Source: an optimization exercise on an open RTL-to-GDS flow (aim: small area, a short achievable clock period and few clock cycles per item). Production flows keep margins and buffers that such runs may drop.
RTL that was checked went through simulation tests only; none was proved equivalent to the original.
Not every run is shown, and edits may drop behaviour that the tests do not exercise.
No functional check of the RTL was part of runs 2 to 5, 8 and 9.

==> run_1/cell_classes.png <==
Fill, decap, tap and diode cells in grey.
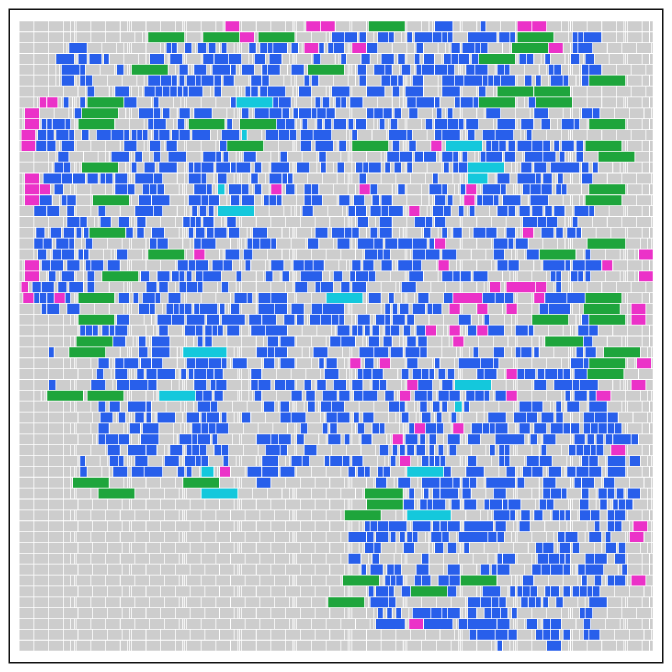
==> run_1/final_routing.png <==
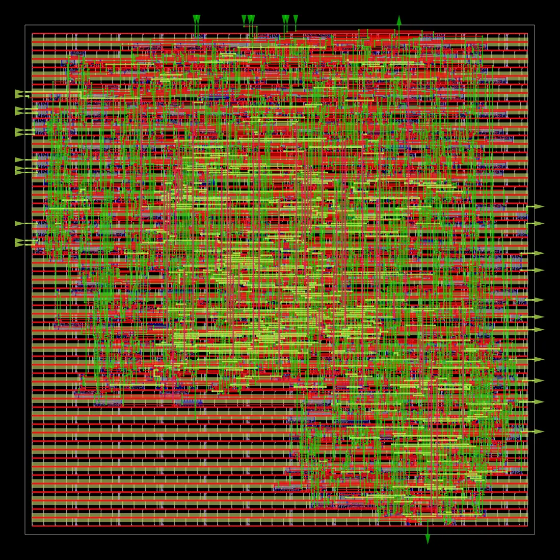
==> run_1/port_nets.png <==
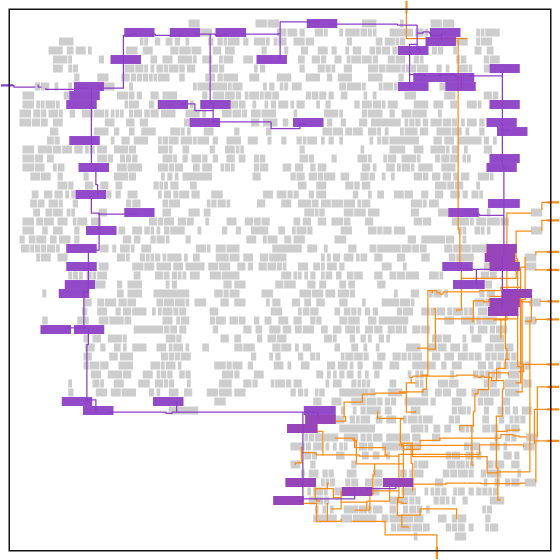
==> design/flow/run.sh <==
#!/bin/bash
# synth_recipe.tcl (not shown) runs the flow's synth.tcl, then flattens the netlist and writes it again
# the make line also repeats each setting of config.mk as NAME=value (left out here)
make -C /OpenROAD-flow-scripts/flow DESIGN_CONFIG=/design/flow/config.mk WORK_HOME=/design/flow/orfs CLKGATE_MAP_FILE= SYNTH_SCRIPT=/design/flow/synth_recipe.tcl finish
==> design/flow/config.mk <==
export PLATFORM = sky130hd
export DESIGN_NAME = atan
export DESIGN_NICKNAME = atan
export VERILOG_FILES = /design/flow/design.v
export SDC_FILE = /design/flow/constraint.sdc
export NUM_CORES = 4
export LEC_CHECK = 0
export CAP_MARGIN = 20
export CORE_MARGIN = 2
export CORE_UTILIZATION = 40
export SLEW_MARGIN = 20
==> design/flow/constraint.sdc <==
create_clock -name core_clock -period 6.0 [get_ports {clk}]
set_input_delay 1.2000 -clock core_clock [delete_from_list [all_inputs] [get_ports {clk}]]
set_output_delay 1.2000 -clock core_clock [all_outputs]
set_load 0.01 [all_outputs]
==> design/flow/design.v <==
module atan
(
    input                       clk         ,
    input                       rst_n       ,
    input                       trig        ,
    output                      vld         ,
    input       signed  [16:0]  para_in     ,
    output  reg signed  [11:0]  atany            
);
reg                     run_latch   ;
reg             [3:0]   cnt         ;
reg     signed  [18:0]  tmp1        ;
reg     signed  [18:0]  tmp2        ;
wire    signed  [19:0]  y0          ;
reg     signed  [19:0]  xr          ;
reg     signed  [19:0]  yr          ;
reg     signed  [19:0]  x2          ;
reg     signed  [19:0]  y2          ;
always @(posedge clk or negedge rst_n)
begin
    if (!rst_n)
        run_latch <= 1'b0;
    else
    begin
        if (trig)
            run_latch <= 1'b1;
        else if (cnt == 4'd9)
            run_latch <= 1'b0;
    end
end
always @(posedge clk or negedge rst_n)
begin
    if (!rst_n)
        cnt <= 4'd0;
    else
    begin
        if (run_latch)
            cnt <= cnt + 4'd1;
        else
            cnt <= 4'd0;
    end
end
assign vld = (cnt == 4'd10);
assign y0 = para_in<<2;
always @(*)
begin
    if (run_latch)
    begin
        case(cnt)
            4'd0:
            begin
                tmp1 = y2>>>1;
                tmp2 = x2>>>1;
            end
            4'd1:
            begin
                tmp1 = y2>>>2;
                tmp2 = x2>>>2;
            end
            4'd2:
            begin
                tmp1 = y2>>>3;
                tmp2 = x2>>>3;
            end
            4'd3:
            begin
                tmp1 = y2>>>4;
                tmp2 = x2>>>4;
            end
            4'd4:
            begin
                tmp1 = y2>>>5;
                tmp2 = x2>>>5;
            end
            4'd5:
            begin
                tmp1 = y2>>>6;
                tmp2 = x2>>>6;
            end
            4'd6:
            begin
                tmp1 = y2>>>7;
                tmp2 = x2>>>7;
            end
            4'd7:
            begin
                tmp1 = y2>>>8;
                tmp2 = x2>>>8;
            end
            4'd8:
            begin
                tmp1 = y2>>>9;
                tmp2 = x2>>>9;
            end
            4'd9:
            begin
                tmp1 = y2>>>10;
                tmp2 = x2>>>10;
            end
            default:     
            begin
                tmp1 = 19'd0;
                tmp2 = 19'd0;
            end
        endcase
    end
    else
    begin
        tmp1 = 19'd0;
        tmp2 = 19'd0;
    end
end
always @(*)
begin
    if (run_latch)
    begin
        if ((x2[19] == y2[19]) | (x2 == 20'd0) | (y2 == 20'd0))
        begin
            xr = x2 + tmp1;
            yr = y2 - tmp2;
        end
        else
        begin
            xr = x2 - tmp1;
            yr = y2 + tmp2;
        end
    end
    else
    begin
        xr = 20'd0;
        yr = 20'd0;
    end
end
always @(posedge clk or negedge rst_n)
begin
    if (!rst_n)
    begin
        x2 <= 20'd0;
        y2 <= 20'd0;
    end
    else
    begin
        if (trig)
        begin
            if (~para_in[16]) 
            begin
                x2 <= 20'd1024 + y0;
                y2 <= y0 - 20'd1024;
            end
            else  
            begin
                x2 <= 20'd1024 - y0;
                y2 <= y0 + 20'd1024;
            end
        end
        else if (run_latch)
        begin
            x2 <= xr;
            y2 <= yr;
        end
    end
end
always @(posedge clk or negedge rst_n)
begin
    if (!rst_n)
        atany <= 12'd0;
    else 
    begin
        if (trig)
        begin
            if (~para_in[16]) 
                atany <= 12'd804;
            else 
                atany <= 12'd3292;
        end
        else if (run_latch)
        begin
            case (cnt)
                4'd0: 
                begin
                    if ((x2[19] == y2[19]) | (x2 == 20'd0) | (y2 == 20'd0))
                        atany <= atany + 12'd475;
                    else
                        atany <= atany - 12'd475;
                end
                4'd1: 
                begin
                    if ((x2[19] == y2[19]) | (x2 == 20'd0) | (y2 == 20'd0)) 
                        atany <= atany + 12'd251;
                    else
                        atany <= atany - 12'd251;
                end
                4'd2: 
                begin
                    if ((x2[19] == y2[19]) | (x2 == 20'd0) | (y2 == 20'd0)) 
                        atany <= atany + 12'd127;
                    else
                        atany <= atany - 12'd127;
                end
                4'd3: 
                begin
                    if ((x2[19] == y2[19]) | (x2 == 20'd0) | (y2 == 20'd0))
                        atany <= atany + 12'd64;
                    else
                        atany <= atany - 12'd64;
                end
                4'd4: 
                begin
                    if ((x2[19] == y2[19]) | (x2 == 20'd0) | (y2 == 20'd0))
                        atany <= atany + 12'd32;
                    else
                        atany <= atany - 12'd32;
                end
                4'd5: 
                begin
                    if ((x2[19] == y2[19]) | (x2 == 20'd0) | (y2 == 20'd0))
                        atany <= atany + 12'd16;
                    else
                        atany <= atany - 12'd16;
                end
                4'd6: 
                begin
                    if ((x2[19] == y2[19]) | (x2 == 20'd0) | (y2 == 20'd0))
                        atany <= atany + 12'd8;
                    else
                        atany <= atany - 12'd8;
                end
                4'd7: 
                begin
                    if ((x2[19] == y2[19]) | (x2 == 20'd0) | (y2 == 20'd0))
                        atany <= atany + 12'd4;
                    else
                        atany <= atany - 12'd4;
                end
                4'd8: 
                begin
                    if ((x2[19] == y2[19]) | (x2 == 20'd0) | (y2 == 20'd0))
                        atany <= atany + 12'd2;
                    else
                        atany <= atany - 12'd2;
                end
                4'd9: 
                begin
                    if ((x2[19] == y2[19]) | (x2 == 20'd0) | (y2 == 20'd0))
                        atany <= atany + 12'd1;
                    else
                        atany <= atany - 12'd1;
                end
            endcase
        end
    end
end
endmodule
==> results.txt, run 1 <==
* Max frequency at around 0.18 GHz
* Status: timing/DRC/antenna clean
* CP Launch Type: flop
* Logic inverters at 50
* Drt pass-1 iters at 6
* CTS tree: done
* Antenna violations before repair at 0
* Area grow syn2layout at 8.11%
* PostCTS Resize Cnt at 0
* Slowest cell on crit path: a2111oi_1
* Commonest non-fill, non-tap cell in the layout: nand2_1
* Worst-Skew Late Latency at 0.36 ns
* Synth warnings at 1
* Most Used Layer, Global Route: met2
* Syn Nets at approximately 1500
* Height of the chip at between 150 and 200 um
* Max-slew headroom at 0.382
* Clock Path Buffers at 2
* Fraction of area in registers at 0.130
* Largest net degree at the start of global routing at 58
* Commonest cells in the netlist: nand2_1, a21oi_1, o21ai_0, nor2_1, ha_1
* Setup Buffers After CTS at 0
* # DRC at 0
* Critical path type: reg -> reg
* Layout Skew at approximately 0.013 ns
* Slowest stage delay, CP at approximately 0.7 ns
* Placed Instances at about 1700
* Share of cells above drive strength 1 at 0.0630
* Post-CTS Hold Buffers at 0
* Full die area at around 27000 um2
* Worst-Margin Slew at 0.921 ns
* Vias in the first global route at roughly 10000
* RSZ-0062 raised after global routing: no
* Syn avg cell area at approximately 7.3 um2
* Top_reg_cell synth: dfrtp_1
* Clkbuf count at 11
* Root Driver: clkbuf_16
* Reg clk slew, reported paths at approximately 0.060 ns
* Area of the multi-input gates at approximately 8000 um2
* Fillers at 2617
* Sequential fraction of the synthesis area at 0.141
* TNS Setup at 0 ns
* H-tree levels at 3
* Post-synth ARST share at 1.00
* M1 GR Usage at 0.415
* HP Class: reg -> reg
* GR Overflow Total at 0
* Crit path buffers/inverters at 3
* Placed instance area at about 11000 um2
* Worst path top cell family by delay: compound AO/OA/AOI/OAI gates
* Dominant kind of cell: multi-input gates
* M1 wire length at approximately 17000 um
* FFs & Latches at 57
* Largest cells by area after synthesis: dfrtp_1, ha_1, xnor2_1
* Final net count at 1457
* Synthesized instance count at around 1400
* Detailed placement HPWL at between 20000 and 30000 um
* Setup Viol. Count Final at 0
* Multi-input combinational area share at 0.729
* N_diodes at 0
* Critical Path, Cell by Cell: inv_1 > ha_2 > buf_4 > buf_4 > a22oi_1 > nand2_1 > a221oi_2 > nand4_1 > o31a_1 > o21ai_0 > xor2_1 > ha_1 > nand2_1 > a2111oi_1 > o32a_1 > a221o_1 > a41oi_1 > xor2_1 > o21ai_0
* Hold slack at 0.531 ns
* Non-clock buffers at 70
* Minimum clock period at between 5 and 6 ns
* CP arrival at between 5 and 6 ns
* Max_cap viols at 0
* Cell with the most instances after synthesis: nand2_1
* Max FO, Critical Path at 23
* Post-synth EDFFs at 0
* GRT met2 Usage at 0.449
* Gp weighted congestion at approximately 1.0
* Met3 Resource Use GR at 0.0383
* Metal3 WL at between 3000 and 4000 um
* Register Area at 1430 um2
* Starting Density at 0.405
* Commonest non-fill, non-tap cells in the layout: nand2_1, a21oi_1, o21ai_0, nor2_1, xnor2_1
* Fin crit share at 0.928
* Area fraction of the dominant cell type after synthesis at 0.141
* Crit. End Element: flop
* Multi-Input Combinational at approximately 1200
* Sinks on the clock net at 57
* Num CTS Buffers at 9
* Fin cells at 1694
* Via density per instance at 6.65
* Setup ws final at ~0.43 ns
* Tap cell count at 330
* Cell area after synthesis at between 10000 and 15000 um2
* Die Span X at ~160 um
* #FFs+latches synth at 57
* Final ANT Viol Nets at 0
* Final number of hold-violating endpoints at 0
* Clock-cell share at 0.0293
* Synth cell types at 86
* Post-synth top area cell: dfrtp_1
* Critical Path RT at 6.26 ns
* Global-route wire length before repair at slightly above 60000 um
* Non-clock buffer share of cell area at 0.0566
* Final Slew Violations at 0
* Vias at roughly 11000
* Post-Place Worst Slack at ~0.35 ns
* Iteration-0 DRC Markers at between 1500 and 2000
Testbench counts for the RTL of run 1, summed over its fixed seeds: cycles 26,408, items 2,400.
-- cell_classes.png (at the start) --
colour	class	cells
blue	all other logic	1221
green	flip-flops	57
cyan	clock drivers and dummy loads	16
magenta	other buffers and delay cells	70
number of core rows: 58
design area: 11000 um2
final core utilization: 0.438
Core Region: 25000 um2

-- final_routing.png (at the start) --
wire length per cell: 23.2 um
met2 wire length: 17100 um
uppermost layer routed: met4
final WL: 39300 um
total global-route track usage: 0.295

-- port_nets.png (at the start) --
colour	port	bits	direction	edge	end cells	buffers	wire
orange	atany	12	output	10 right, 1 bottom, 1 top	12	12	1330 um
purple	rst_n	1	input	left	57	2	627 um
I/O Buffers: 32
Top Ports: 33

-- run 1: logic make-up after synthesis --
kind of cell,share of synthesized area
AOI/OAI and AO/OA,0.352
and+or+nand+nor,0.207
buffers and inverters,0.0731
xor gates and xnor gates,0.0890
adders and majority gates,0.103
DFF,0.141
muxes,0.0353
-- run 1: path summary, 6_finish.rpt --
path	endpoint	from	slack, ns	cells past startpoint
max	x2[18]$_DFFE_PN0N_	cnt[1]$_DFF_PN0_	0.43	19
min	cnt[0]$_DFF_PN0_	cnt[0]$_DFF_PN0_	0.53	1
max reg2reg	x2[18]$_DFFE_PN0N_	cnt[1]$_DFF_PN0_	0.43	19
min reg2reg	cnt[0]$_DFF_PN0_	cnt[0]$_DFF_PN0_	0.53	1
max in group asynchronous	cnt[2]$_DFF_PN0_	rst_n	4.38	2
min in group asynchronous	y2[16]$_DFFE_PN0N_	rst_n	1.02	2
-- run 1: sequential cells by signal (all words and copies together), names as in the netlist --
name,cells
x2,20
y2,20
atany,12
run_latch,1
cnt,4
==> run_1/metal_stack.png <==
Bar = 50 um. Two of the layers only.
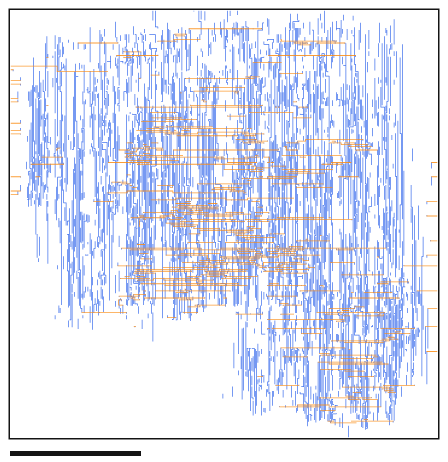

--- run 2 (diff from run 1) ---
==> design/flow/design.v (replaced) <==
module atan
(
    input                       clk         ,
    input                       rst_n       ,
    input                       trig        ,
    output                      vld         ,
    input       signed  [16:0]  para_in     ,
    output      signed  [11:0]  atany
);
reg         busy;
reg         vld_r;
reg  [7:0]  clr;     
wire [7:0]  h = clr & ~{1'b0, clr[7:1]};    
reg  [18:0] x;
reg  [19:0] z;
reg  [8:0]  dsr;     
always @(posedge clk or negedge rst_n)
    if (!rst_n) begin
        busy  <= 1'b0;
        vld_r <= 1'b0;
    end else begin
        busy  <= trig | (busy & ~clr[7]);
        vld_r <= busy & clr[7];
    end
assign vld = vld_r;
wire        s   = para_in[16];
wire [18:0] p4  = {para_in, 2'b00};
wire [18:0] y0  = s ? p4 + 19'd1024 : p4 - 19'd1024;
wire [18:0] x0  = s ? 19'd1024 - p4 : 19'd1024 + p4;
wire        d   = ~z[19];
wire [18:0] xm  = {x[18:8], x[7:0] & ~clr};
wire [19:0] zn  = {z[18:0], 1'b0} + ({1'b0, xm} ^ {20{d}}) + d;
wire [34:0] ze  = {{15{z[19]}}, z};
reg  [18:0] ty;
integer i, j;
always @(*) begin
    ty = 19'd0;
    for (i = 0; i < 8; i = i + 1)
        for (j = 0; j < 19; j = j + 1)
            ty[j] = ty[j] | (h[i] & ze[j + 2*i + 1]);
end
wire [18:0] xn  = x + (ty ^ {19{~d}}) + !d;
always @(posedge clk) begin
    clr <= trig ? 8'd1 : {clr[6:0], 1'b1};
    x   <= trig ? x0 : xn;
    z   <= trig ? {y0[18], y0} : zn;
    dsr <= {dsr[7:0], trig ? s : d};
end
wire       d8  = ~z[19];
wire [9:0] y9a = z[17:8] - x[18:9];
wire [9:0] y9b = z[17:8] + x[18:9];
wire       d9  = d8 ? ~y9a[9] : ~y9b[9];
reg  [11:0] e;
always @(*)
    case (dsr[8:5])
        4'b0000: e = 12'd3920;
        4'b0001: e = 12'd78;
        4'b0010: e = 12'd326;
        4'b0011: e = 12'd580;
        4'b0100: e = 12'd774;
        4'b0101: e = 12'd1028;
        4'b0110: e = 12'd1276;
        4'b0111: e = 12'd1530;
        4'b1000: e = 12'd2312;
        4'b1001: e = 12'd2566;
        4'b1010: e = 12'd2814;
        4'b1011: e = 12'd3068;
        4'b1100: e = 12'd3262;
        4'b1101: e = 12'd3516;
        4'b1110: e = 12'd3764;
        default: e = 12'd4018;
    endcase
wire [11:0] e0 = e + {4'd0, dsr[4:0], d8, 2'b00};
wire [11:0] e1 = e0 + 12'd2;
assign atany = d9 ? e1 : e0;
endmodule
--- a/design/flow/config.mk
+++ b/design/flow/config.mk
@@ -8,4 +8,5 @@
 export CAP_MARGIN = 20
 export CORE_MARGIN = 2
 export CORE_UTILIZATION = 40
+export SETUP_SLACK_MARGIN = 3
 export SLEW_MARGIN = 20
==> run_2/metal_stack.png <==
Bar = 50 um. Two of the layers only.
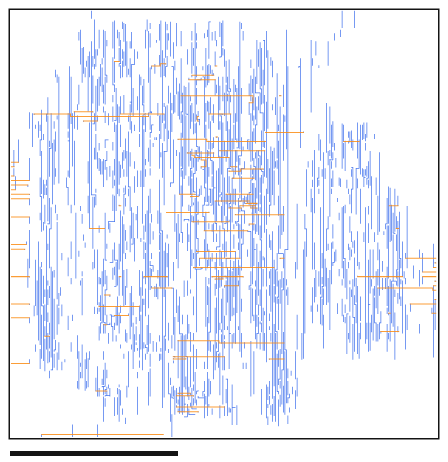
colour	layer	wire length
orange	met3	655 um
blue	met2	8520 um
Vias: 5825
final WL: 17300 um
wire length per cell: 16.9 um

==> run_2/cell_classes.png <==
Fill, decap, tap and diode cells in grey.
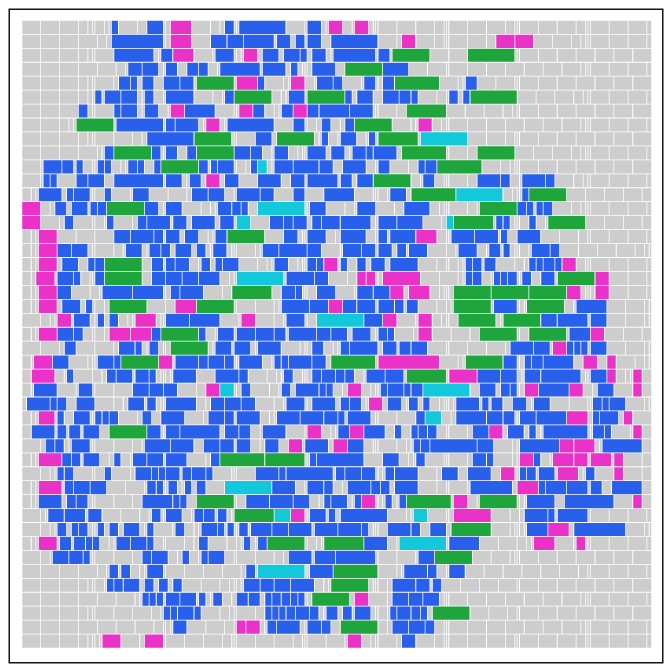
colour	class	cells
magenta	other buffers and delay cells	101
green	flip-flops	65
blue	all other logic	658
cyan	clock drivers and dummy loads	16
design area: 8050 um2
Core Region: 15000 um2

==> run 2 against run 1 <==
Non-clock buffer count up 31. Sequential cell count up 8. Highest routed layer unchanged. Still clean. Critical path type is now reg -> out. Critical endpoint is now atany[9]. Sequential share of layout area up 3.8 points. Cell area down 27%.
==> results.txt, run 2 <==
* Critical Path, Cell by Cell: clkinv_8 > ha_4 > fa_2 > a21oi_2 > nor2_1 > nor2_2 > o21bai_1 > a21oi_2 > xor2_2 > buf_4 > buf_4 > nor3_1 > nor4b_4 > xnor2_1 > buf_2
* Uppermost layer routed: met4
* Share of cells above drive strength 1 at 0.257 (+0.194)
* H-tree levels at 3 (unchanged)
* Max FO, Critical Path at 3 (-87%)
* Antenna violations before repair at 0 (unchanged)
* Post-Place Worst Slack at 1.58 ns (+1.23 ns)
* Cell with the most instances after synthesis: xnor2_1
* Top Ports at 33 (unchanged)
* Levels on crit path at 15 (-4)
* CP startpoint: z[19]$_DFF_P_
* Starting Density at 0.403 (-0.00145)
* Slowest cell on crit path: dfxtp_4
* M1 GR Usage at 0.276 (-0.139)
* Hold path endpoint: dsr[4]$_DFF_P_
* TNS Setup at 0 ns (unchanged)
* # DRC at 0 (unchanged)
* HP Class: reg -> reg
* #FFs+latches synth at 65 (+14%)
* R2R setup slack at 2.42 ns (+1.99 ns)
* Cell area after synthesis at 6070 um2 (-40%)
* Worst-Margin Slew at 0.655 ns (-0.266 ns)
* Crit path buffers/inverters at 4 (+1)
* Top_reg_cell synth: dfxtp_1
* Final ANT Viol Nets at 0 (unchanged)
* Area fraction of the dominant cell type after synthesis at 0.208 (+0.0672)
* Metal3 WL at 654 um (-80%)
* Status: timing/DRC/antenna clean
* Layout Skew at 0.00842 ns (-0.00446 ns)
* Synth warnings at 1 (unchanged)
* Reg-to-Reg End: x[18]$_DFF_P_
* GRT met2 Usage at 0.363 (-0.0855)
* Iteration-0 DRC Markers at 409 (-77%)
* Synthesized instance count at 760 (-45%)
* Critical Path RT at 4.80 ns (-1.46 ns)
* Final number of hold-violating endpoints at 0 (unchanged)
* Sinks on the clock net at 65 (+14%)
* RSZ-0062 raised after global routing: yes
* Height of the chip at 127 um (-22%)
* Placed instance area at 6690 um2 (-37%)
* Total global-route track usage at 0.211 (-0.0838)
* Largest net degree at the start of global routing at 70 (+21%)
* Num CTS Buffers at 9 (unchanged)
* Drt pass-1 iters at 5 (-1)
* Setup ws final at 1.78 ns (+1.35 ns)
* Slowest stage delay, CP at 0.40 ns (-0.30 ns)
* Gp weighted congestion at 0.930 (-6.8%)
* Root Driver: clkbuf_16
* Worst-Skew Late Latency at 0.34 ns (-0.02 ns)
* Worst flop-to-flop path startpoint: clr[3]$_SDFF_PP0_
* Post-CTS Hold Buffers at 0 (unchanged)
* Post-synth EDFFs at 0 (unchanged)
* Most Used Layer, Global Route: met2
* Final Slew Violations at 0 (unchanged)
* Synth cell types at 73 (-15%)
* Worst path top cell family by delay: simple AND/OR/NAND/NOR gates
* Placed Instances at 948 (-44%)
* Detailed placement HPWL at 12100 um (-58%)
* Vias in the first global route at 5409 (-48%)
* Area grow syn2layout at 32.7%
* Max frequency at 0.237 GHz (+32%)
* Final net count at 925 (-37%)
* Syn Nets at 850 (-43%)
* Minimum clock period at 4.22 ns (-1.35 ns)
* Syn avg cell area at 7.98 um2 (+9.7%)
* Setup Viol. Count Final at 0 (unchanged)
* Min-delay src: dsr[3]$_DFF_P_
* GR Overflow Total at 0 (unchanged)
* Via density per instance at 5.67 (-15%)
* CTS tree: done
* Hold depth at 0 (-1)
* Crit. End Element: output port
* Global-route wire length before repair at 27600 um (-55%)
* Post-synth ARST share at 0.0308 (-0.969)
* Crit path to: atany[9]
* Full die area at 16200 um2 (-39%)
* Clock Path Buffers at 2 (unchanged)
* Post-synth top area cell: dfxtp_1
* Reg clk slew, reported paths at 0.06 ns (about the same)
* Fin cells at 1028 (-39%)
* CP Launch Type: flop
* Sequential fraction of the synthesis area at 0.216 (+0.0755)
* N_diodes at 0 (unchanged)
* Commonest non-fill, non-tap cells in the layout: nand2_1, xnor2_1, ha_1, buf_4, dfxtp_1
* Hold slack at 0.354 ns (-0.177 ns)
* Number of cells on the worst reg-to-reg path at 16 (-3)
* Number of core rows at 45 (-22%)
* Critical path type: reg -> out
* Met3 Resource Use GR at 0.0293 (-0.00903)
* Fillers at 1345 (-49%)
* Max_cap viols at 0 (unchanged)
* Fin crit share at 0.704 (-0.224)
* Final core utilization at 0.535 (+0.0976)
* Die Span X at 127 um (-22%)
==> run_2/final_routing.png <==
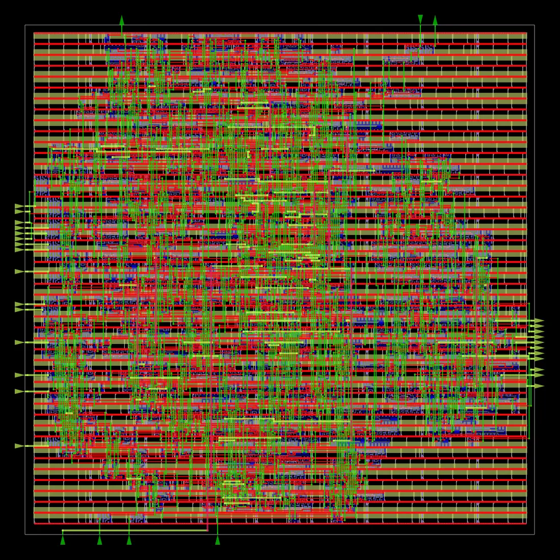
met2 wire length: 8520 um
M1 wire length: 7870 um

==> run_2/port_nets.png <==
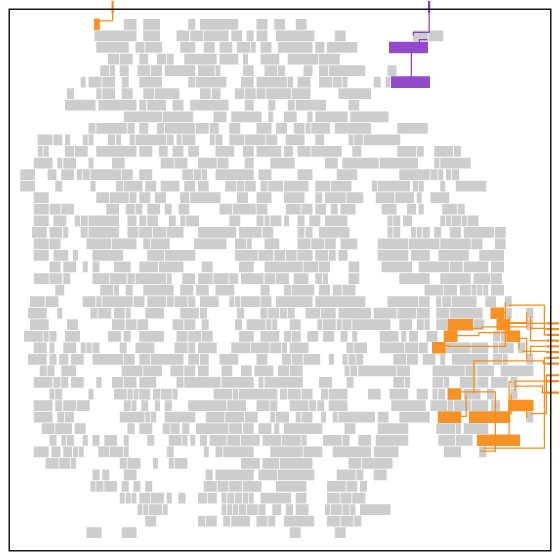
colour	port	bits	direction	edge	end cells	buffers	wire
purple	rst_n	1	input	top	2	1	20.3 um
orange	atany	12	output	11 right, 1 top	12	11	278 um
I/O Buffers: 31

## run 2: cell types whose count changed after synthesis, sizes merged, moves of 18 or more
cell    delta
a21oi     -65
a22oi     -32
buf       -39
clkbuf    -39
dfrtp     -55
dfxtp     +63
mux2i     -20
nand2     -63
nand3     -26
nor2      -64
o21ai     -45
o22ai     -18
## run 2: kinds of logic after synthesis
kind of cell,Yosys count,synth area share
AO/OA/AOI/OAI,237,0.262
AND/OR/NAND/NOR,207,0.171
XOR/XNOR,96,0.139
buffers and inverters,74,0.0474
adder cells (fa/ha/maj),70,0.147
flip-flops,65,0.216
multiplexers,10,0.0167
other,1,0.000618
## run 2: layout make-up
class	instances	area, um2	share of cell area
clock buffers	10	229	0.0284
flip-flops and latches	65	1350	0.168
repair buffers	101	905	0.112
inverters	37	154	0.0191
multi-input cells	621	5130	0.637
clock inverters	6	45.0	0.00560
well taps	188	235	0.0292
## run 2: timing repair
| action | in CTS | in global routing |
|---|---|---|
| pin swaps | 30 | 54 |
| endpoints found under the setup margin | 34 | 28 |
| gates cloned | 3 | 1 |
| buffers inserted | 34 | 26 |
| gates resized for setup | 129 | 67 |
==> run_2/density.png <==
13 x 13 tiles, from dark purple (low) to yellow (high), 0 to 100% covered.
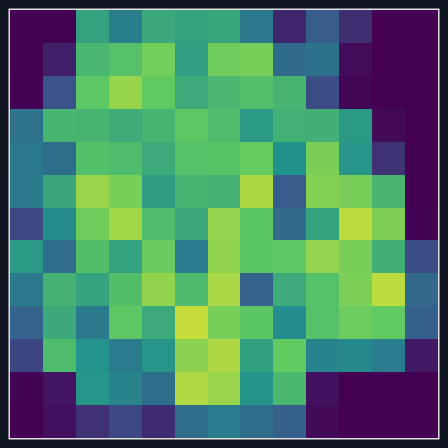

--- run 3 (diff from run 2) ---
--- a/design/flow/config.mk
+++ b/design/flow/config.mk
@@ -8,5 +8,5 @@
 export CAP_MARGIN = 20
 export CORE_MARGIN = 2
 export CORE_UTILIZATION = 40
-export SETUP_SLACK_MARGIN = 3
+export SETUP_SLACK_MARGIN = 2.5
 export SLEW_MARGIN = 20
==> run_3/density.png <==
13 x 13 tiles, from dark purple (low) to yellow (high), 0 to 100% covered.
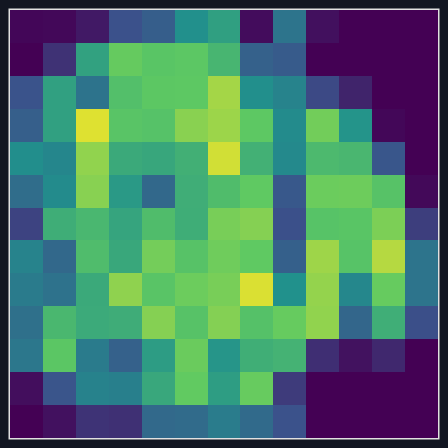
fullest tile	95%
emptiest ninth of the die	top right
tiles over 75% full	20%
nearly empty tiles	14%
densest ninth of the die	middle
Starting Density: 0.403
final core utilization: 0.509

==> run_3/metal_stack.png <==
Bar = 50 um. Two of the layers only.
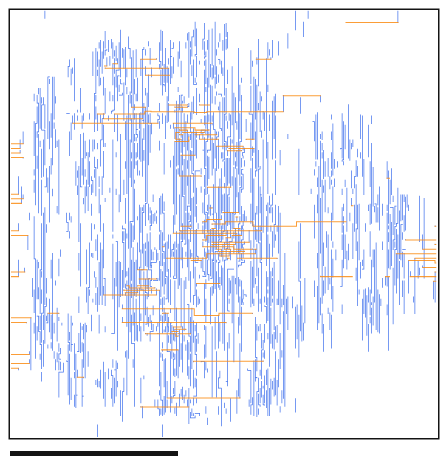
colour	layer	wire length
orange	met3	808 um
blue	met2	8450 um
total global-route track usage: 0.207
Vias: 5843
final WL: 17200 um
wire length per cell: 16.9 um

==> run 3 against run 2 <==
Global-route usage fell by 0.43 points. Sequential cell count unchanged. First-iteration DRC count grew 31%. Worst hold slack better by 0.0066 ns. Synthesized cell count stayed put. Still clean on timing, DRC and antenna. Critical path type unchanged. Via count is 0.31% higher. Clock skew is 0.0027 ns lower. Routed wire length decreased by 0.63%.
==> results.txt, run 3 <==
* N_diodes at 0 (unchanged)
* Max FO, Critical Path at 2 (-1)
* Critical Path RT at 4.80 ns (about the same)
* Gp weighted congestion at 0.882 (-5.2%)
* Area grow syn2layout at 26.3%
* Area fraction of the dominant cell type after synthesis at 0.208 (unchanged)
* Adder-Cell Fraction of Synth Area at 0.147 (unchanged)
* Sinks on the clock net at 65 (unchanged)
* Post-Synth XOR/XNOR Area at 0.139 (unchanged)
* Worst flop-to-flop path startpoint: clr[4]$_SDFF_PP0_
* Post-synthesis mux area share at 0.0167 (unchanged)
* Max_cap viols at 0 (unchanged)
* Hold depth at 0 (unchanged)
* Critical path type: reg -> out
* Via density per instance at 5.74 (+1.3%)
* Number of core rows at 45 (unchanged)
* Share of cells above drive strength 1 at 0.210 (-0.0475)
* Die Span X at 127 um (unchanged)
* Worst-Skew Late Latency at 0.34 ns (about the same)
* Crit path to: atany[10]
* RSZ-0062 raised after global routing: yes
* Antenna violations before repair at 0 (unchanged)
* Vias in the first global route at 5447 (+0.70%)
* Core Region at 15000 um2 (unchanged)
* R2R setup slack at 2.39 ns (-0.03 ns)
* Iteration-0 DRC Markers at 534 (+31%)
* Cell area after synthesis at 6070 um2 (unchanged)
* # DRC at 0 (unchanged)
* Root Driver: clkbuf_16
* Final net count at 915 (-1.1%)
* Syn avg cell area at 7.98 um2 (unchanged)
* Height of the chip at 127 um (unchanged)
* Post-CTS Hold Buffers at 0 (unchanged)
* Crit. End Element: output port
* Clock Path Buffers at 2 (unchanged)
* Hold path endpoint: dsr[3]$_DFF_P_
* Commonest non-fill, non-tap cells in the layout: xnor2_1, nand2_1, ha_1, o21ai_0, buf_4
* GR Overflow Total at 0 (unchanged)
* #FFs+latches synth at 65 (unchanged)
* Global-route wire length before repair at 27100 um (-1.8%)
* Min-delay src: dsr[2]$_DFF_P_
* Placed Instances at 946 (-0.21%)
* Layout Skew at 0.00569 ns (-0.00273 ns)
* HP Class: reg -> reg
* Setup ws final at 1.77 ns (-0.00326 ns)
* Final number of hold-violating endpoints at 0 (unchanged)
* Final Slew Violations at 0 (unchanged)
* Syn Nets at 850 (unchanged)
* Placed instance area at 6610 um2 (-1.2%)
* Final ANT Viol Nets at 0 (unchanged)
* Main combinational cell family by area after synthesis: compound AO/OA/AOI/OAI gates
* Detailed placement HPWL at 12100 um (-0.54%)
* Post-synth EDFFs at 0 (unchanged)
* Synth Area in Compound Gates at 0.262 (unchanged)
* TNS Setup at 0 ns (unchanged)
* Synthesized instance count at 760 (unchanged)
* CP Launch Type: flop
* Number of cells on the worst reg-to-reg path at 15 (-1)
* Reg-to-Reg End: x[18]$_DFF_P_
* Reg clk slew, reported paths at 0.06 ns (about the same)
* Status: timing/DRC/antenna clean
* Cell with the most instances after synthesis: xnor2_1
* Post-Place Worst Slack at 1.59 ns (+0.0101 ns)
* CTS tree: done
* H-tree levels at 3 (unchanged)
* Top_reg_cell synth: dfxtp_1
* CP startpoint: z[19]$_DFF_P_
* Fin crit share at 0.704 (about the same)
* Full die area at 16200 um2 (unchanged)
* Top Ports at 33 (unchanged)
* Synth warnings at 1 (unchanged)
* Drt pass-1 iters at 8 (+3)
==> run_3/cell_classes.png <==
Fill, decap, tap and diode cells in grey.
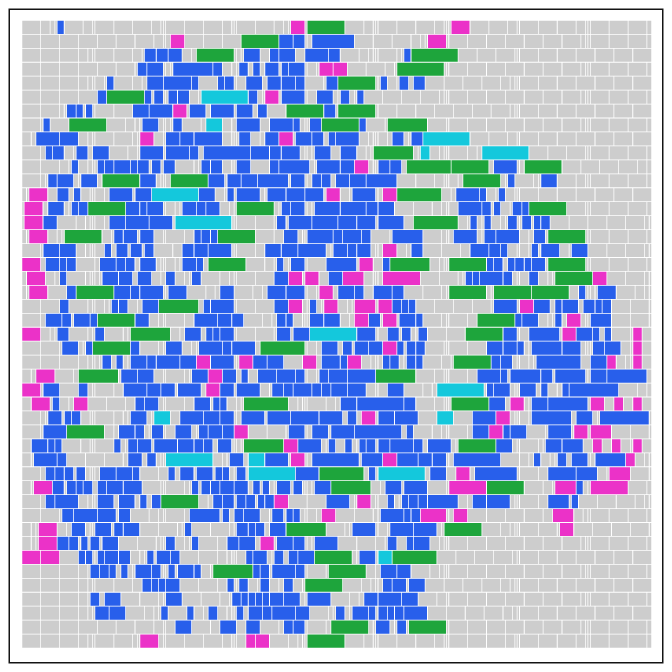
colour	class	cells
green	flip-flops	65
blue	all other logic	658
magenta	other buffers and delay cells	91
cyan	clock drivers and dummy loads	16
design area: 7660 um2
fraction of area in registers: 0.176

==> run_3/final_routing.png <==
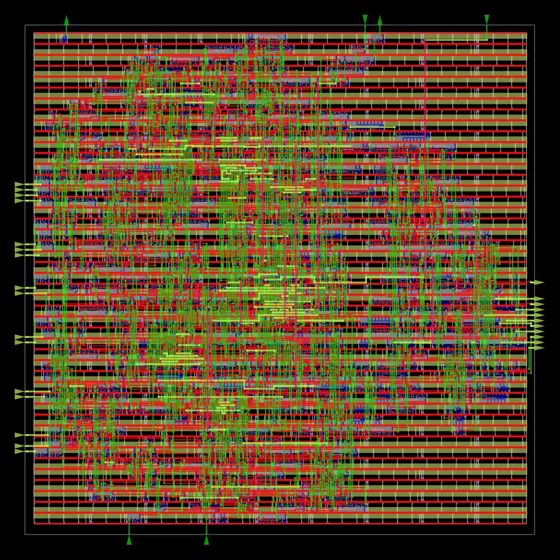
met2 wire length: 8450 um
M1 wire length: 7600 um
metal3 WL: 808 um

==> run 3: cell counts after synthesis <==
No cell type changed its count.
==> run 3: routing by layer <==
layer  vias up  track usage  share of wire
met5         -            0              0
met4         0       0.0614          0.021
met3        26       0.0352          0.047
met2       187        0.364           0.49
met1      2755        0.260           0.44
li1       2875            -              -
==> run 3: critical path, cell delays in order (launching register included) <==
cell and delay, ns:
dfxtp_4 0.38, clkinv_8 0.05, ha_4 0.16, fa_2 0.37, a21oi_2 0.13, nor2_1 0.06
nor2_2 0.13, o21bai_1 0.08, a21oi_2 0.20, xor2_2 0.11, or3_4 0.42, nor4_4 0.28
xnor2_1 0.15, buf_2 0.15
==> run 3: cell type report <==
class	instances	area [um2]
Clock buffer	9	225
Clock inverter	7	77.6
Fill cell	1403	7370
Inverter	37	154
Multi-Input combinational cell	621	4850
Sequential cell	65	1350
Tap cell	188	235
Timing Repair Buffer	91	769
==> run 3: repair_timing <==
action	in CTS	in global routing
pin swaps	37	35
endpoints found under the setup margin	24	18
gates cloned	0	0
gates resized for setup	113	22
buffers inserted	40	16
==> run_3/port_nets.png <==
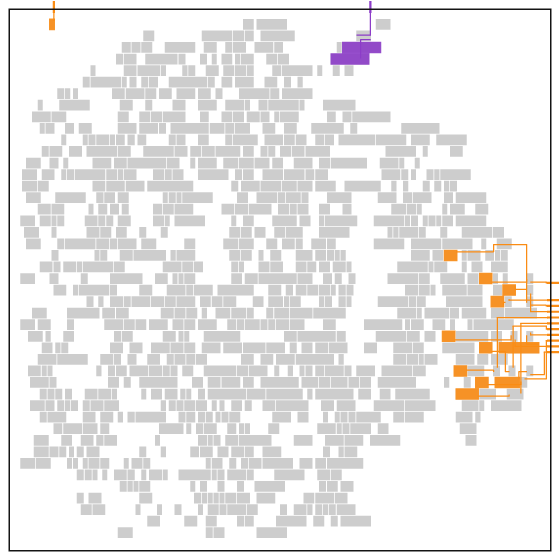

--- run 4 (diff from run 3) ---
--- a/design/flow/design.v
+++ b/design/flow/design.v
@@ -9,8 +9,8 @@
 );
 reg         busy;
 reg         vld_r;
+reg  [7:0]  h;       
 reg  [7:0]  clr;     
-wire [7:0]  h = clr & ~{1'b0, clr[7:1]};    
 reg  [18:0] x;
 reg  [19:0] z;
 reg  [8:0]  dsr;     
@@ -19,8 +19,8 @@
         busy  <= 1'b0;
         vld_r <= 1'b0;
     end else begin
-        busy  <= trig | (busy & ~clr[7]);
-        vld_r <= busy & clr[7];
+        busy  <= trig | (busy & ~h[7]);
+        vld_r <= busy & h[7];
     end
 assign vld = vld_r;
 wire        s   = para_in[16];
@@ -41,15 +41,15 @@
 end
 wire [18:0] xn  = x + (ty ^ {19{~d}}) + !d;
 always @(posedge clk) begin
+    h   <= trig ? 8'd1 : {h[6:0], 1'b0};
     clr <= trig ? 8'd1 : {clr[6:0], 1'b1};
     x   <= trig ? x0 : xn;
     z   <= trig ? {y0[18], y0} : zn;
     dsr <= {dsr[7:0], trig ? s : d};
 end
-wire       d8  = ~z[19];
-wire [9:0] y9a = z[17:8] - x[18:9];
-wire [9:0] y9b = z[17:8] + x[18:9];
-wire       d9  = d8 ? ~y9a[9] : ~y9b[9];
+wire       d8 = ~z[19];
+wire [9:0] y9 = z[17:8] + (x[18:9] ^ {10{d8}}) + d8;
+wire       d9 = ~y9[9];
 reg  [11:0] e;
 always @(*)
     case (dsr[8:5])
--- a/design/flow/config.mk
+++ b/design/flow/config.mk
@@ -8,5 +8,5 @@
 export CAP_MARGIN = 20
 export CORE_MARGIN = 2
 export CORE_UTILIZATION = 40
-export SETUP_SLACK_MARGIN = 2.5
+export SETUP_SLACK_MARGIN = 2
 export SLEW_MARGIN = 20
==> run_4/port_nets.png <==
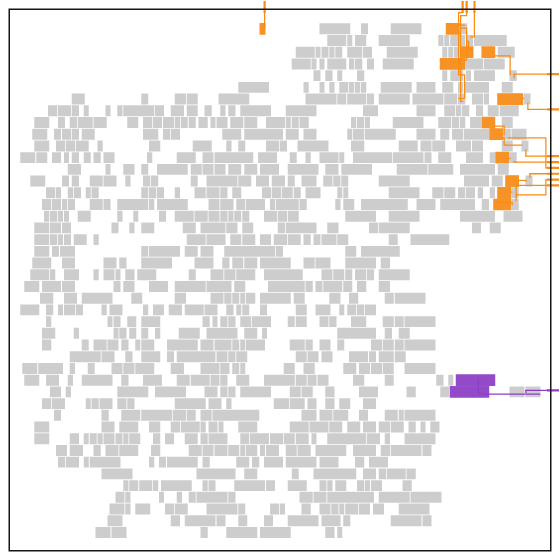
colour	port	bits	direction	edge	end cells	buffers	wire
orange	atany	12	output	8 right, 4 top	12	11	169 um
purple	rst_n	1	input	right	2	1	22.5 um

==> run_4/final_routing.png <==
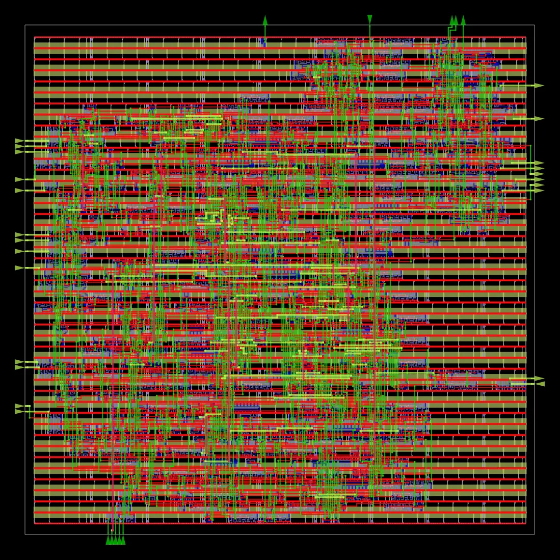
met2 wire length: 6920 um
total global-route track usage: 0.198
metal3 WL: 845 um
final WL: 15500 um

==> run 4 against run 3 <==
Still clean on timing, DRC and antenna. Non-clock buffer count fell by 31. Cell area fell by 8.3%. Worst hold slack got worse by 0.0029 ns. Sequential share of layout area rose by 3.4 points. Cell count fell by 7.1%. Maximum frequency fell by 1.7%. Register-to-register slack got worse by 0.12 ns. Clock skew rose by 0.0024 ns. Synthesized cell count fell by 4.6%. Largest cell class unchanged. Highest routed layer unchanged.
==> results.txt, run 4 <==
* Status: timing/DRC/antenna clean
* Vias in the first global route at 5202 (-4.5%)
* Slowest stage delay, CP at 0.37 ns (-0.05 ns)
* GR Overflow Total at 0 (unchanged)
* Clock Path Buffers at 2 (unchanged)
* Max FO, Critical Path at 5 (+3)
* Placed Instances at 905 (-4.3%)
* Final Slew Violations at 0 (unchanged)
* Final net count at 831 (-9.2%)
* Global-route wire length before repair at 25700 um (-5.1%)
* Slowest cell on crit path: dfxtp_4
* Gp weighted congestion at 0.922 (+4.5%)
* Final number of hold-violating endpoints at 0 (unchanged)
* Iteration-0 DRC Markers at 395 (-26%)
* Antenna violations before repair at 0 (unchanged)
* Height of the chip at 125 um (-1.4%)
* Post-CTS Hold Buffers at 0 (unchanged)
* Via density per instance at 5.67 (-1.2%)
* HP Class: reg -> reg
* Placed instance area at 6330 um2 (-4.1%)
* Syn avg cell area at 8.13 um2 (+1.9%)
* Synth cell types at 63
* R2R setup slack at 2.27 ns (-0.12 ns)
* CP startpoint: z[19]$_DFF_P_
* Share of cells above drive strength 1 at 0.126 (-0.0837)
* Crit path buffers/inverters at 3 (+1)
* Post-synth EDFFs at 0 (unchanged)
* Post-Place Worst Slack at 1.39 ns (-0.201 ns)
* Worst path top cell family by delay: compound AO/OA/AOI/OAI gates
* N_diodes at 0 (unchanged)
* RSZ-0062 raised after global routing: yes
* #FFs+latches synth at 73 (+12%)
* Hold depth at 0 (unchanged)
* Die Span X at 125 um (-1.4%)
* Area fraction of the dominant cell type after synthesis at 0.241 (+0.0332)
* Area of the multi-input gates at 4330 um2 (-11%)
* Worst flop-to-flop path startpoint: h[0]$_DFF_P_
* Worst-Skew Late Latency at 0.34 ns (about the same)
* Synthesized instance count at 725 (-4.6%)
* Levels on crit path at 12 (-1)
* Root Driver: clkbuf_16
* Area grow syn2layout at 19.1%
* Cell with the most instances after synthesis: dfxtp_1
* Fin crit share at 0.717 (+0.0123)
* Reg clk slew, reported paths at 0.06 ns (about the same)
* Register Area at 1480 um2 (+9.2%)
* Min-delay src: dsr[1]$_DFF_P_
* Top Ports at 33 (unchanged)
* CTS tree: done
* Number of cells on the worst reg-to-reg path at 12 (-3)
* Commonest non-fill, non-tap cells in the layout: dfxtp_1, xnor2_1, a21oi_1, nand2_1, ha_1
* Full die area at 15700 um2 (-2.7%)
* Drt pass-1 iters at 5 (-3)
* Critical Path, Cell by Cell: buf_12 > xnor2_2 > ha_1 > a21o_1 > or3_1 > a31oi_2 > o21a_4 > mux2i_4 > buf_6 > a31oi_4 > xnor2_1 > buf_2
* Detailed placement HPWL at 11200 um (-7.4%)
* Cell area after synthesis at 5900 um2 (-2.8%)
* Hold path endpoint: dsr[2]$_DFF_P_
* Reg-to-Reg End: x[18]$_DFF_P_
* Sinks on the clock net at 73 (+12%)
* H-tree levels at 3 (unchanged)
* Critical path type: reg -> out
* Layout Skew at 0.00809 ns (+0.00240 ns)
* CP Launch Type: flop
==> run_4/density.png <==
13 x 13 tiles, from dark purple (low) to yellow (high), 0 to 100% covered.
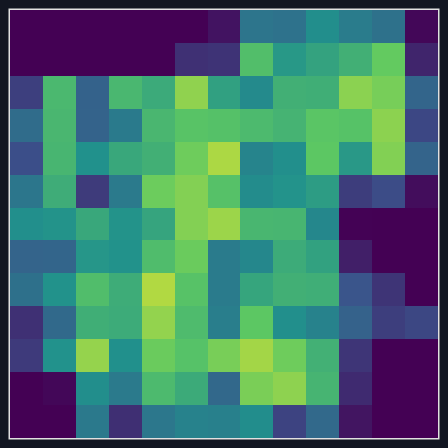
fullest tile	88%
nearly empty tiles	17%
mean over tiles	43%
tiles over 75% full	13%
final core utilization: 0.485
Starting Density: 0.407
Core Region: 14500 um2

==> run_4/metal_stack.png <==
Bar = 50 um. Two of the layers only.
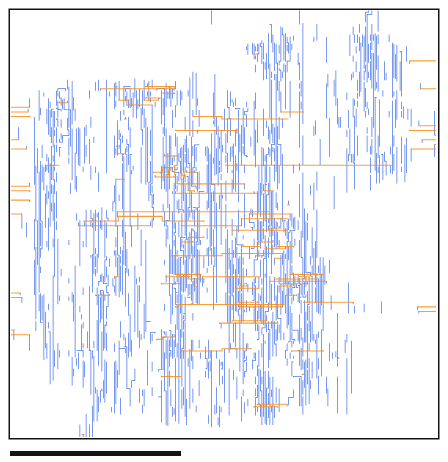
colour	layer	wire length
blue	met2	6920 um
orange	met3	845 um
Vias: 5365
wire length per cell: 16.4 um

run 4: final cells by class:
class,instances,share of cell area
Inverter,26,0.0144
Clock inverter,6,0.0164
Sequential cell,73,0.210
Tap cell,184,0.0328
Multi-Input combinational cell,587,0.617
Clock buffer,10,0.0340
Timing Repair Buffer,60,0.0754
run 4: routing by layer:
layer | vias to the layer above | GRT usage | wire length, um
li1 | 2676 | - | -
met3 | 30 | 0.0321 | 845
met1 | 2487 | 0.270 | 7410
met2 | 172 | 0.319 | 6920
met5 | - | 0 | 0
met4 | 0 | 0.0673 | 349
run 4: timing repair:
action | in CTS | in global routing
setup buffers | 16 | 8
pin swaps | 14 | 14
resized for setup | 67 | 10
gates cloned | 1 | 0
setup endpoints to repair | 11 | 13
run 4: kinds of logic after synthesis:
group,Yosys count,share of synthesized area
adder cells (fa/ha/maj),54,0.117
XOR/XNOR,89,0.132
buffers and inverters,65,0.0448
AO/OA/AOI/OAI,228,0.259
flip-flops,73,0.250
AND/OR/NAND/NOR,199,0.170
multiplexers,16,0.0274
other,1,0.000636
==> run_4/cell_classes.png <==
Fill, decap, tap and diode cells in grey.
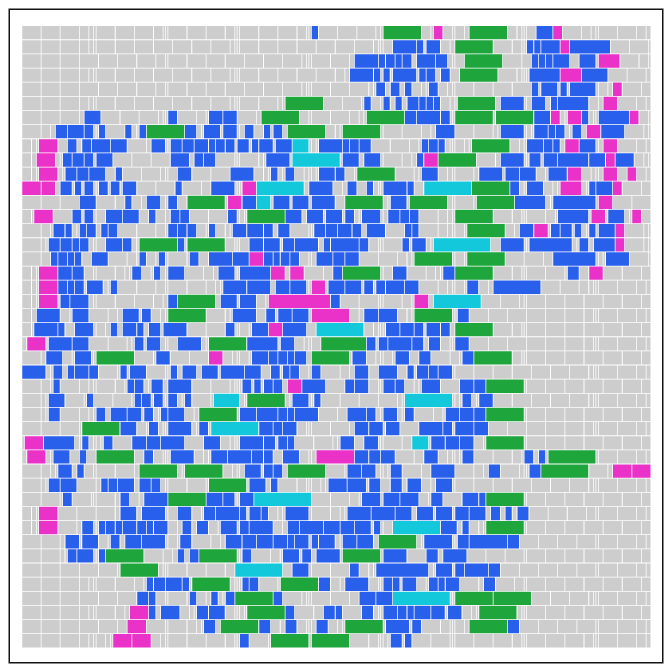

--- run 5 (diff from run 4) ---
--- a/design/flow/config.mk
+++ b/design/flow/config.mk
@@ -8,5 +8,5 @@
 export CAP_MARGIN = 20
 export CORE_MARGIN = 2
 export CORE_UTILIZATION = 40
-export SETUP_SLACK_MARGIN = 2
+export SETUP_SLACK_MARGIN = 3
 export SLEW_MARGIN = 20
==> run_5/cell_classes.png <==
Fill, decap, tap and diode cells in grey.
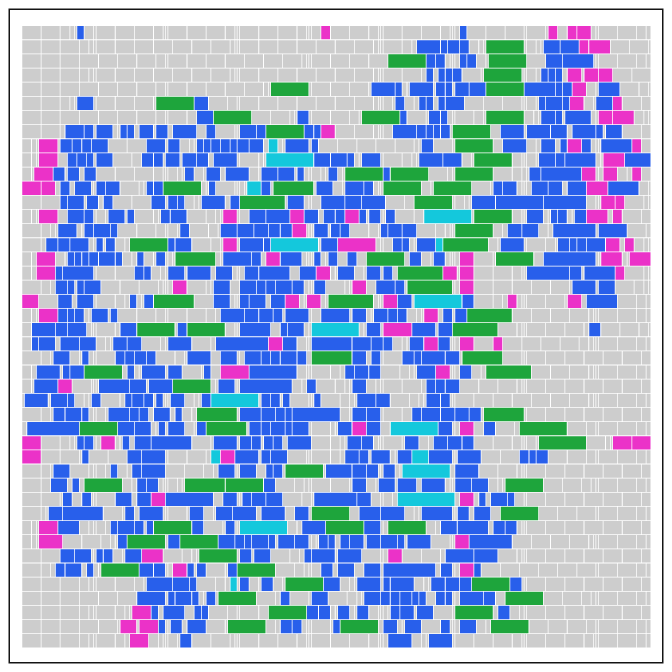
colour	class	cells
green	flip-flops	73
cyan	clock drivers and dummy loads	16
blue	all other logic	613
magenta	other buffers and delay cells	90
fraction of area in registers: 0.201
design area: 7530 um2
final core utilization: 0.520
number of core rows: 44

==> run_5/final_routing.png <==
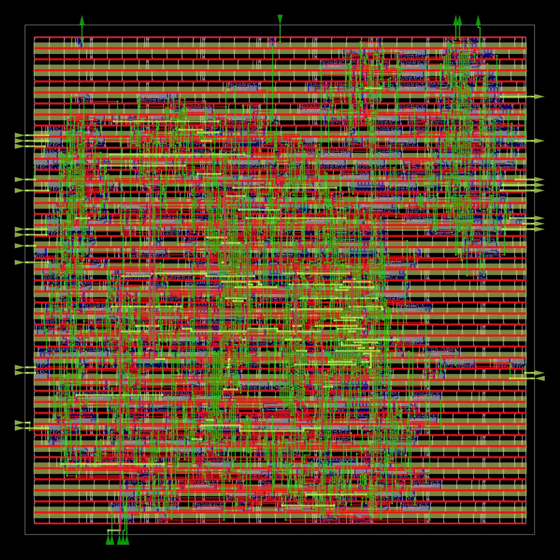
metal3 WL: 719 um
met2 wire length: 7740 um
wire length per cell: 16.6 um

==> run_5/density.png <==
13 x 13 tiles, from dark purple (low) to yellow (high), 0 to 100% covered.
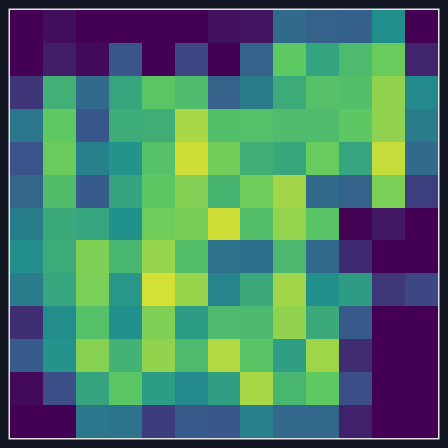
emptiest ninth of the die	bottom right
nearly empty tiles	14%
tiles over 75% full	18%

==> run_5/port_nets.png <==
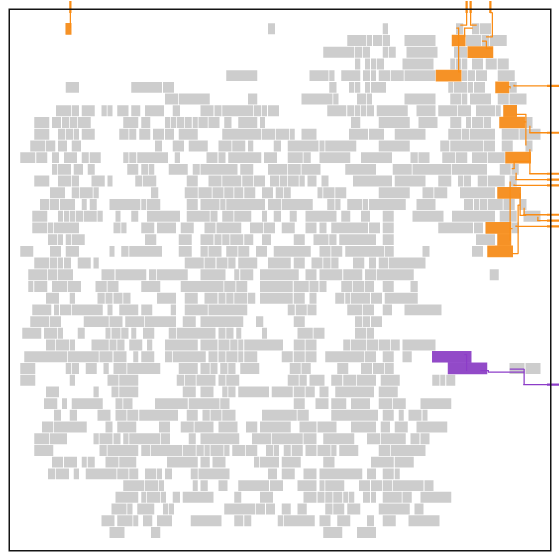
colour	port	bits	direction	edge	end cells	buffers	wire
purple	rst_n	1	input	right	2	1	26.7 um
orange	atany	12	output	8 right, 4 top	12	11	146 um

==> run 5 against run 4 <==
Routed wire length is 4.4% higher. Sequential cell count did not move. Critical path depth is 2 higher. Clock skew rose by 0.0016 ns.
==> results.txt, run 5 <==
* Critical path type: reg -> out
* Sinks on the clock net at 73 (unchanged)
* Layout Skew at 0.00965 ns (+0.00157 ns)
* Detailed placement HPWL at 11100 um (-0.32%)
* PostCTS Resize Cnt at 92 (+37%)
* Final Slew Violations at 0 (unchanged)
* Critical Path, Cell by Cell: buf_12 > buf_8 > xnor2_4 > ha_4 > a21o_1 > a21o_1 > a21o_1 > a31oi_4 > o21a_4 > mux2i_4 > buf_6 > nor2b_4 > xor2_2 > buf_2
* Vias at 5607 (+4.5%)
* Via density per instance at 5.74 (+1.3%)
* Reg-to-Reg End: x[18]$_DFF_P_
* CP startpoint: z[19]$_DFF_P_
* Status: timing/DRC/antenna clean
* Root Driver: clkbuf_16
* Cell area after synthesis at 5900 um2 (unchanged)
* Most Used Layer, Global Route: met2
* Crit path buffers/inverters at 4 (+1)
* Vias in the first global route at 5257 (+1.1%)
* Final number of hold-violating endpoints at 0 (unchanged)
* Adder-Cell Fraction of Synth Area at 0.117 (unchanged)
* HP Class: reg -> reg
* M1 GR Usage at 0.262 (-0.00820)
* Gp weighted congestion at 0.882 (-4.3%)
* Post-Synth XOR/XNOR Area at 0.132 (unchanged)
* Area grow syn2layout at 27.8%
* Met3 Resource Use GR at 0.0364 (+0.00428)
* Post-synthesis mux area share at 0.0274 (unchanged)
* Final WL at 16200 um (+4.4%)
* Setup Buffers After CTS at 26 (+10)
* Syn avg cell area at 8.13 um2 (unchanged)
* Drt pass-1 iters at 6 (+1)
* Placed Instances at 905 (unchanged)
* N_diodes at 0 (unchanged)
* Post-synth EDFFs at 0 (unchanged)
* Number of cells on the worst reg-to-reg path at 11 (-1)
* H-tree levels at 3 (unchanged)
* Antenna violations before repair at 0 (unchanged)
* #FFs+latches synth at 73 (unchanged)
-- run 5: changes by cell type in the layout (fill, tap and decap cells not counted), moves of 7 or more --
| cell | delta |
|---|---|
| buf_4 | +23 |
| dfxtp_1 | -16 |
| dfxtp_2 | +9 |
| dfxtp_4 | +7 |
| xnor2_1 | -7 |
-- run 5: stage by stage --
step	cell area [um2]	hold slack (ns)	utilization	worst slack, ns
final	7530	0.357	0.520	1.72
after global routing	7530	0.367	0.520	1.62
after CTS	7020	0.362	0.485	1.74
after detailed placement	6380	0.351	0.440	1.40
after global placement	6380	0.347	0.440	1.48
after floorplan	6010	0.337	-	2.05
-- run 5: final cells by class --
class                      instances  share of cell area
multi-input combinational        587               0.618
sequential                        73               0.201
timing repair buffer              90              0.0993
clock buffer                      11              0.0309
tap                              184              0.0306
inverter                          26              0.0135
clock inverter                     5             0.00747
-- run 5: kinds of logic (layout without fill, tap and decap cells) --
kind of cell	Yosys count	in the layout
and+or+nand+nor	199	199
DFF	73	73
adders and majority gates	54	54
buffers and inverters	65	132
AOI/OAI and AO/OA	228	228
xor gates and xnor gates	89	89
muxes	16	16
other	1	1
==> run_5/metal_stack.png <==
Bar = 50 um. Two of the layers only.
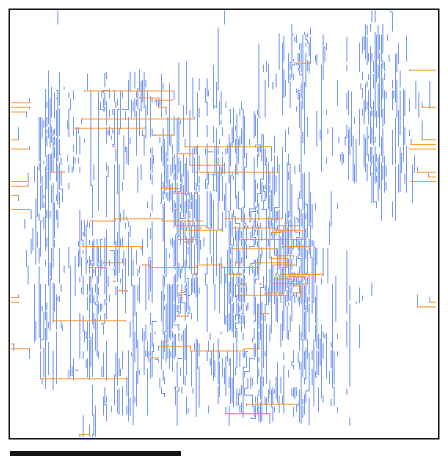

--- run 6 (diff from run 5) ---
==> design/flow/design.v (replaced) <==
module atan
(
    input                       clk         ,
    input                       rst_n       ,
    input                       trig        ,
    output                      vld         ,
    input       signed  [16:0]  para_in     ,
    output      signed  [11:0]  atany
);
reg         busy;
reg         vld_r;
reg  [7:1]  clr;     
reg  [18:0] x;
reg  [19:2] z;
reg  [11:0] acc;     
wire [7:0]  ct  = {clr, 1'b1};
wire [7:0]  h   = ct & ~{1'b0, ct[7:1]};      
always @(posedge clk or negedge rst_n)
    if (!rst_n) begin
        busy  <= 1'b0;
        vld_r <= 1'b0;
    end else begin
        busy  <= trig | (busy & ~clr[7]);
        vld_r <= busy & clr[7];
    end
assign vld = vld_r;
wire        s   = para_in[16];
wire [18:0] p4  = {para_in, 2'b00};
wire [18:0] y0  = s ? p4 + 19'd1024 : p4 - 19'd1024;
wire [18:0] x0  = s ? 19'd1024 - p4 : 19'd1024 + p4;
wire        d   = ~z[19];
wire [19:0] zf  = {z, 2'b00};
wire [18:0] xm  = {x[18:1] & {11'h7FF, ~clr}, 1'b0};
wire [19:0] zn  = {zf[18:0], 1'b0} + ({1'b0, xm} ^ {20{d}}) + d;
wire [34:0] ze  = {{15{zf[19]}}, zf};
reg  [18:0] ty;
integer i, j;
always @(*) begin
    ty = 19'd0;
    for (i = 0; i < 8; i = i + 1)
        for (j = 0; j < 19; j = j + 1)
            ty[j] = ty[j] | (h[i] & ze[j + 2*i + 1]);
end
wire [18:0] xn  = x + (ty ^ {19{~d}}) + !d;
wire [11:0] k2  = ({12{h[0]}} & 12'd950) | ({12{h[1]}} & 12'd502) | ({12{h[2]}} & 12'd254)
                | {4'd0, h[3], h[4], h[5], h[6], h[7], 3'd0};
wire [11:0] accn = acc + (k2 & {12{d}});
always @(posedge clk) begin
    clr <= trig ? 7'd0 : {clr[6:1], 1'b1};
    x   <= trig ? x0 : xn;
    z   <= trig ? {y0[18], y0[18:2]} : zn[19:2];
    acc <= trig ? (s ? 12'd2312 : 12'd3920) : accn;
end
wire       d8  = ~z[19];
wire [9:0] y9a = zf[17:8] - x[18:9];
wire [9:0] y9b = zf[17:8] + x[18:9];
wire       d9  = d8 ? ~y9a[9] : ~y9b[9];
wire [11:0] a0 = acc + {9'd0, d8, 2'b00};
wire [11:0] a1 = acc + {9'd0, d8, 2'b10};
assign atany = d9 ? a1 : a0;
endmodule
--- a/design/flow/config.mk
+++ b/design/flow/config.mk
@@ -8,5 +8,4 @@
 export CAP_MARGIN = 20
 export CORE_MARGIN = 2
 export CORE_UTILIZATION = 40
-export SETUP_SLACK_MARGIN = 3
 export SLEW_MARGIN = 20
==> run_6/metal_stack.png <==
Bar = 50 um. Two of the layers only.
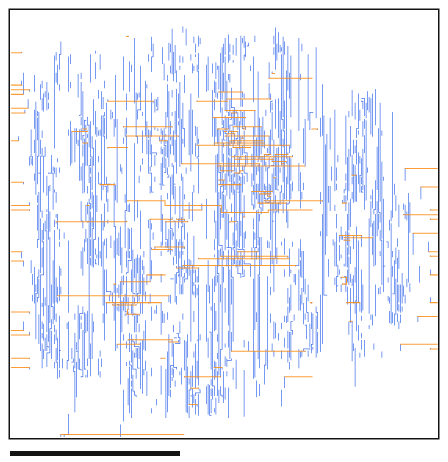
colour	layer	wire length
blue	met2	7360 um
orange	met3	905 um
Vias: 5660
total global-route track usage: 0.209
final WL: 16400 um

==> run_6/port_nets.png <==
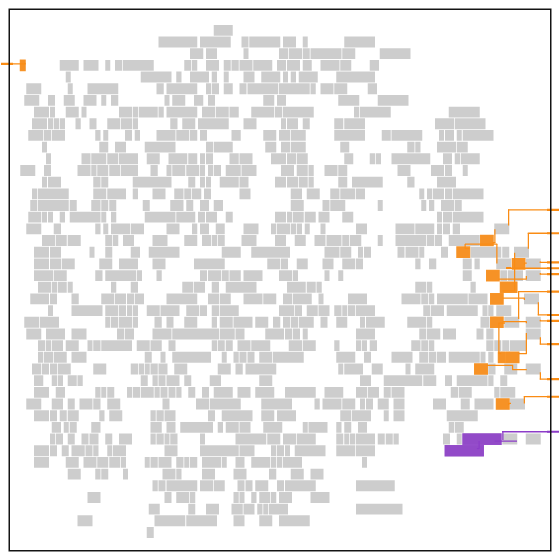
colour	port	bits	direction	edge	end cells	buffers	wire
orange	atany	12	output	11 right, 1 left	12	11	150 um
purple	rst_n	1	input	right	2	1	19.9 um

==> run 6 against run 5 <==
Still clean on timing, DRC and antenna. Synthesized cell count rose by 7.4%. Register-to-register slack worse by 1.5 ns. Sequential share of layout area decreased by 2.8 points. Critical path depth fell by 5. Worst hold slack improved by 0.13 ns. Via count grew 0.95%. Worst setup slack got worse by 0.56 ns. Largest cell class unchanged.
==> results.txt, run 6 <==
* Dominant kind of cell: multi-input gates
* Layout Skew at 0.00571 ns (-0.00394 ns)
* Root Driver: clkbuf_16
* PostCTS Resize Cnt at 0 (-100%)
* Post-synth EDFFs at 0 (unchanged)
* Wire length per cell at 16.8 um (+1.3%)
* Final Slew Violations at 0 (unchanged)
* FFs & Latches at 57 (-22%)
* Via density per instance at 5.80 (+0.95%)
* Critical path type: reg -> out
* Gp weighted congestion at 0.913 (+3.4%)
* Commonest non-fill, non-tap cells in the layout: nand2_1, xnor2_1, ha_1, a21oi_1, o21ai_0
* Detailed placement HPWL at 12300 um (+11%)
* HP Class: reg -> reg
* H-tree levels at 3 (unchanged)
* Post-synthesis mux area share at 0.0240 (-0.00333)
* M1 GR Usage at 0.283 (+0.0205)
* CP startpoint: z[15]$_DFF_P_
* Tap cell count at 184 (unchanged)
* Met3 Resource Use GR at 0.0242 (-0.0122)
* Reg-to-Reg End: x[16]$_DFF_P_
* Multi-Input Combinational at 642 (+9.4%)
* Vias in the first global route at 5379 (+2.3%)
* #FFs+latches synth at 57 (-22%)
* Non-clock buffer share of cell area at 0.0514 (-0.0479)
* Syn avg cell area at 7.61 um2 (-6.4%)
* Most Used Layer, Global Route: met2
* Final number of hold-violating endpoints at 0 (unchanged)
* Area of the multi-input gates at ~4500 um2
* Clock-cell share at 0.0486 (+0.0103)
* Number of cells on the worst reg-to-reg path at 16 (+5)
* Crit path buffers/inverters at 1 (-3)
* Clkbuf count at 14 (+3)
* Setup Buffers After CTS at 0 (-100%)
* Adder-Cell Fraction of Synth Area at 0.149 (+0.0322)
* Status: timing/DRC/antenna clean
* Antenna violations before repair at 0 (unchanged)
* Sequential fraction of the synthesis area at 0.194
* N_diodes at 0 (unchanged)
* Met2 wire length at 7360 um (-4.9%)
* Post-Synth XOR/XNOR Area at 0.142 (+0.00953)
* Critical Path, Cell by Cell: ha_1 > or4_1 > a21oi_1 > o31ai_1 > o2111ai_1 > and3_1 > mux2_1 > xnor2_1 > clkdlybuf4s50_1
* Metal3 WL at 904 um (+26%)
* Number of core rows at 44 (unchanged)
Testbench counts for the RTL of run 6, summed over its fixed seeds: cycles 21,608, items 2,400.
==> run_6/density.png <==
13 x 13 tiles, from dark purple (low) to yellow (high), 0 to 100% covered.
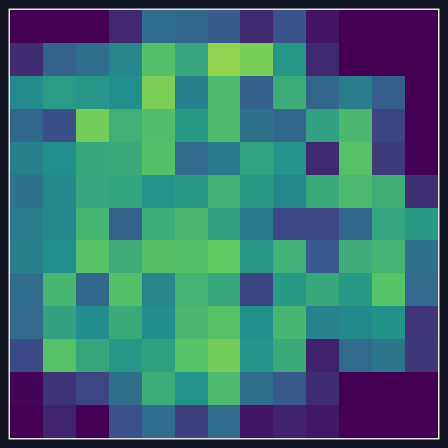
fullest tile	83%
nearly empty tiles	12%
mean over tiles	41%
tiles over 75% full	3.0%
emptiest ninth of the die	top right
Core Region: 14500 um2
final core utilization: 0.459
Starting Density: 0.408

==> run_6/cell_classes.png <==
Fill, decap, tap and diode cells in grey.
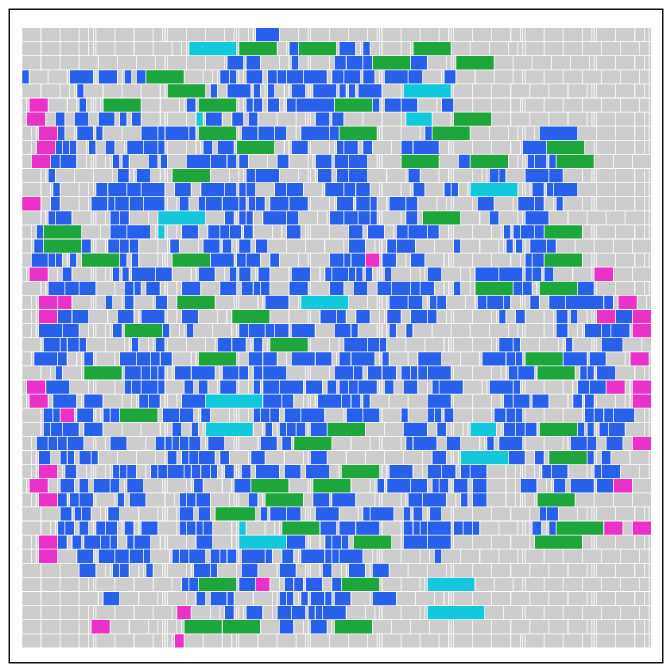
colour	class	cells
blue	all other logic	683
magenta	other buffers and delay cells	36
green	flip-flops	57
cyan	clock drivers and dummy loads	16
fraction of area in registers: 0.173
design area: 6660 um2

[run 6: cell count changes in the layout (fill, tap and decap cells not counted), sizes merged, moves of 16 or more]
cell   delta
dfxtp    -16
nand2    +25
a22oi    -16
buf      -62
[run 6: worst min path at each step]
stage	slack (ns)	depth (start not counted)	endpoint
after floorplan	0.46	1	vld_r$_DFF_PN0_
after global placement	0.47	1	vld_r$_DFF_PN0_
after detailed placement	0.48	1	vld_r$_DFF_PN0_
after CTS	0.49	1	vld_r$_DFF_PN0_
after global routing	0.52	1	vld_r$_DFF_PN0_
final	0.49	1	vld_r$_DFF_PN0_
[run 6: stage by stage]
stage | hold WS (ns) | cells | util | area, um2 | worst slack (ns)
2_1_floorplan | 0.458 | 779 | - | 5930 | 2.31
3_3_place_gp | 0.472 | 960 | 0.436 | 6340 | 1.31
3_5_place_dp | 0.481 | 960 | 0.436 | 6340 | 1.34
4_1_cts | 0.493 | 976 | 0.459 | 6660 | 1.15
5_1_grt | 0.516 | 976 | 0.459 | 6660 | 0.923
6_report | 0.488 | 976 | 0.459 | 6660 | 1.16
==> run_6/final_routing.png <==
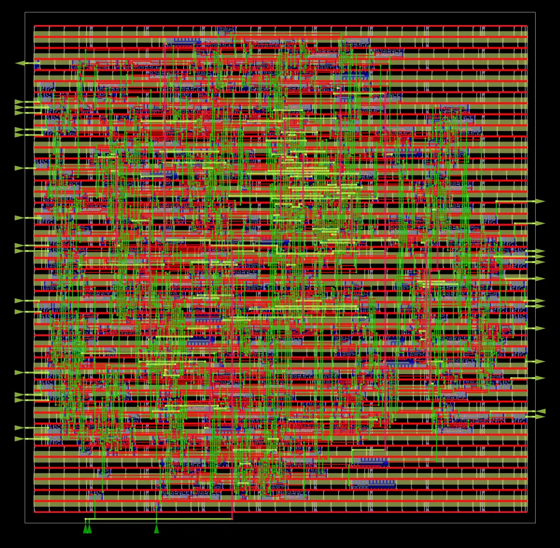

--- run 7 (diff from run 6) ---
--- a/design/flow/config.mk
+++ b/design/flow/config.mk
@@ -8,4 +8,5 @@
 export CAP_MARGIN = 20
 export CORE_MARGIN = 2
 export CORE_UTILIZATION = 40
+export SETUP_SLACK_MARGIN = 3
 export SLEW_MARGIN = 20
==> run_7/final_routing.png <==
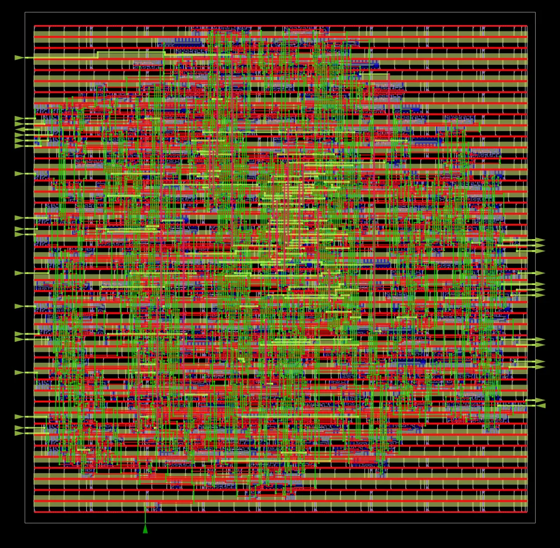
M1 wire length: 8310 um
met2 wire length: 8770 um
wire length per cell: 17.7 um
total global-route track usage: 0.221
Vias: 6019

==> run_7/density.png <==
13 x 13 tiles, from dark purple (low) to yellow (high), 0 to 100% covered.
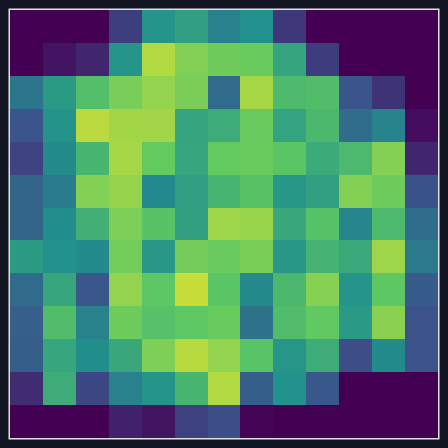
emptiest ninth of the die	top right
fullest tile	91%
tiles over 75% full	24%
nearly empty tiles	14%
mean over tiles	48%
final core utilization: 0.543

==> run 7 against run 6 <==
Still clean on timing, DRC and antenna. First-iteration DRC count increased by 19%. Cell count grew 7.3%. Global-route usage is 1.2 points higher. Sequential share of layout area shrank 1.7 points. Routed wire length increased by 13%. Register-to-register slack improved by 1.2 ns. Worst hold slack better by 0.0074 ns. Critical endpoint is now atany[10]. Largest cell class unchanged. Highest routed layer unchanged.
==> results.txt, run 7 <==
* Status: timing/DRC/antenna clean
* Multi-Input Combinational at 642 (unchanged)
* Hold slack at 0.496 ns (+0.00742 ns)
* Root Driver: clkbuf_16
* Met3 Resource Use GR at 0.0306 (+0.00637)
* Placed instance area at 6440 um2 (+1.5%)
* Non-clock buffer share of cell area at 0.121 (+0.0695)
* CP startpoint: x[15]$_DFF_P_
* Final number of hold-violating endpoints at 0 (unchanged)
* Most Used Layer, Global Route: met2
* Post-synth EDFFs at 0 (unchanged)
* Detailed placement HPWL at 12400 um (+0.39%)
* M1 GR Usage at 0.292 (+0.00971)
* Gp weighted congestion at 0.957 (+4.9%)
* Crit path buffers/inverters at 4 (+3)
* Critical path type: reg -> out
* Post-Place Worst Slack at 1.34 ns (+0.000640 ns)
* Sinks on the clock net at between 50 and 60
* Setup Buffers After CTS at 34 (+34)
* Area of the multi-input gates at 5020 um2 (+12%)
* Clkbuf count at 11 (-3)
* Reg-to-Reg End: x[16]$_DFF_P_
* Dominant kind of cell: multi-input gates
* Vias in the first global route at 5672 (+5.4%)
* Sequential fraction of the synthesis area at 0.194 (unchanged)
* Antenna violations before repair at 0 (unchanged)
* Area grow syn2layout at 33.1%
* H-tree levels at 3 (unchanged)
* Via density per instance at 5.75 (-0.87%)
* #FFs+latches synth at 57 (unchanged)
* Critical Path, Cell by Cell: inv_2 > ha_4 > or4_4 > a21oi_2 > o31ai_2 > o21a_1 > buf_4 > a41oi_4 > buf_4 > nor2_2 > xor2_1 > buf_2
* Starting Density at 0.408 (unchanged)
* PostCTS Resize Cnt at 123 (+123)
* Hold depth at 1 (unchanged)
* Final Slew Violations at 0 (unchanged)
* Full die area at between 15000 and 20000 um2
* Commonest non-fill, non-tap cells in the layout: nand2_1, xnor2_1, buf_4, ha_1, a21oi_1
* Core Region at 14500 um2 (unchanged)
* Clock-cell share at 0.0377 (-0.0109)
* Layout Skew at 0.00656 ns (+0.000847 ns)
* FFs & Latches at 57 (unchanged)
* Largest net degree at the start of global routing at 68
* N_diodes at 0 (unchanged)
* HP Class: reg -> reg
==> run_7/cell_classes.png <==
Fill, decap, tap and diode cells in grey.
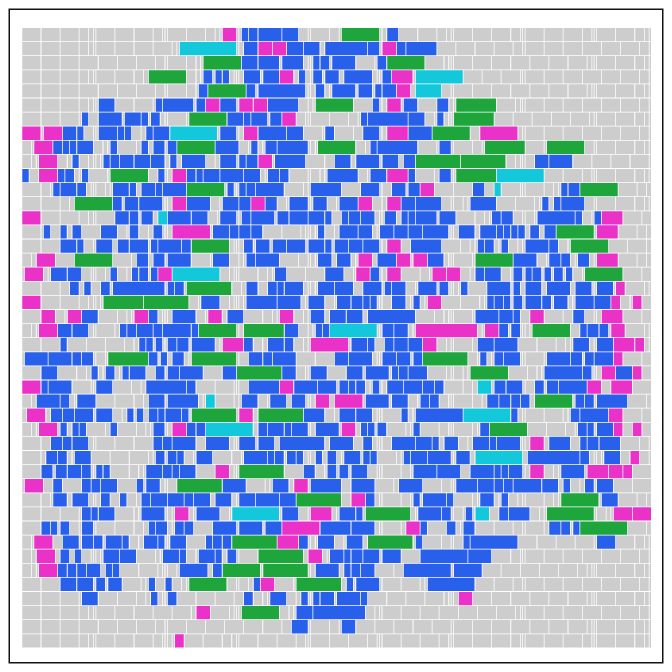
colour	class	cells
green	flip-flops	57
blue	all other logic	683
magenta	other buffers and delay cells	107
cyan	clock drivers and dummy loads	16
design area: 7890 um2
fraction of area in registers: 0.156

==> run_7/metal_stack.png <==
Bar = 50 um. Two of the layers only.
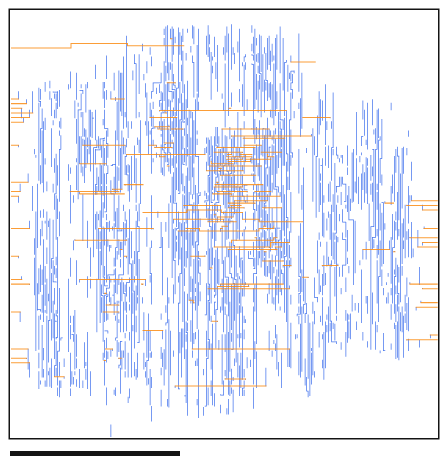
colour	layer	wire length
orange	met3	1010 um
blue	met2	8770 um
final WL: 18600 um

[run 7: how the worst min path moves through the flow]
stage | startpoint | end | slack [ns]
2_1_floorplan | busy$_DFF_PN0_ | vld_r$_DFF_PN0_ | 0.46
3_3_place_gp | busy$_DFF_PN0_ | vld_r$_DFF_PN0_ | 0.47
3_5_place_dp | busy$_DFF_PN0_ | vld_r$_DFF_PN0_ | 0.48
4_1_cts | busy$_DFF_PN0_ | vld_r$_DFF_PN0_ | 0.49
5_1_grt | busy$_DFF_PN0_ | vld_r$_DFF_PN0_ | 0.53
6_report | busy$_DFF_PN0_ | vld_r$_DFF_PN0_ | 0.50
[run 7: stage by stage]
step | instances
after floorplan | 779
final | 1047
after global routing | 1047
after CTS | 1011
after global placement | 960
after detailed placement | 960
[run 7: cells by family after synthesis]
group / count (synthesis) / share of synthesized area
simple gates: 240 / 0.195
compound gates: 222 / 0.241
xor+xnor: 96 / 0.142
buf+inv: 80 / 0.0540
fa+ha+maj: 69 / 0.149
flops: 57 / 0.194
mux: 14 / 0.0240
other cells: 1 / 0.000632
==> run_7/port_nets.png <==
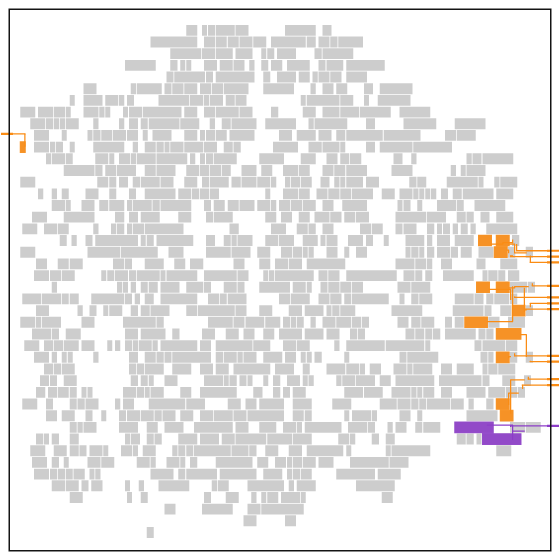

--- run 8 (diff from run 7) ---
--- a/design/flow/design.v
+++ b/design/flow/design.v
@@ -32,7 +32,8 @@
 wire [19:0] zf  = {z, 2'b00};
 wire [18:0] xm  = {x[18:1] & {11'h7FF, ~clr}, 1'b0};
 wire [19:0] zn  = {zf[18:0], 1'b0} + ({1'b0, xm} ^ {20{d}}) + d;
-wire [34:0] ze  = {{15{zf[19]}}, zf};
+wire [18:0] za  = zf[18:0] ^ {19{zf[19]}};
+wire [33:0] ze  = {15'd0, za};
 reg  [18:0] ty;
 integer i, j;
 always @(*) begin
@@ -41,7 +42,7 @@
         for (j = 0; j < 19; j = j + 1)
             ty[j] = ty[j] | (h[i] & ze[j + 2*i + 1]);
 end
-wire [18:0] xn  = x + (ty ^ {19{~d}}) + !d;
+wire [18:0] xn  = x + ty + !d;
 wire [11:0] k2  = ({12{h[0]}} & 12'd950) | ({12{h[1]}} & 12'd502) | ({12{h[2]}} & 12'd254)
                 | {4'd0, h[3], h[4], h[5], h[6], h[7], 3'd0};
 wire [11:0] accn = acc + (k2 & {12{d}});
==> run_8/port_nets.png <==
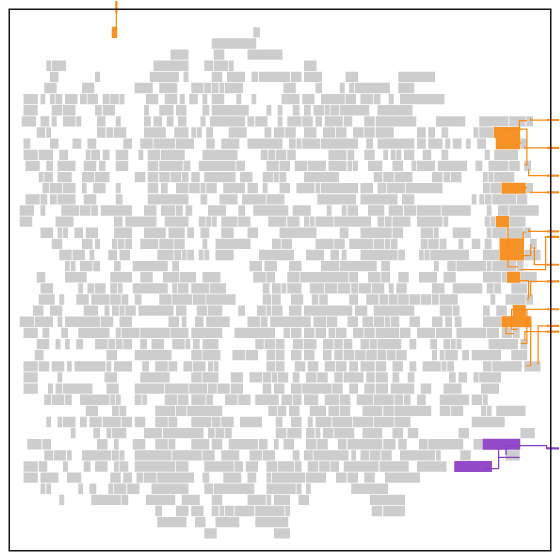
colour	port	bits	direction	edge	end cells	buffers	wire
purple	rst_n	1	input	right	2	1	26.9 um
orange	atany	12	output	11 right, 1 top	12	11	170 um

==> run_8/density.png <==
13 x 13 tiles, from dark purple (low) to yellow (high), 0 to 100% covered.
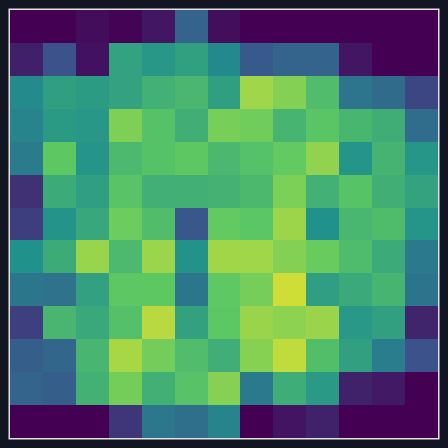
nearly empty tiles	11%
mean over tiles	50%
fullest tile	93%
Starting Density: 0.411
Core Region: 15900 um2
final core utilization: 0.561

==> run 8 against run 7 <==
Still clean. Cell count grew 10%. First-iteration DRC count grew 24%. Clock skew is essentially flat. Largest cell class unchanged.
==> results.txt, run 8 <==
* Critical path type: reg -> out
* M1 GR Usage at 0.321 (+0.0283)
* Antenna violations before repair at 0 (unchanged)
* Syn avg cell area at 7.68 um2
* RSZ-0062 raised after global routing: yes
* Register Area at ~1200 um2
* Final ANT Viol Nets at 0
* Final number of hold-violating endpoints at 0 (unchanged)
* N_diodes at 0 (unchanged)
* Min-delay src: busy$_DFF_PN0_
* CP arrival at between 2 and 3 ns
* Uppermost layer routed: met4
* Met2 wire length at 9520 um (+8.5%)
* Reg-to-Reg End: x[14]$_DFF_P_
* R2R setup slack at roughly 2.5 ns
* Area grow syn2layout at 36.6%
* Worst-Margin Slew at 0.918 ns
* Root Driver: clkbuf_16
* Sinks on the clock net at 57 (unchanged)
* Commonest non-fill, non-tap cells in the layout: buf_4, xnor2_1, nor2_1, ha_1, nand2_1
* Fin cells at 1156 (+10%)
* Status: timing/DRC/antenna clean
* Critical Path, Cell by Cell: inv_4 > ha_4 > and4bb_4 > o31ai_4 > a211oi_2 > a311o_1 > a21oi_4 > buf_6 > buf_6 > mux2i_2 > xor2_1 > buf_2
* Fin crit share at 0.682
* Largest cells by area after synthesis: dfxtp_1, ha_1, xnor2_1
* Placed instance area at 7070 um2 (+9.8%)
* GR Overflow Total at 0
* Gp weighted congestion at 0.888 (-7.3%)
* Sequential fraction of the synthesis area at 0.176 (-0.0182)
* H-tree levels at 3 (unchanged)
* Via density per instance at 5.79 (+0.76%)
* GRT met2 Usage at 0.370
* Crit. End Element: output port
* Top_reg_cell synth: dfxtp_1
* Critical Path RT at about 4.8 ns
* Layout Skew at 0.00695 ns (+0.000394 ns)
* Synth cell types at a little under 80
* M1 wire length at 9540 um (+15%)
* Post-Place Worst Slack at 1.62 ns (+0.282 ns)
* Placed Instances at 1048 (+9.2%)
* Post-synth EDFFs at 0 (unchanged)
* Met3 Resource Use GR at 0.0427 (+0.0121)
* Full die area at 17400 um2 (+10%)
* Synthesized instance count at 853
* Syn Nets at between 900 and 1000
* CP startpoint: x[11]$_DFF_P_
* # DRC at 0
* Area of the multi-input gates at 5790 um2 (+15%)
* Final Slew Violations at 0 (unchanged)
* Max_cap viols at 0
* Largest net degree at the start of global routing at 59 (-13%)
* Detailed placement HPWL at 13700 um (+10%)
* #FFs+latches synth at 57 (unchanged)
* Most Used Layer, Global Route: met2
* Hold slack at 0.475 ns (-0.0208 ns)
* HP Class: reg -> reg
* Hold depth at 1 (unchanged)
* Share of cells above drive strength 1 at 0.287
* Commonest cells in the netlist: xnor2_1, ha_1, nor2_1, dfxtp_1, nand2_1
* Minimum clock period at 4.09 ns
* Hold path endpoint: busy$_DFF_PN0_
* Vias in the first global route at 6265 (+10%)
==> run_8/metal_stack.png <==
Bar = 50 um. Two of the layers only.
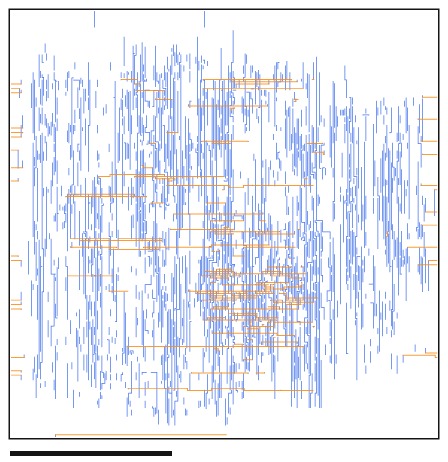
colour	layer	wire length
orange	met3	1300 um
blue	met2	9520 um
total global-route track usage: 0.235
Vias: 6696
wire length per cell: 18.1 um
final WL: 20900 um

==> run_8/cell_classes.png <==
Fill, decap, tap and diode cells in grey.
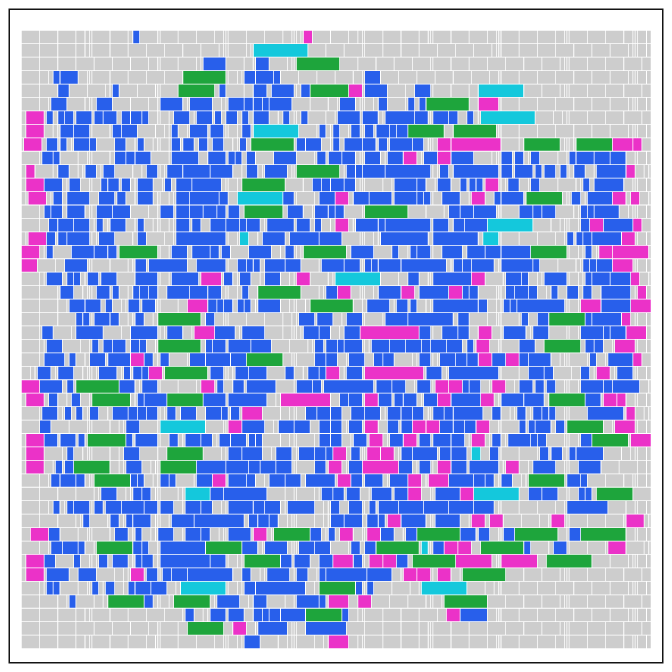
colour	class	cells
cyan	clock drivers and dummy loads	16
green	flip-flops	57
blue	all other logic	742
magenta	other buffers and delay cells	125
fraction of area in registers: 0.139
design area: 8940 um2

[run 8: cell type report]
cell class                      count  area share
Inverter                           41      0.0182
Tap cell                          216      0.0302
Timing Repair inverter              1    0.000839
Clock inverter                      5     0.00881
Sequential cell                    57       0.139
Multi-Input combinational cell    700       0.647
Timing Repair Buffer              125       0.129
Clock buffer                       11      0.0271
[run 8: kinds of logic (layout without fill, tap and decap cells)]
| logic type | after synthesis | count (layout) | synth area share |
|---|---|---|---|
| AOI/OAI and AO/OA | 279 | 279 | 0.294 |
| and+or+nand+nor | 245 | 245 | 0.190 |
| DFF | 57 | 57 | 0.176 |
| muxes | 13 | 13 | 0.0201 |
| xor gates and xnor gates | 92 | 92 | 0.123 |
| adders and majority gates | 70 | 70 | 0.138 |
| buffers and inverters | 96 | 183 | 0.0573 |
| other | 1 | 1 | 0.000573 |
[run 8: critical path, delay by kind of cell (launching register included)]
kind            cells  cell delay (ns)
compound gates      4             0.90
buf+inv             4             0.42
flops               1             0.36
fa+ha+maj           1             0.25
simple gates        1             0.22
mux                 1             0.21
xor+xnor            1             0.17
[run 8: what timing repair did]
item,CTS,global route
setup endpoints to repair,37,34
gates resized for setup,169,71
buffers inserted,60,28
pin swaps,31,42
cloned,4,0
==> run_8/final_routing.png <==
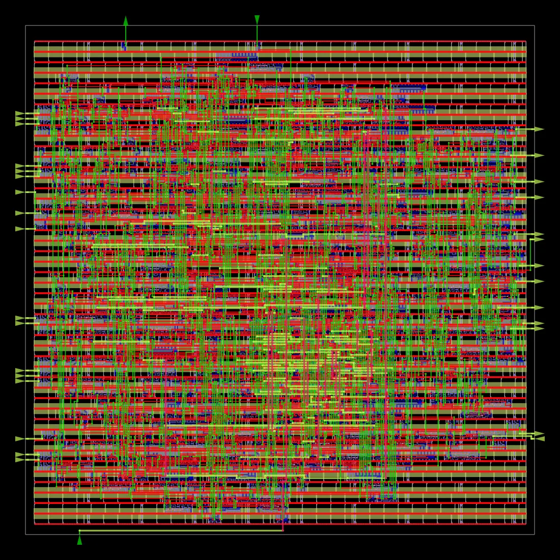

--- run 9 (diff from run 8) ---
==> design/flow/design.v (replaced) <==
module atan
(
    input                       clk         ,
    input                       rst_n       ,
    input                       trig        ,
    output                      vld         ,
    input       signed  [16:0]  para_in     ,
    output      signed  [11:0]  atany
);
reg         busy;
reg         vld_r;
reg  [8:1]  clr;     
reg  [18:0] x;
reg  [19:2] z;
reg  [11:0] acc;     
wire [8:0]  ct  = {clr, 1'b1};
wire [8:0]  h   = ct & ~{1'b0, ct[8:1]};      
always @(posedge clk or negedge rst_n)
    if (!rst_n) begin
        busy  <= 1'b0;
        vld_r <= 1'b0;
    end else begin
        busy  <= trig | (busy & ~clr[8]);
        vld_r <= busy & clr[8];
    end
assign vld = vld_r;
wire        s   = para_in[16];
wire [18:0] p4  = {para_in, 2'b00};
wire [18:0] y0  = s ? p4 + 19'd1024 : p4 - 19'd1024;
wire [18:0] x0  = s ? 19'd1024 - p4 : 19'd1024 + p4;
wire        d   = ~z[19];
wire [19:0] zf  = {z, 2'b00};
wire [18:0] xm  = {x[18:1] & {10'h3FF, ~clr}, 1'b0};
wire [19:0] zn  = {zf[18:0], 1'b0} + ({1'b0, xm} ^ {20{d}}) + d;
wire [18:0] za  = zf[18:0] ^ {19{zf[19]}};
wire [33:0] ze  = {15'd0, za};
reg  [18:0] ty;
integer i, j;
always @(*) begin
    ty = 19'd0;
    for (i = 0; i < 8; i = i + 1)
        for (j = 0; j < 19; j = j + 1)
            ty[j] = ty[j] | (h[i] & ze[j + 2*i + 1]);
end
wire [18:0] xn  = x + ty + !d;
wire [11:0] k2  = ({12{h[0]}} & 12'd950) | ({12{h[1]}} & 12'd502) | ({12{h[2]}} & 12'd254)
                | {4'd0, h[3], h[4], h[5], h[6], h[7], h[8], 2'd0};
wire [11:0] accn = acc + (k2 & {12{d}});
always @(posedge clk) begin
    clr <= trig ? 8'd0 : {clr[7:1], 1'b1};
    x   <= trig ? x0 : xn;
    z   <= trig ? {y0[18], y0[18:2]} : zn[19:2];
    acc <= trig ? (s ? 12'd2312 : 12'd3920) : accn;
end
wire        d9 = ~z[19];
wire [11:0] a1 = acc + 12'd2;
assign atany = d9 ? a1 : acc;
endmodule
==> run_9/final_routing.png <==
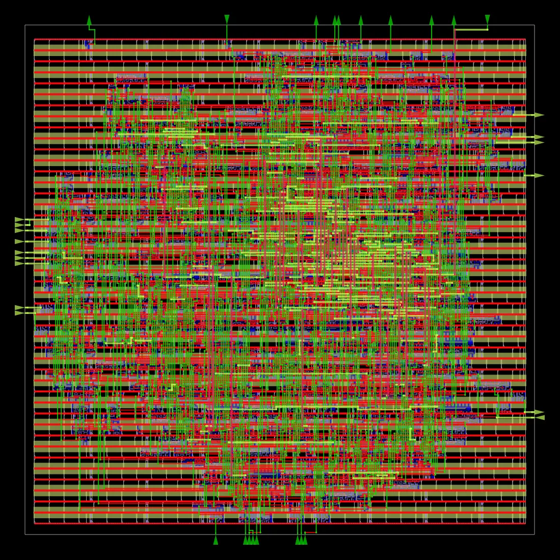
Vias: 6360
wire length per cell: 20.8 um
met2 wire length: 10200 um
total global-route track usage: 0.250
final WL: 21100 um

==> run_9/cell_classes.png <==
Fill, decap, tap and diode cells in grey.
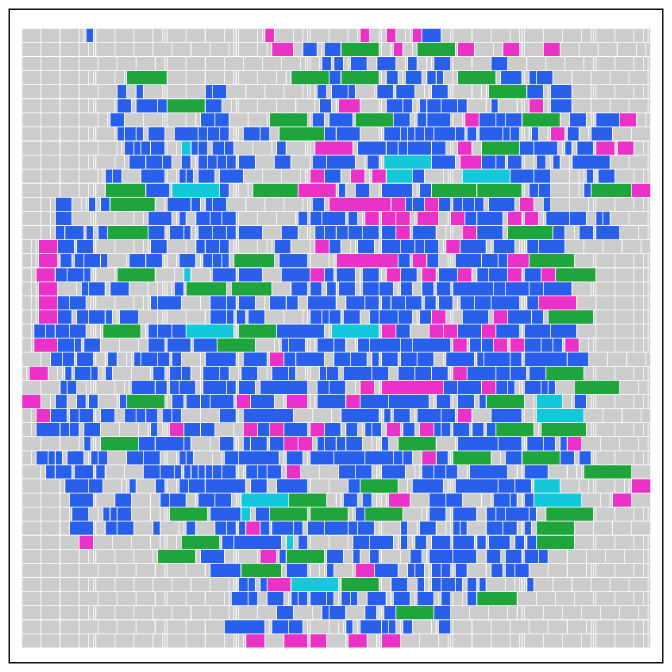
colour	class	cells
cyan	clock drivers and dummy loads	16
magenta	other buffers and delay cells	102
blue	all other logic	657
green	flip-flops	58
Core Region: 14500 um2
fraction of area in registers: 0.156
final core utilization: 0.538
design area: 7830 um2

==> run 9 against run 8 <==
Critical path type is now reg -> reg. First-iteration DRC count rose by 17%. Synthesized cell count fell by 9.8%. Still clean on timing, DRC and antenna. Clock-buffer cell count is 3 higher. Clock skew decreased by 0.00083 ns.
==> results.txt, run 9 <==
* Reg-to-Reg End: x[16]$_DFF_P_
* Post-Synth XOR/XNOR Area at 0.150 (+0.0271)
* Critical Path RT at 6.26 ns (+1.46 ns)
* Largest cells by area after synthesis: dfxtp_1, xnor2_1, ha_1
* Slowest cell on crit path: dfxtp_1
* R2R setup slack at 2.89 ns (+0.38 ns)
* Root Driver: clkbuf_16
* Cell with the most instances after synthesis: xnor2_1
* Final net count at 900
* Number of core rows at between 40 and 50
* Antenna violations before repair at 0 (unchanged)
* Worst flop-to-flop path startpoint: z[17]$_DFF_P_
* Min-delay src: busy$_DFF_PN0_
* Crit. End Element: flop
* Syn avg cell area at 7.73 um2 (+0.77%)
* HP Class: reg -> reg
* Commonest non-fill, non-tap cells in the layout: xnor2_1, buf_4, a21oi_1, nand2_1, ha_1
* CP arrival at 3.38 ns (+0.49 ns)
* Setup Viol. Count Final at 0
* Reg clk slew, reported paths at ~0.05 ns
* Levels on crit path at 10 (-2)
* Synthesized instance count at 769 (-9.8%)
* Detailed placement HPWL at 13200 um (-3.9%)
* Hold slack at 0.485 ns (+0.00997 ns)
* Via density per instance at 6.25 (+8.0%)
* Critical Path, Cell by Cell: o22ai_1 > o31ai_2 > o221ai_1 > ha_1 > o21a_1 > o21ai_2 > a22oi_2 > a21oi_2 > or3_1 > a31oi_1
* Post-Synth Simple-Gate Area at 0.168 (-0.0221)
* Largest net degree at the start of global routing at 72 (+22%)
* Full die area at 15900 um2 (-8.9%)
* Top Ports at 33
* Post-CTS Hold Buffers at 0
* Minimum clock period at 3.11 ns (-0.984 ns)
* Sinks on the clock net at 58 (+1.8%)
* Layout Skew at 0.00612 ns (-0.000834 ns)
* Synth warnings at 1
* Worst path top cell family by delay: compound AO/OA/AOI/OAI gates
* Syn Nets at 841 (-11%)
* Commonest non-fill, non-tap cell in the layout: xnor2_1
* Worst-Margin Slew at 0.746 ns (-0.173 ns)
* Synth cell types at 68 (-12%)
* H-tree levels at 3 (unchanged)
* Status: timing/DRC/antenna clean
* # DRC at 0 (unchanged)
* Num CTS Buffers at 9
* Synth Area in Compound Gates at 0.303 (+0.00885)
* Fin crit share at 0.518 (-0.164)
* Commonest cells in the netlist: xnor2_1, a21oi_1, dfxtp_1, o21ai_0
* Crit path buffers/inverters at 0 (-4)
* Max-slew headroom at 0.500
* Top_reg_cell synth: dfxtp_1
* N_diodes at 0 (unchanged)
* Sequential fraction of the synthesis area at 0.197 (+0.0211)
* Vias in the first global route at 6086 (-2.9%)
* Post-synth EDFFs at 0 (unchanged)
* #FFs+latches synth at 58 (+1.8%)
* Main combinational cell family by area after synthesis: compound AO/OA/AOI/OAI gates
* CP startpoint: z[17]$_DFF_P_
* Final Slew Violations at 0 (unchanged)
* Hold depth at 1 (unchanged)
* Critical path type: reg -> reg
* Area grow syn2layout at 31.6%
* Max_cap viols at 0 (unchanged)
* Worst-Skew Late Latency at about 0.35 ns
* Share of cells above drive strength 1 at 0.252 (-0.0351)
* Adder-Cell Fraction of Synth Area at 0.113 (-0.0252)
* Max frequency at 0.321 GHz
* Hold path endpoint: busy$_DFF_PN0_
* Final number of hold-violating endpoints at 0 (unchanged)
* Gp weighted congestion at 0.938 (+5.7%)
* RSZ-0062 raised after global routing: yes
* Final ANT Viol Nets at 0 (unchanged)
* Post-synthesis mux area share at 0.0141 (-0.00597)
* GR Overflow Total at 0 (unchanged)
==> run_9/density.png <==
13 x 13 tiles, from dark purple (low) to yellow (high), 0 to 100% covered.
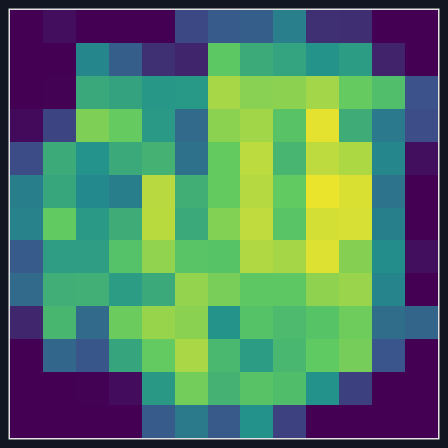
tiles over 75% full	26%
nearly empty tiles	17%
mean over tiles	48%
fullest tile	97%
Starting Density: 0.409

==> run_9/metal_stack.png <==
Bar = 50 um. Two of the layers only.
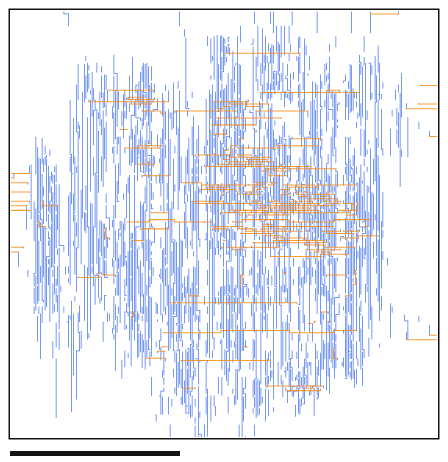
colour	layer	wire length
blue	met2	10200 um
orange	met3	1330 um

==> run 9: timing repair <==
| item | CTS | global route |
|---|---|---|
| gates cloned | 5 | 1 |
| gates resized for setup | 104 | 89 |
| buffers inserted | 33 | 31 |
| pin swaps | 19 | 43 |
| endpoints found under the hold margin | 0 | 0 |
| endpoints found under the setup margin | 40 | 25 |
==> run 9: metal layers <==
metal	global-route usage	part of all wire
met2	0.418	0.48
met3	0.0395	0.063
met5	0	0
met4	0.103	0.039
met1	0.321	0.42
==> run 9: cell type report <==
class                   instances  area, um2
fillers                      1298       6710
multi-input cells             630       5020
flip-flops and latches         58       1220
repair buffers                102        956
clock buffers                  14        274
well taps                     184        230
inverters                      25        101
repair inverters                2       12.5
clock inverters                 2       10.0
==> run 9: stage by stage <==
step / setup slack (ns) / cells / cell area (um2)
2_1_floorplan: 3.01 / 769 / 5960
3_3_place_gp: 2.30 / 931 / 6300
3_5_place_dp: 2.16 / 931 / 6300
4_1_cts: 2.85 / 985 / 7250
5_1_grt: 2.76 / 1017 / 7830
6_report: 2.89 / 1017 / 7830
==> run_9/port_nets.png <==
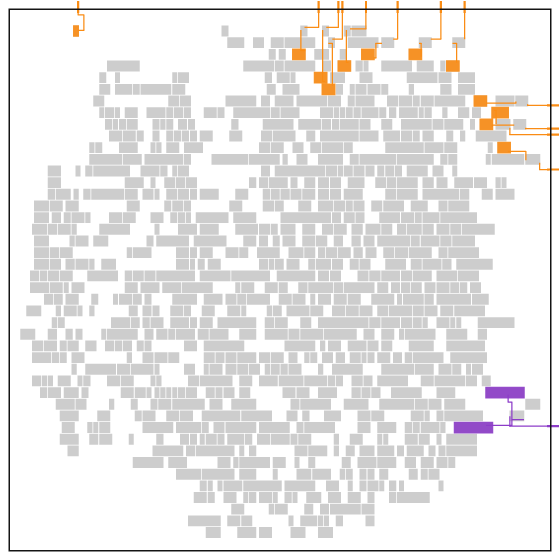

--- run 10 (diff from run 9) ---
--- a/design/flow/design.v
+++ b/design/flow/design.v
@@ -32,8 +32,7 @@
 wire [19:0] zf  = {z, 2'b00};
 wire [18:0] xm  = {x[18:1] & {10'h3FF, ~clr}, 1'b0};
 wire [19:0] zn  = {zf[18:0], 1'b0} + ({1'b0, xm} ^ {20{d}}) + d;
-wire [18:0] za  = zf[18:0] ^ {19{zf[19]}};
-wire [33:0] ze  = {15'd0, za};
+wire [34:0] ze  = {{15{zf[19]}}, zf};
 reg  [18:0] ty;
 integer i, j;
 always @(*) begin
@@ -42,7 +41,7 @@
         for (j = 0; j < 19; j = j + 1)
             ty[j] = ty[j] | (h[i] & ze[j + 2*i + 1]);
 end
-wire [18:0] xn  = x + ty + !d;
+wire [18:0] xn  = x + (ty ^ {19{~d}}) + !d;
 wire [11:0] k2  = ({12{h[0]}} & 12'd950) | ({12{h[1]}} & 12'd502) | ({12{h[2]}} & 12'd254)
                 | {4'd0, h[3], h[4], h[5], h[6], h[7], h[8], 2'd0};
 wire [11:0] accn = acc + (k2 & {12{d}});
==> run_10/port_nets.png <==
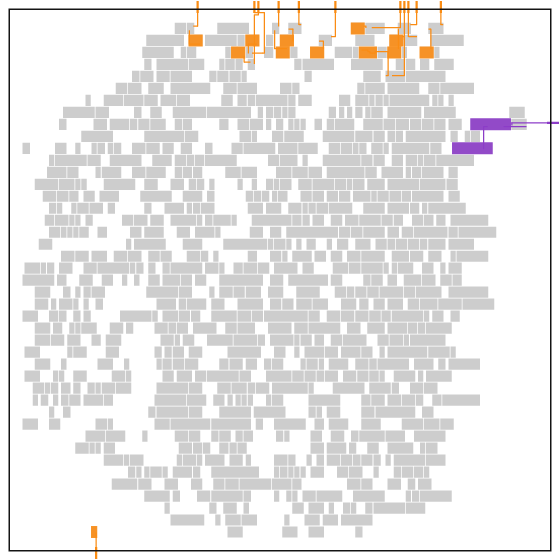
colour	port	bits	direction	edge	end cells	buffers	wire
purple	rst_n	1	input	right	2	1	19.6 um
orange	atany	12	output	11 top, 1 bottom	12	11	139 um

==> run_10/final_routing.png <==
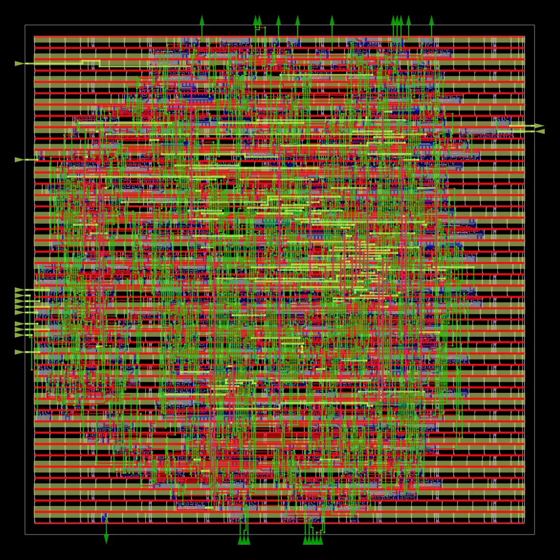
final WL: 18600 um
Vias: 5885
wire length per cell: 18.6 um
M1 wire length: 7850 um
met2 wire length: 8880 um

==> run 10 against run 9 <==
Synthesized area down 5.6%. Synthesized cell count down 5.1%. Largest cell class unchanged. Highest routed layer unchanged. Still clean on timing, DRC and antenna. Utilization up 1.4 points.
==> results.txt, run 10 <==
* Vias in the first global route at 5638 (-7.4%)
* Largest cells by area after synthesis: dfxtp_1, ha_1, xnor2_1
* Adder-Cell Fraction of Synth Area at 0.116 (+0.00312)
* Met3 Resource Use GR at 0.0418 (+0.00231)
* Main combinational cell family by area after synthesis: compound AO/OA/AOI/OAI gates
* Antenna violations before repair at 0 (unchanged)
* Num CTS Buffers at 9 (unchanged)
* Reg clk slew, reported paths at 0.06 ns (about the same)
* Sinks on the clock net at 58 (unchanged)
* Share of cells above drive strength 1 at 0.244 (-0.00760)
* Syn Nets at 801 (-4.8%)
* GR Overflow Total at 0 (unchanged)
* Critical Path RT at 6.21 ns (-0.05 ns)
* Syn avg cell area at 7.69 um2 (-0.53%)
* Post-CTS Hold Buffers at 0 (unchanged)
* Slowest cell on crit path: a221o_1
* RSZ-0062 raised after global routing: yes
* Max_cap viols at 0 (unchanged)
* Area grow syn2layout at 35.4%
* Worst-Margin Slew at 0.767 ns (+0.0213 ns)
* Crit. End Element: flop
* Worst path top cell family by delay: compound AO/OA/AOI/OAI gates
* Post-Synth Simple-Gate Area at 0.206 (+0.0378)
* CP arrival at 3.45 ns (+0.07 ns)
* Full die area at 15000 um2 (-5.4%)
* Post-Place Worst Slack at 1.95 ns (-0.203 ns)
* #FFs+latches synth at 58 (unchanged)
* Placed Instances at 901 (-3.2%)
* Status: timing/DRC/antenna clean
* Crit path buffers/inverters at 1 (+1)
* Detailed placement HPWL at 12100 um (-7.7%)
* N_diodes at 0 (unchanged)
Testbench counts for the RTL of run 10, summed over its fixed seeds: cycles 24,008, items 2,400.
==> run_10/metal_stack.png <==
Bar = 20 um. Two of the layers only.
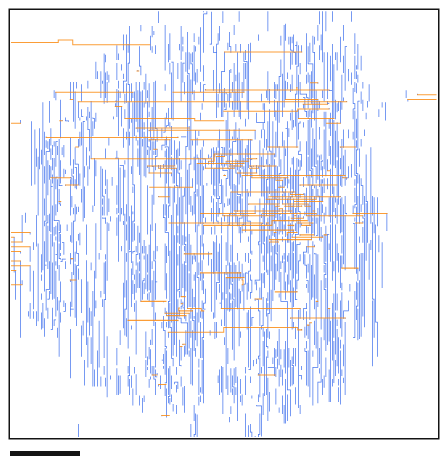
colour	layer	wire length
blue	met2	8880 um
orange	met3	1160 um
total global-route track usage: 0.243

==> run_10/cell_classes.png <==
Fill, decap, tap and diode cells in grey.
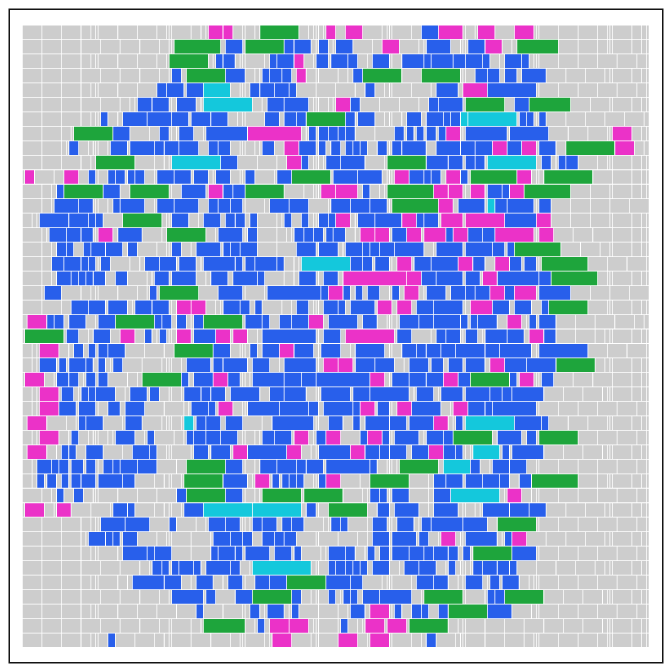
colour	class	cells
blue	all other logic	631
magenta	other buffers and delay cells	113
green	flip-flops	58
cyan	clock drivers and dummy loads	16
number of core rows: 43
Core Region: 13800 um2
fraction of area in registers: 0.159
final core utilization: 0.552

[run 10: changes by cell type after synthesis, moves of 13 or more]
cell | previous run | this run
o22ai_1 | 32 | 2
nand2_1 | 44 | 70
clkbuf_1 | 49 | 35
mux2i_1 | 5 | 18
nor2_1 | 40 | 53
[run 10: area by class of cell]
class,instances,area [um2]
Clock buffer,14,274
Clock inverter,2,35.0
Fill cell,1244,6170
Inverter,24,97.6
Multi-Input combinational cell,606,4750
Sequential cell,58,1210
Tap cell,180,225
Timing Repair Buffer,113,1010
Timing Repair inverter,1,7.51
[run 10: path summary, 6_finish.rpt]
| kind | from | endpoint | slack (ns) | cells after the start |
|---|---|---|---|---|
| min reg2reg | busy$_DFF_PN0_ | vld_r$_DFF_PN0_ | 0.47 | 1 |
| max in group asynchronous | rst_n | busy$_DFF_PN0_ | 4.86 | 1 |
| max | clr[2]$_SDFF_PP0_ | x[16]$_DFF_P_ | 2.76 | 14 |
| max reg2reg | clr[2]$_SDFF_PP0_ | x[16]$_DFF_P_ | 2.76 | 14 |
| min | busy$_DFF_PN0_ | vld_r$_DFF_PN0_ | 0.47 | 1 |
| min in group asynchronous | rst_n | vld_r$_DFF_PN0_ | 1.01 | 1 |
==> run_10/density.png <==
12 x 12 tiles, from dark purple (low) to yellow (high), 0 to 100% covered.
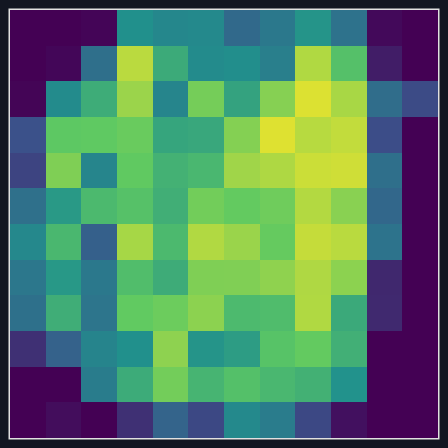

--- run 11 (diff from run 10) ---
--- a/design/flow/config.mk
+++ b/design/flow/config.mk
@@ -5,6 +5,7 @@
 export SDC_FILE = /design/flow/constraint.sdc
 export NUM_CORES = 4
 export LEC_CHECK = 0
+export ABC_AREA = 1
 export CAP_MARGIN = 20
 export CORE_MARGIN = 2
 export CORE_UTILIZATION = 40
==> run_11/density.png <==
13 x 13 tiles, from dark purple (low) to yellow (high), 0 to 100% covered.
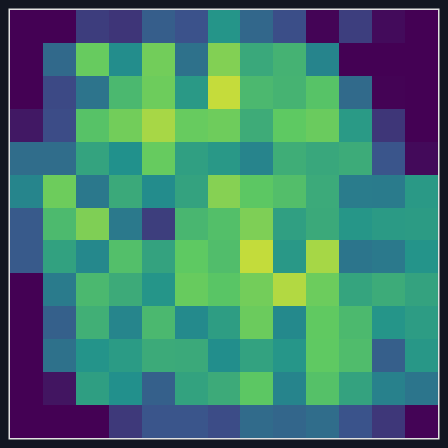
emptiest ninth of the die	top right
nearly empty tiles	12%
mean over tiles	47%
fullest tile	91%
final core utilization: 0.519
Core Region: 15000 um2
Starting Density: 0.406

==> run_11/cell_classes.png <==
Fill, decap, tap and diode cells in grey.
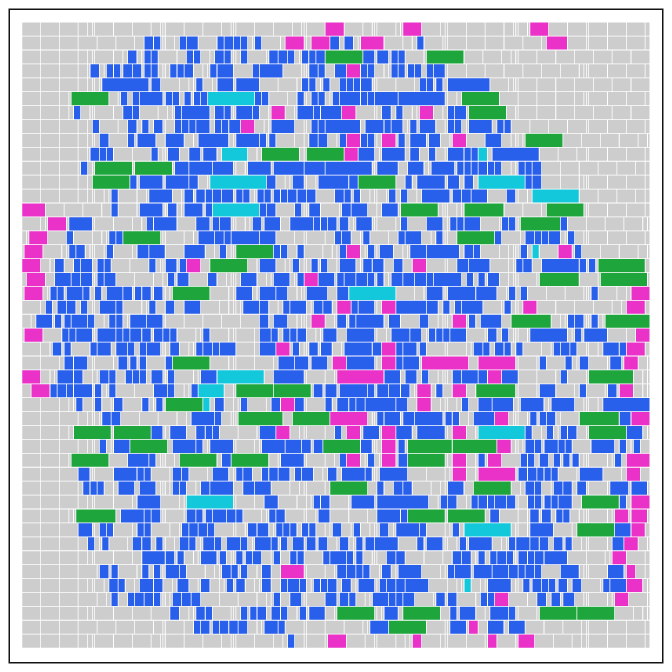
colour	class	cells
blue	all other logic	886
cyan	clock drivers and dummy loads	16
magenta	other buffers and delay cells	87
green	flip-flops	58
fraction of area in registers: 0.154
number of core rows: 45
design area: 7810 um2

==> run 11 against run 10 <==
Register-to-register slack better by 0.22 ns. Worst hold slack got worse by 0.010 ns. Die area increased by 8.3%. Cell area up 2.7%. Largest cell class unchanged. Still clean on timing, DRC and antenna. Clock-buffer cell count unchanged.
==> results.txt, run 11 <==
* Status: timing/DRC/antenna clean
* Placed instance area at roughly 6500 um2
* CP arrival at 3.25 ns (-0.20 ns)
* Post-synth top area cell: dfxtp_1
* Slowest cell on crit path: ha_2
* Met2 wire length at 10000 um (+13%)
* Clock Path Buffers at 2
* Syn avg cell area at 6.30 um2 (-18%)
* Crit. End Element: flop
* Final ANT Viol Nets at 0
* RSZ-0062 raised after global routing: yes
* M1 GR Usage at 0.313
* Slowest stage delay, CP at ~0.38 ns
* Sinks on the clock net at 58 (unchanged)
* Synth warnings at 1
* I/O Buffers at 31
* Worst-Margin Slew at 0.566 ns (-0.201 ns)
* Share of cells above drive strength 1 at 0.187 (-0.0573)
* R2R setup slack at 2.99 ns (+0.22 ns)
* Area grow syn2layout at 28.0%
* Cell area after synthesis at a little over 6000 um2
* Detailed placement HPWL at 15600 um (+29%)
* Most used cell, CP: nand2_1
* Commonest non-fill, non-tap cell in the layout: nand2_1
* CTS tree: done
* Num CTS Buffers at 9 (unchanged)
* Antenna violations before repair at 1 (+1)
* Most Used Layer, Global Route: met2
* Synth cell types at slightly below 50
* Post-Place Worst Slack at 2.05 ns (+0.0904 ns)
* Critical Path RT at 6.24 ns (+0.03 ns)
* Height of the chip at approximately 130 um
* Layout Skew at between 0.008 and 0.009 ns
* TNS Setup at 0 ns
* Minimum clock period at between 3 and 4 ns
* Post-synth EDFFs at 0
* Syn Nets at 1040 (+30%)
* Largest Register: x
* Top_reg_cell synth: dfxtp_1
* Die Span X at about 130 um
* Global-route wire length before repair at 32400 um
* # DRC at 0
* Commonest non-fill, non-tap cells in the layout: nand2_1, inv_1, nor2_1, o21ai_0, a21oi_1
* Metal3 WL at between 1000 and 1500 um
* Full die area at 16300 um2 (+8.3%)
* Max_cap viols at 0 (unchanged)
* Fin cells at ~1200
* #FFs+latches synth at 58 (unchanged)
* Largest net degree at the start of global routing at between 40 and 50
* Fin crit share at 0.502
* Max FO, Critical Path at 7
* Vias in the first global route at 6350 (+13%)
* Placed Instances at 1166 (+29%)
* Largest cells by area after synthesis: dfxtp_1, nand2_1, ha_1
* Synthesized instance count at 969
* H-tree levels at 3
* Drt pass-1 iters at 7
* Max-slew headroom at 0.622
* Cell with the most instances after synthesis: nand2_1
* Reg clk slew, reported paths at 0.06 ns (about the same)
* GR Overflow Total at 0 (unchanged)
* Max reg flops at 19
* Setup Viol. Count Final at 0
* Worst-Skew Late Latency at about 0.34 ns
* Critical path type: reg -> reg
* Post-CTS Hold Buffers at 0 (unchanged)
* Area fraction of the dominant cell type after synthesis at 0.184
* GRT met2 Usage at 0.420
* Met3 Resource Use GR at 0.0331 (-0.00874)
* CP Launch Type: flop
* M1 wire length at 9180 um (+17%)
* Final net count at 1113
==> run_11/metal_stack.png <==
Bar = 50 um. Two of the layers only.
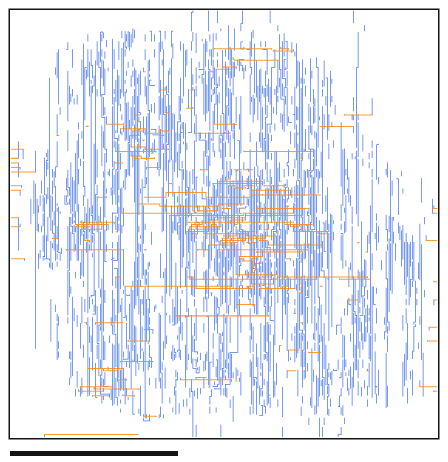
colour	layer	wire length
blue	met2	10000 um
orange	met3	1120 um
Vias: 6906
wire length per cell: 17.4 um
final WL: 21600 um
total global-route track usage: 0.254

==> run_11/port_nets.png <==
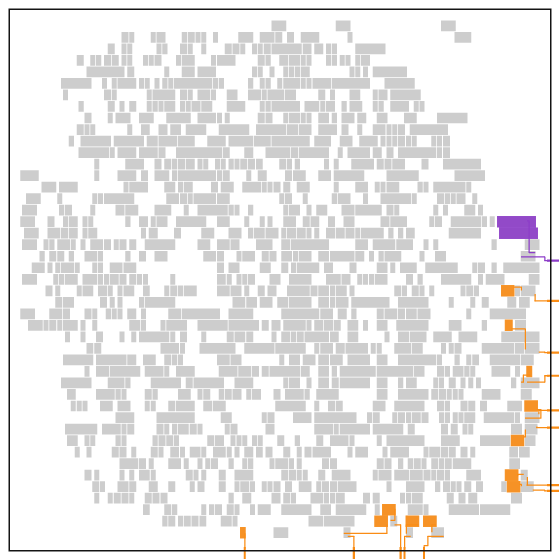
colour	port	bits	direction	edge	end cells	buffers	wire
orange	atany	12	output	7 right, 5 bottom	12	11	105 um
purple	rst_n	1	input	right	2	1	16.5 um

==> run 11: critical path: cells and delay by family (launching register included) <==
family,cells,cell delay (ns)
simple gates,3,0.24
buf+inv,1,0.24
fa+ha+maj,1,0.38
compound gates,8,1.50
xor+xnor,1,0.20
flops,1,0.34
==> run 11: kinds of logic after synthesis <==
logic type,share of synthesized area
simple gates,0.280
compound gates,0.224
buf+inv,0.111
xor+xnor,0.0863
flops,0.192
fa+ha+maj,0.107
other cells,0.000615
==> run 11: layout make-up <==
class	count	area (um2)
inverters	145	577
flip-flops and latches	58	1200
repair buffers	87	793
clock buffers	14	264
clock inverters	2	35.0
multi-input cells	741	4700
fillers	1496	7230
diodes	1	2.50
well taps	188	235
==> run 11: path summary, 6_finish.rpt <==
kind,startpoint,endpoint,cells after the start
max,z[17]$_DFF_P_,x[14]$_DFF_P_,14
min,clr[8]$_SDFF_PP0_,vld_r$_DFF_PN0_,2
max reg2reg,z[17]$_DFF_P_,x[14]$_DFF_P_,14
min reg2reg,clr[8]$_SDFF_PP0_,vld_r$_DFF_PN0_,2
max in group asynchronous,rst_n,vld_r$_DFF_PN0_,1
min in group asynchronous,rst_n,busy$_DFF_PN0_,1

[separate check: timing with driven ports]
The flow's constraints put no driver on any port. The routed layouts listed below were extracted and timed again, unchanged, in two steps. Step 1: set_driving_cell puts a clkbuf_16 on clk and a buf_2 on each other input, an assumption about the parent block. Step 2, shift: input delay + t, output delay - t, t = (earliest + latest rising clock arrival at the registers) / 2. This alone moves slack from input paths to output paths. Three values: ideal ports, drivers, drivers and shift; two values: the first two.
| run | t (ns) | slack for setup (ns) | worst setup path at the end | clock arrival spread, ns | pins driven straight from the clock port |
|---|---|---|---|---|---|
| run 1 | 0.400 | 0.430 / 0.430 / 0.430 | register to register | 0.012 / 0.013 | 1 |
| run 2 | 0.379 | 1.776 / 1.735 / 2.113 | register to output | 0.009 / 0.009 | 1 |
| run 3 | 0.383 | 1.773 / 1.730 / 2.113 | register to output | 0.006 / 0.006 | 1 |
| run 4 | 0.380 | 1.700 / 1.658 / 2.038 | register to output | 0.008 / 0.009 | 1 |
| run 5 | 0.378 | 1.723 / 1.681 / 2.059 | register to output | 0.009 / 0.010 | 1 |
| run 6 | 0.381 | 1.159 / 1.120 / 1.275 | register to register | 0.006 / 0.006 | 1 |
| run 7 | 0.378 | 2.046 / 2.002 / 2.314 | input to register | 0.007 / 0.006 | 1 |
| run 8 | 0.389 | 1.905 / 1.863 / 2.251 | register to output | 0.007 / 0.007 | 1 |
| run 9 | 0.388 | 2.889 / 2.889 / 2.761 | input to register | 0.007 / 0.006 | 1 |
| run 10 | 0.376 | 2.764 / 2.764 / 2.512 | input to register | 0.011 / 0.011 | 1 |
| run 11 | 0.385 | 2.987 / 2.965 / 2.751 | input to register | 0.008 / 0.008 | 1 |
After both steps setup and hold are still met in every run listed. For run 10, which loses most, drivers alone change the setup slack by 0.000 ns; drivers and shift together by -0.252 ns.
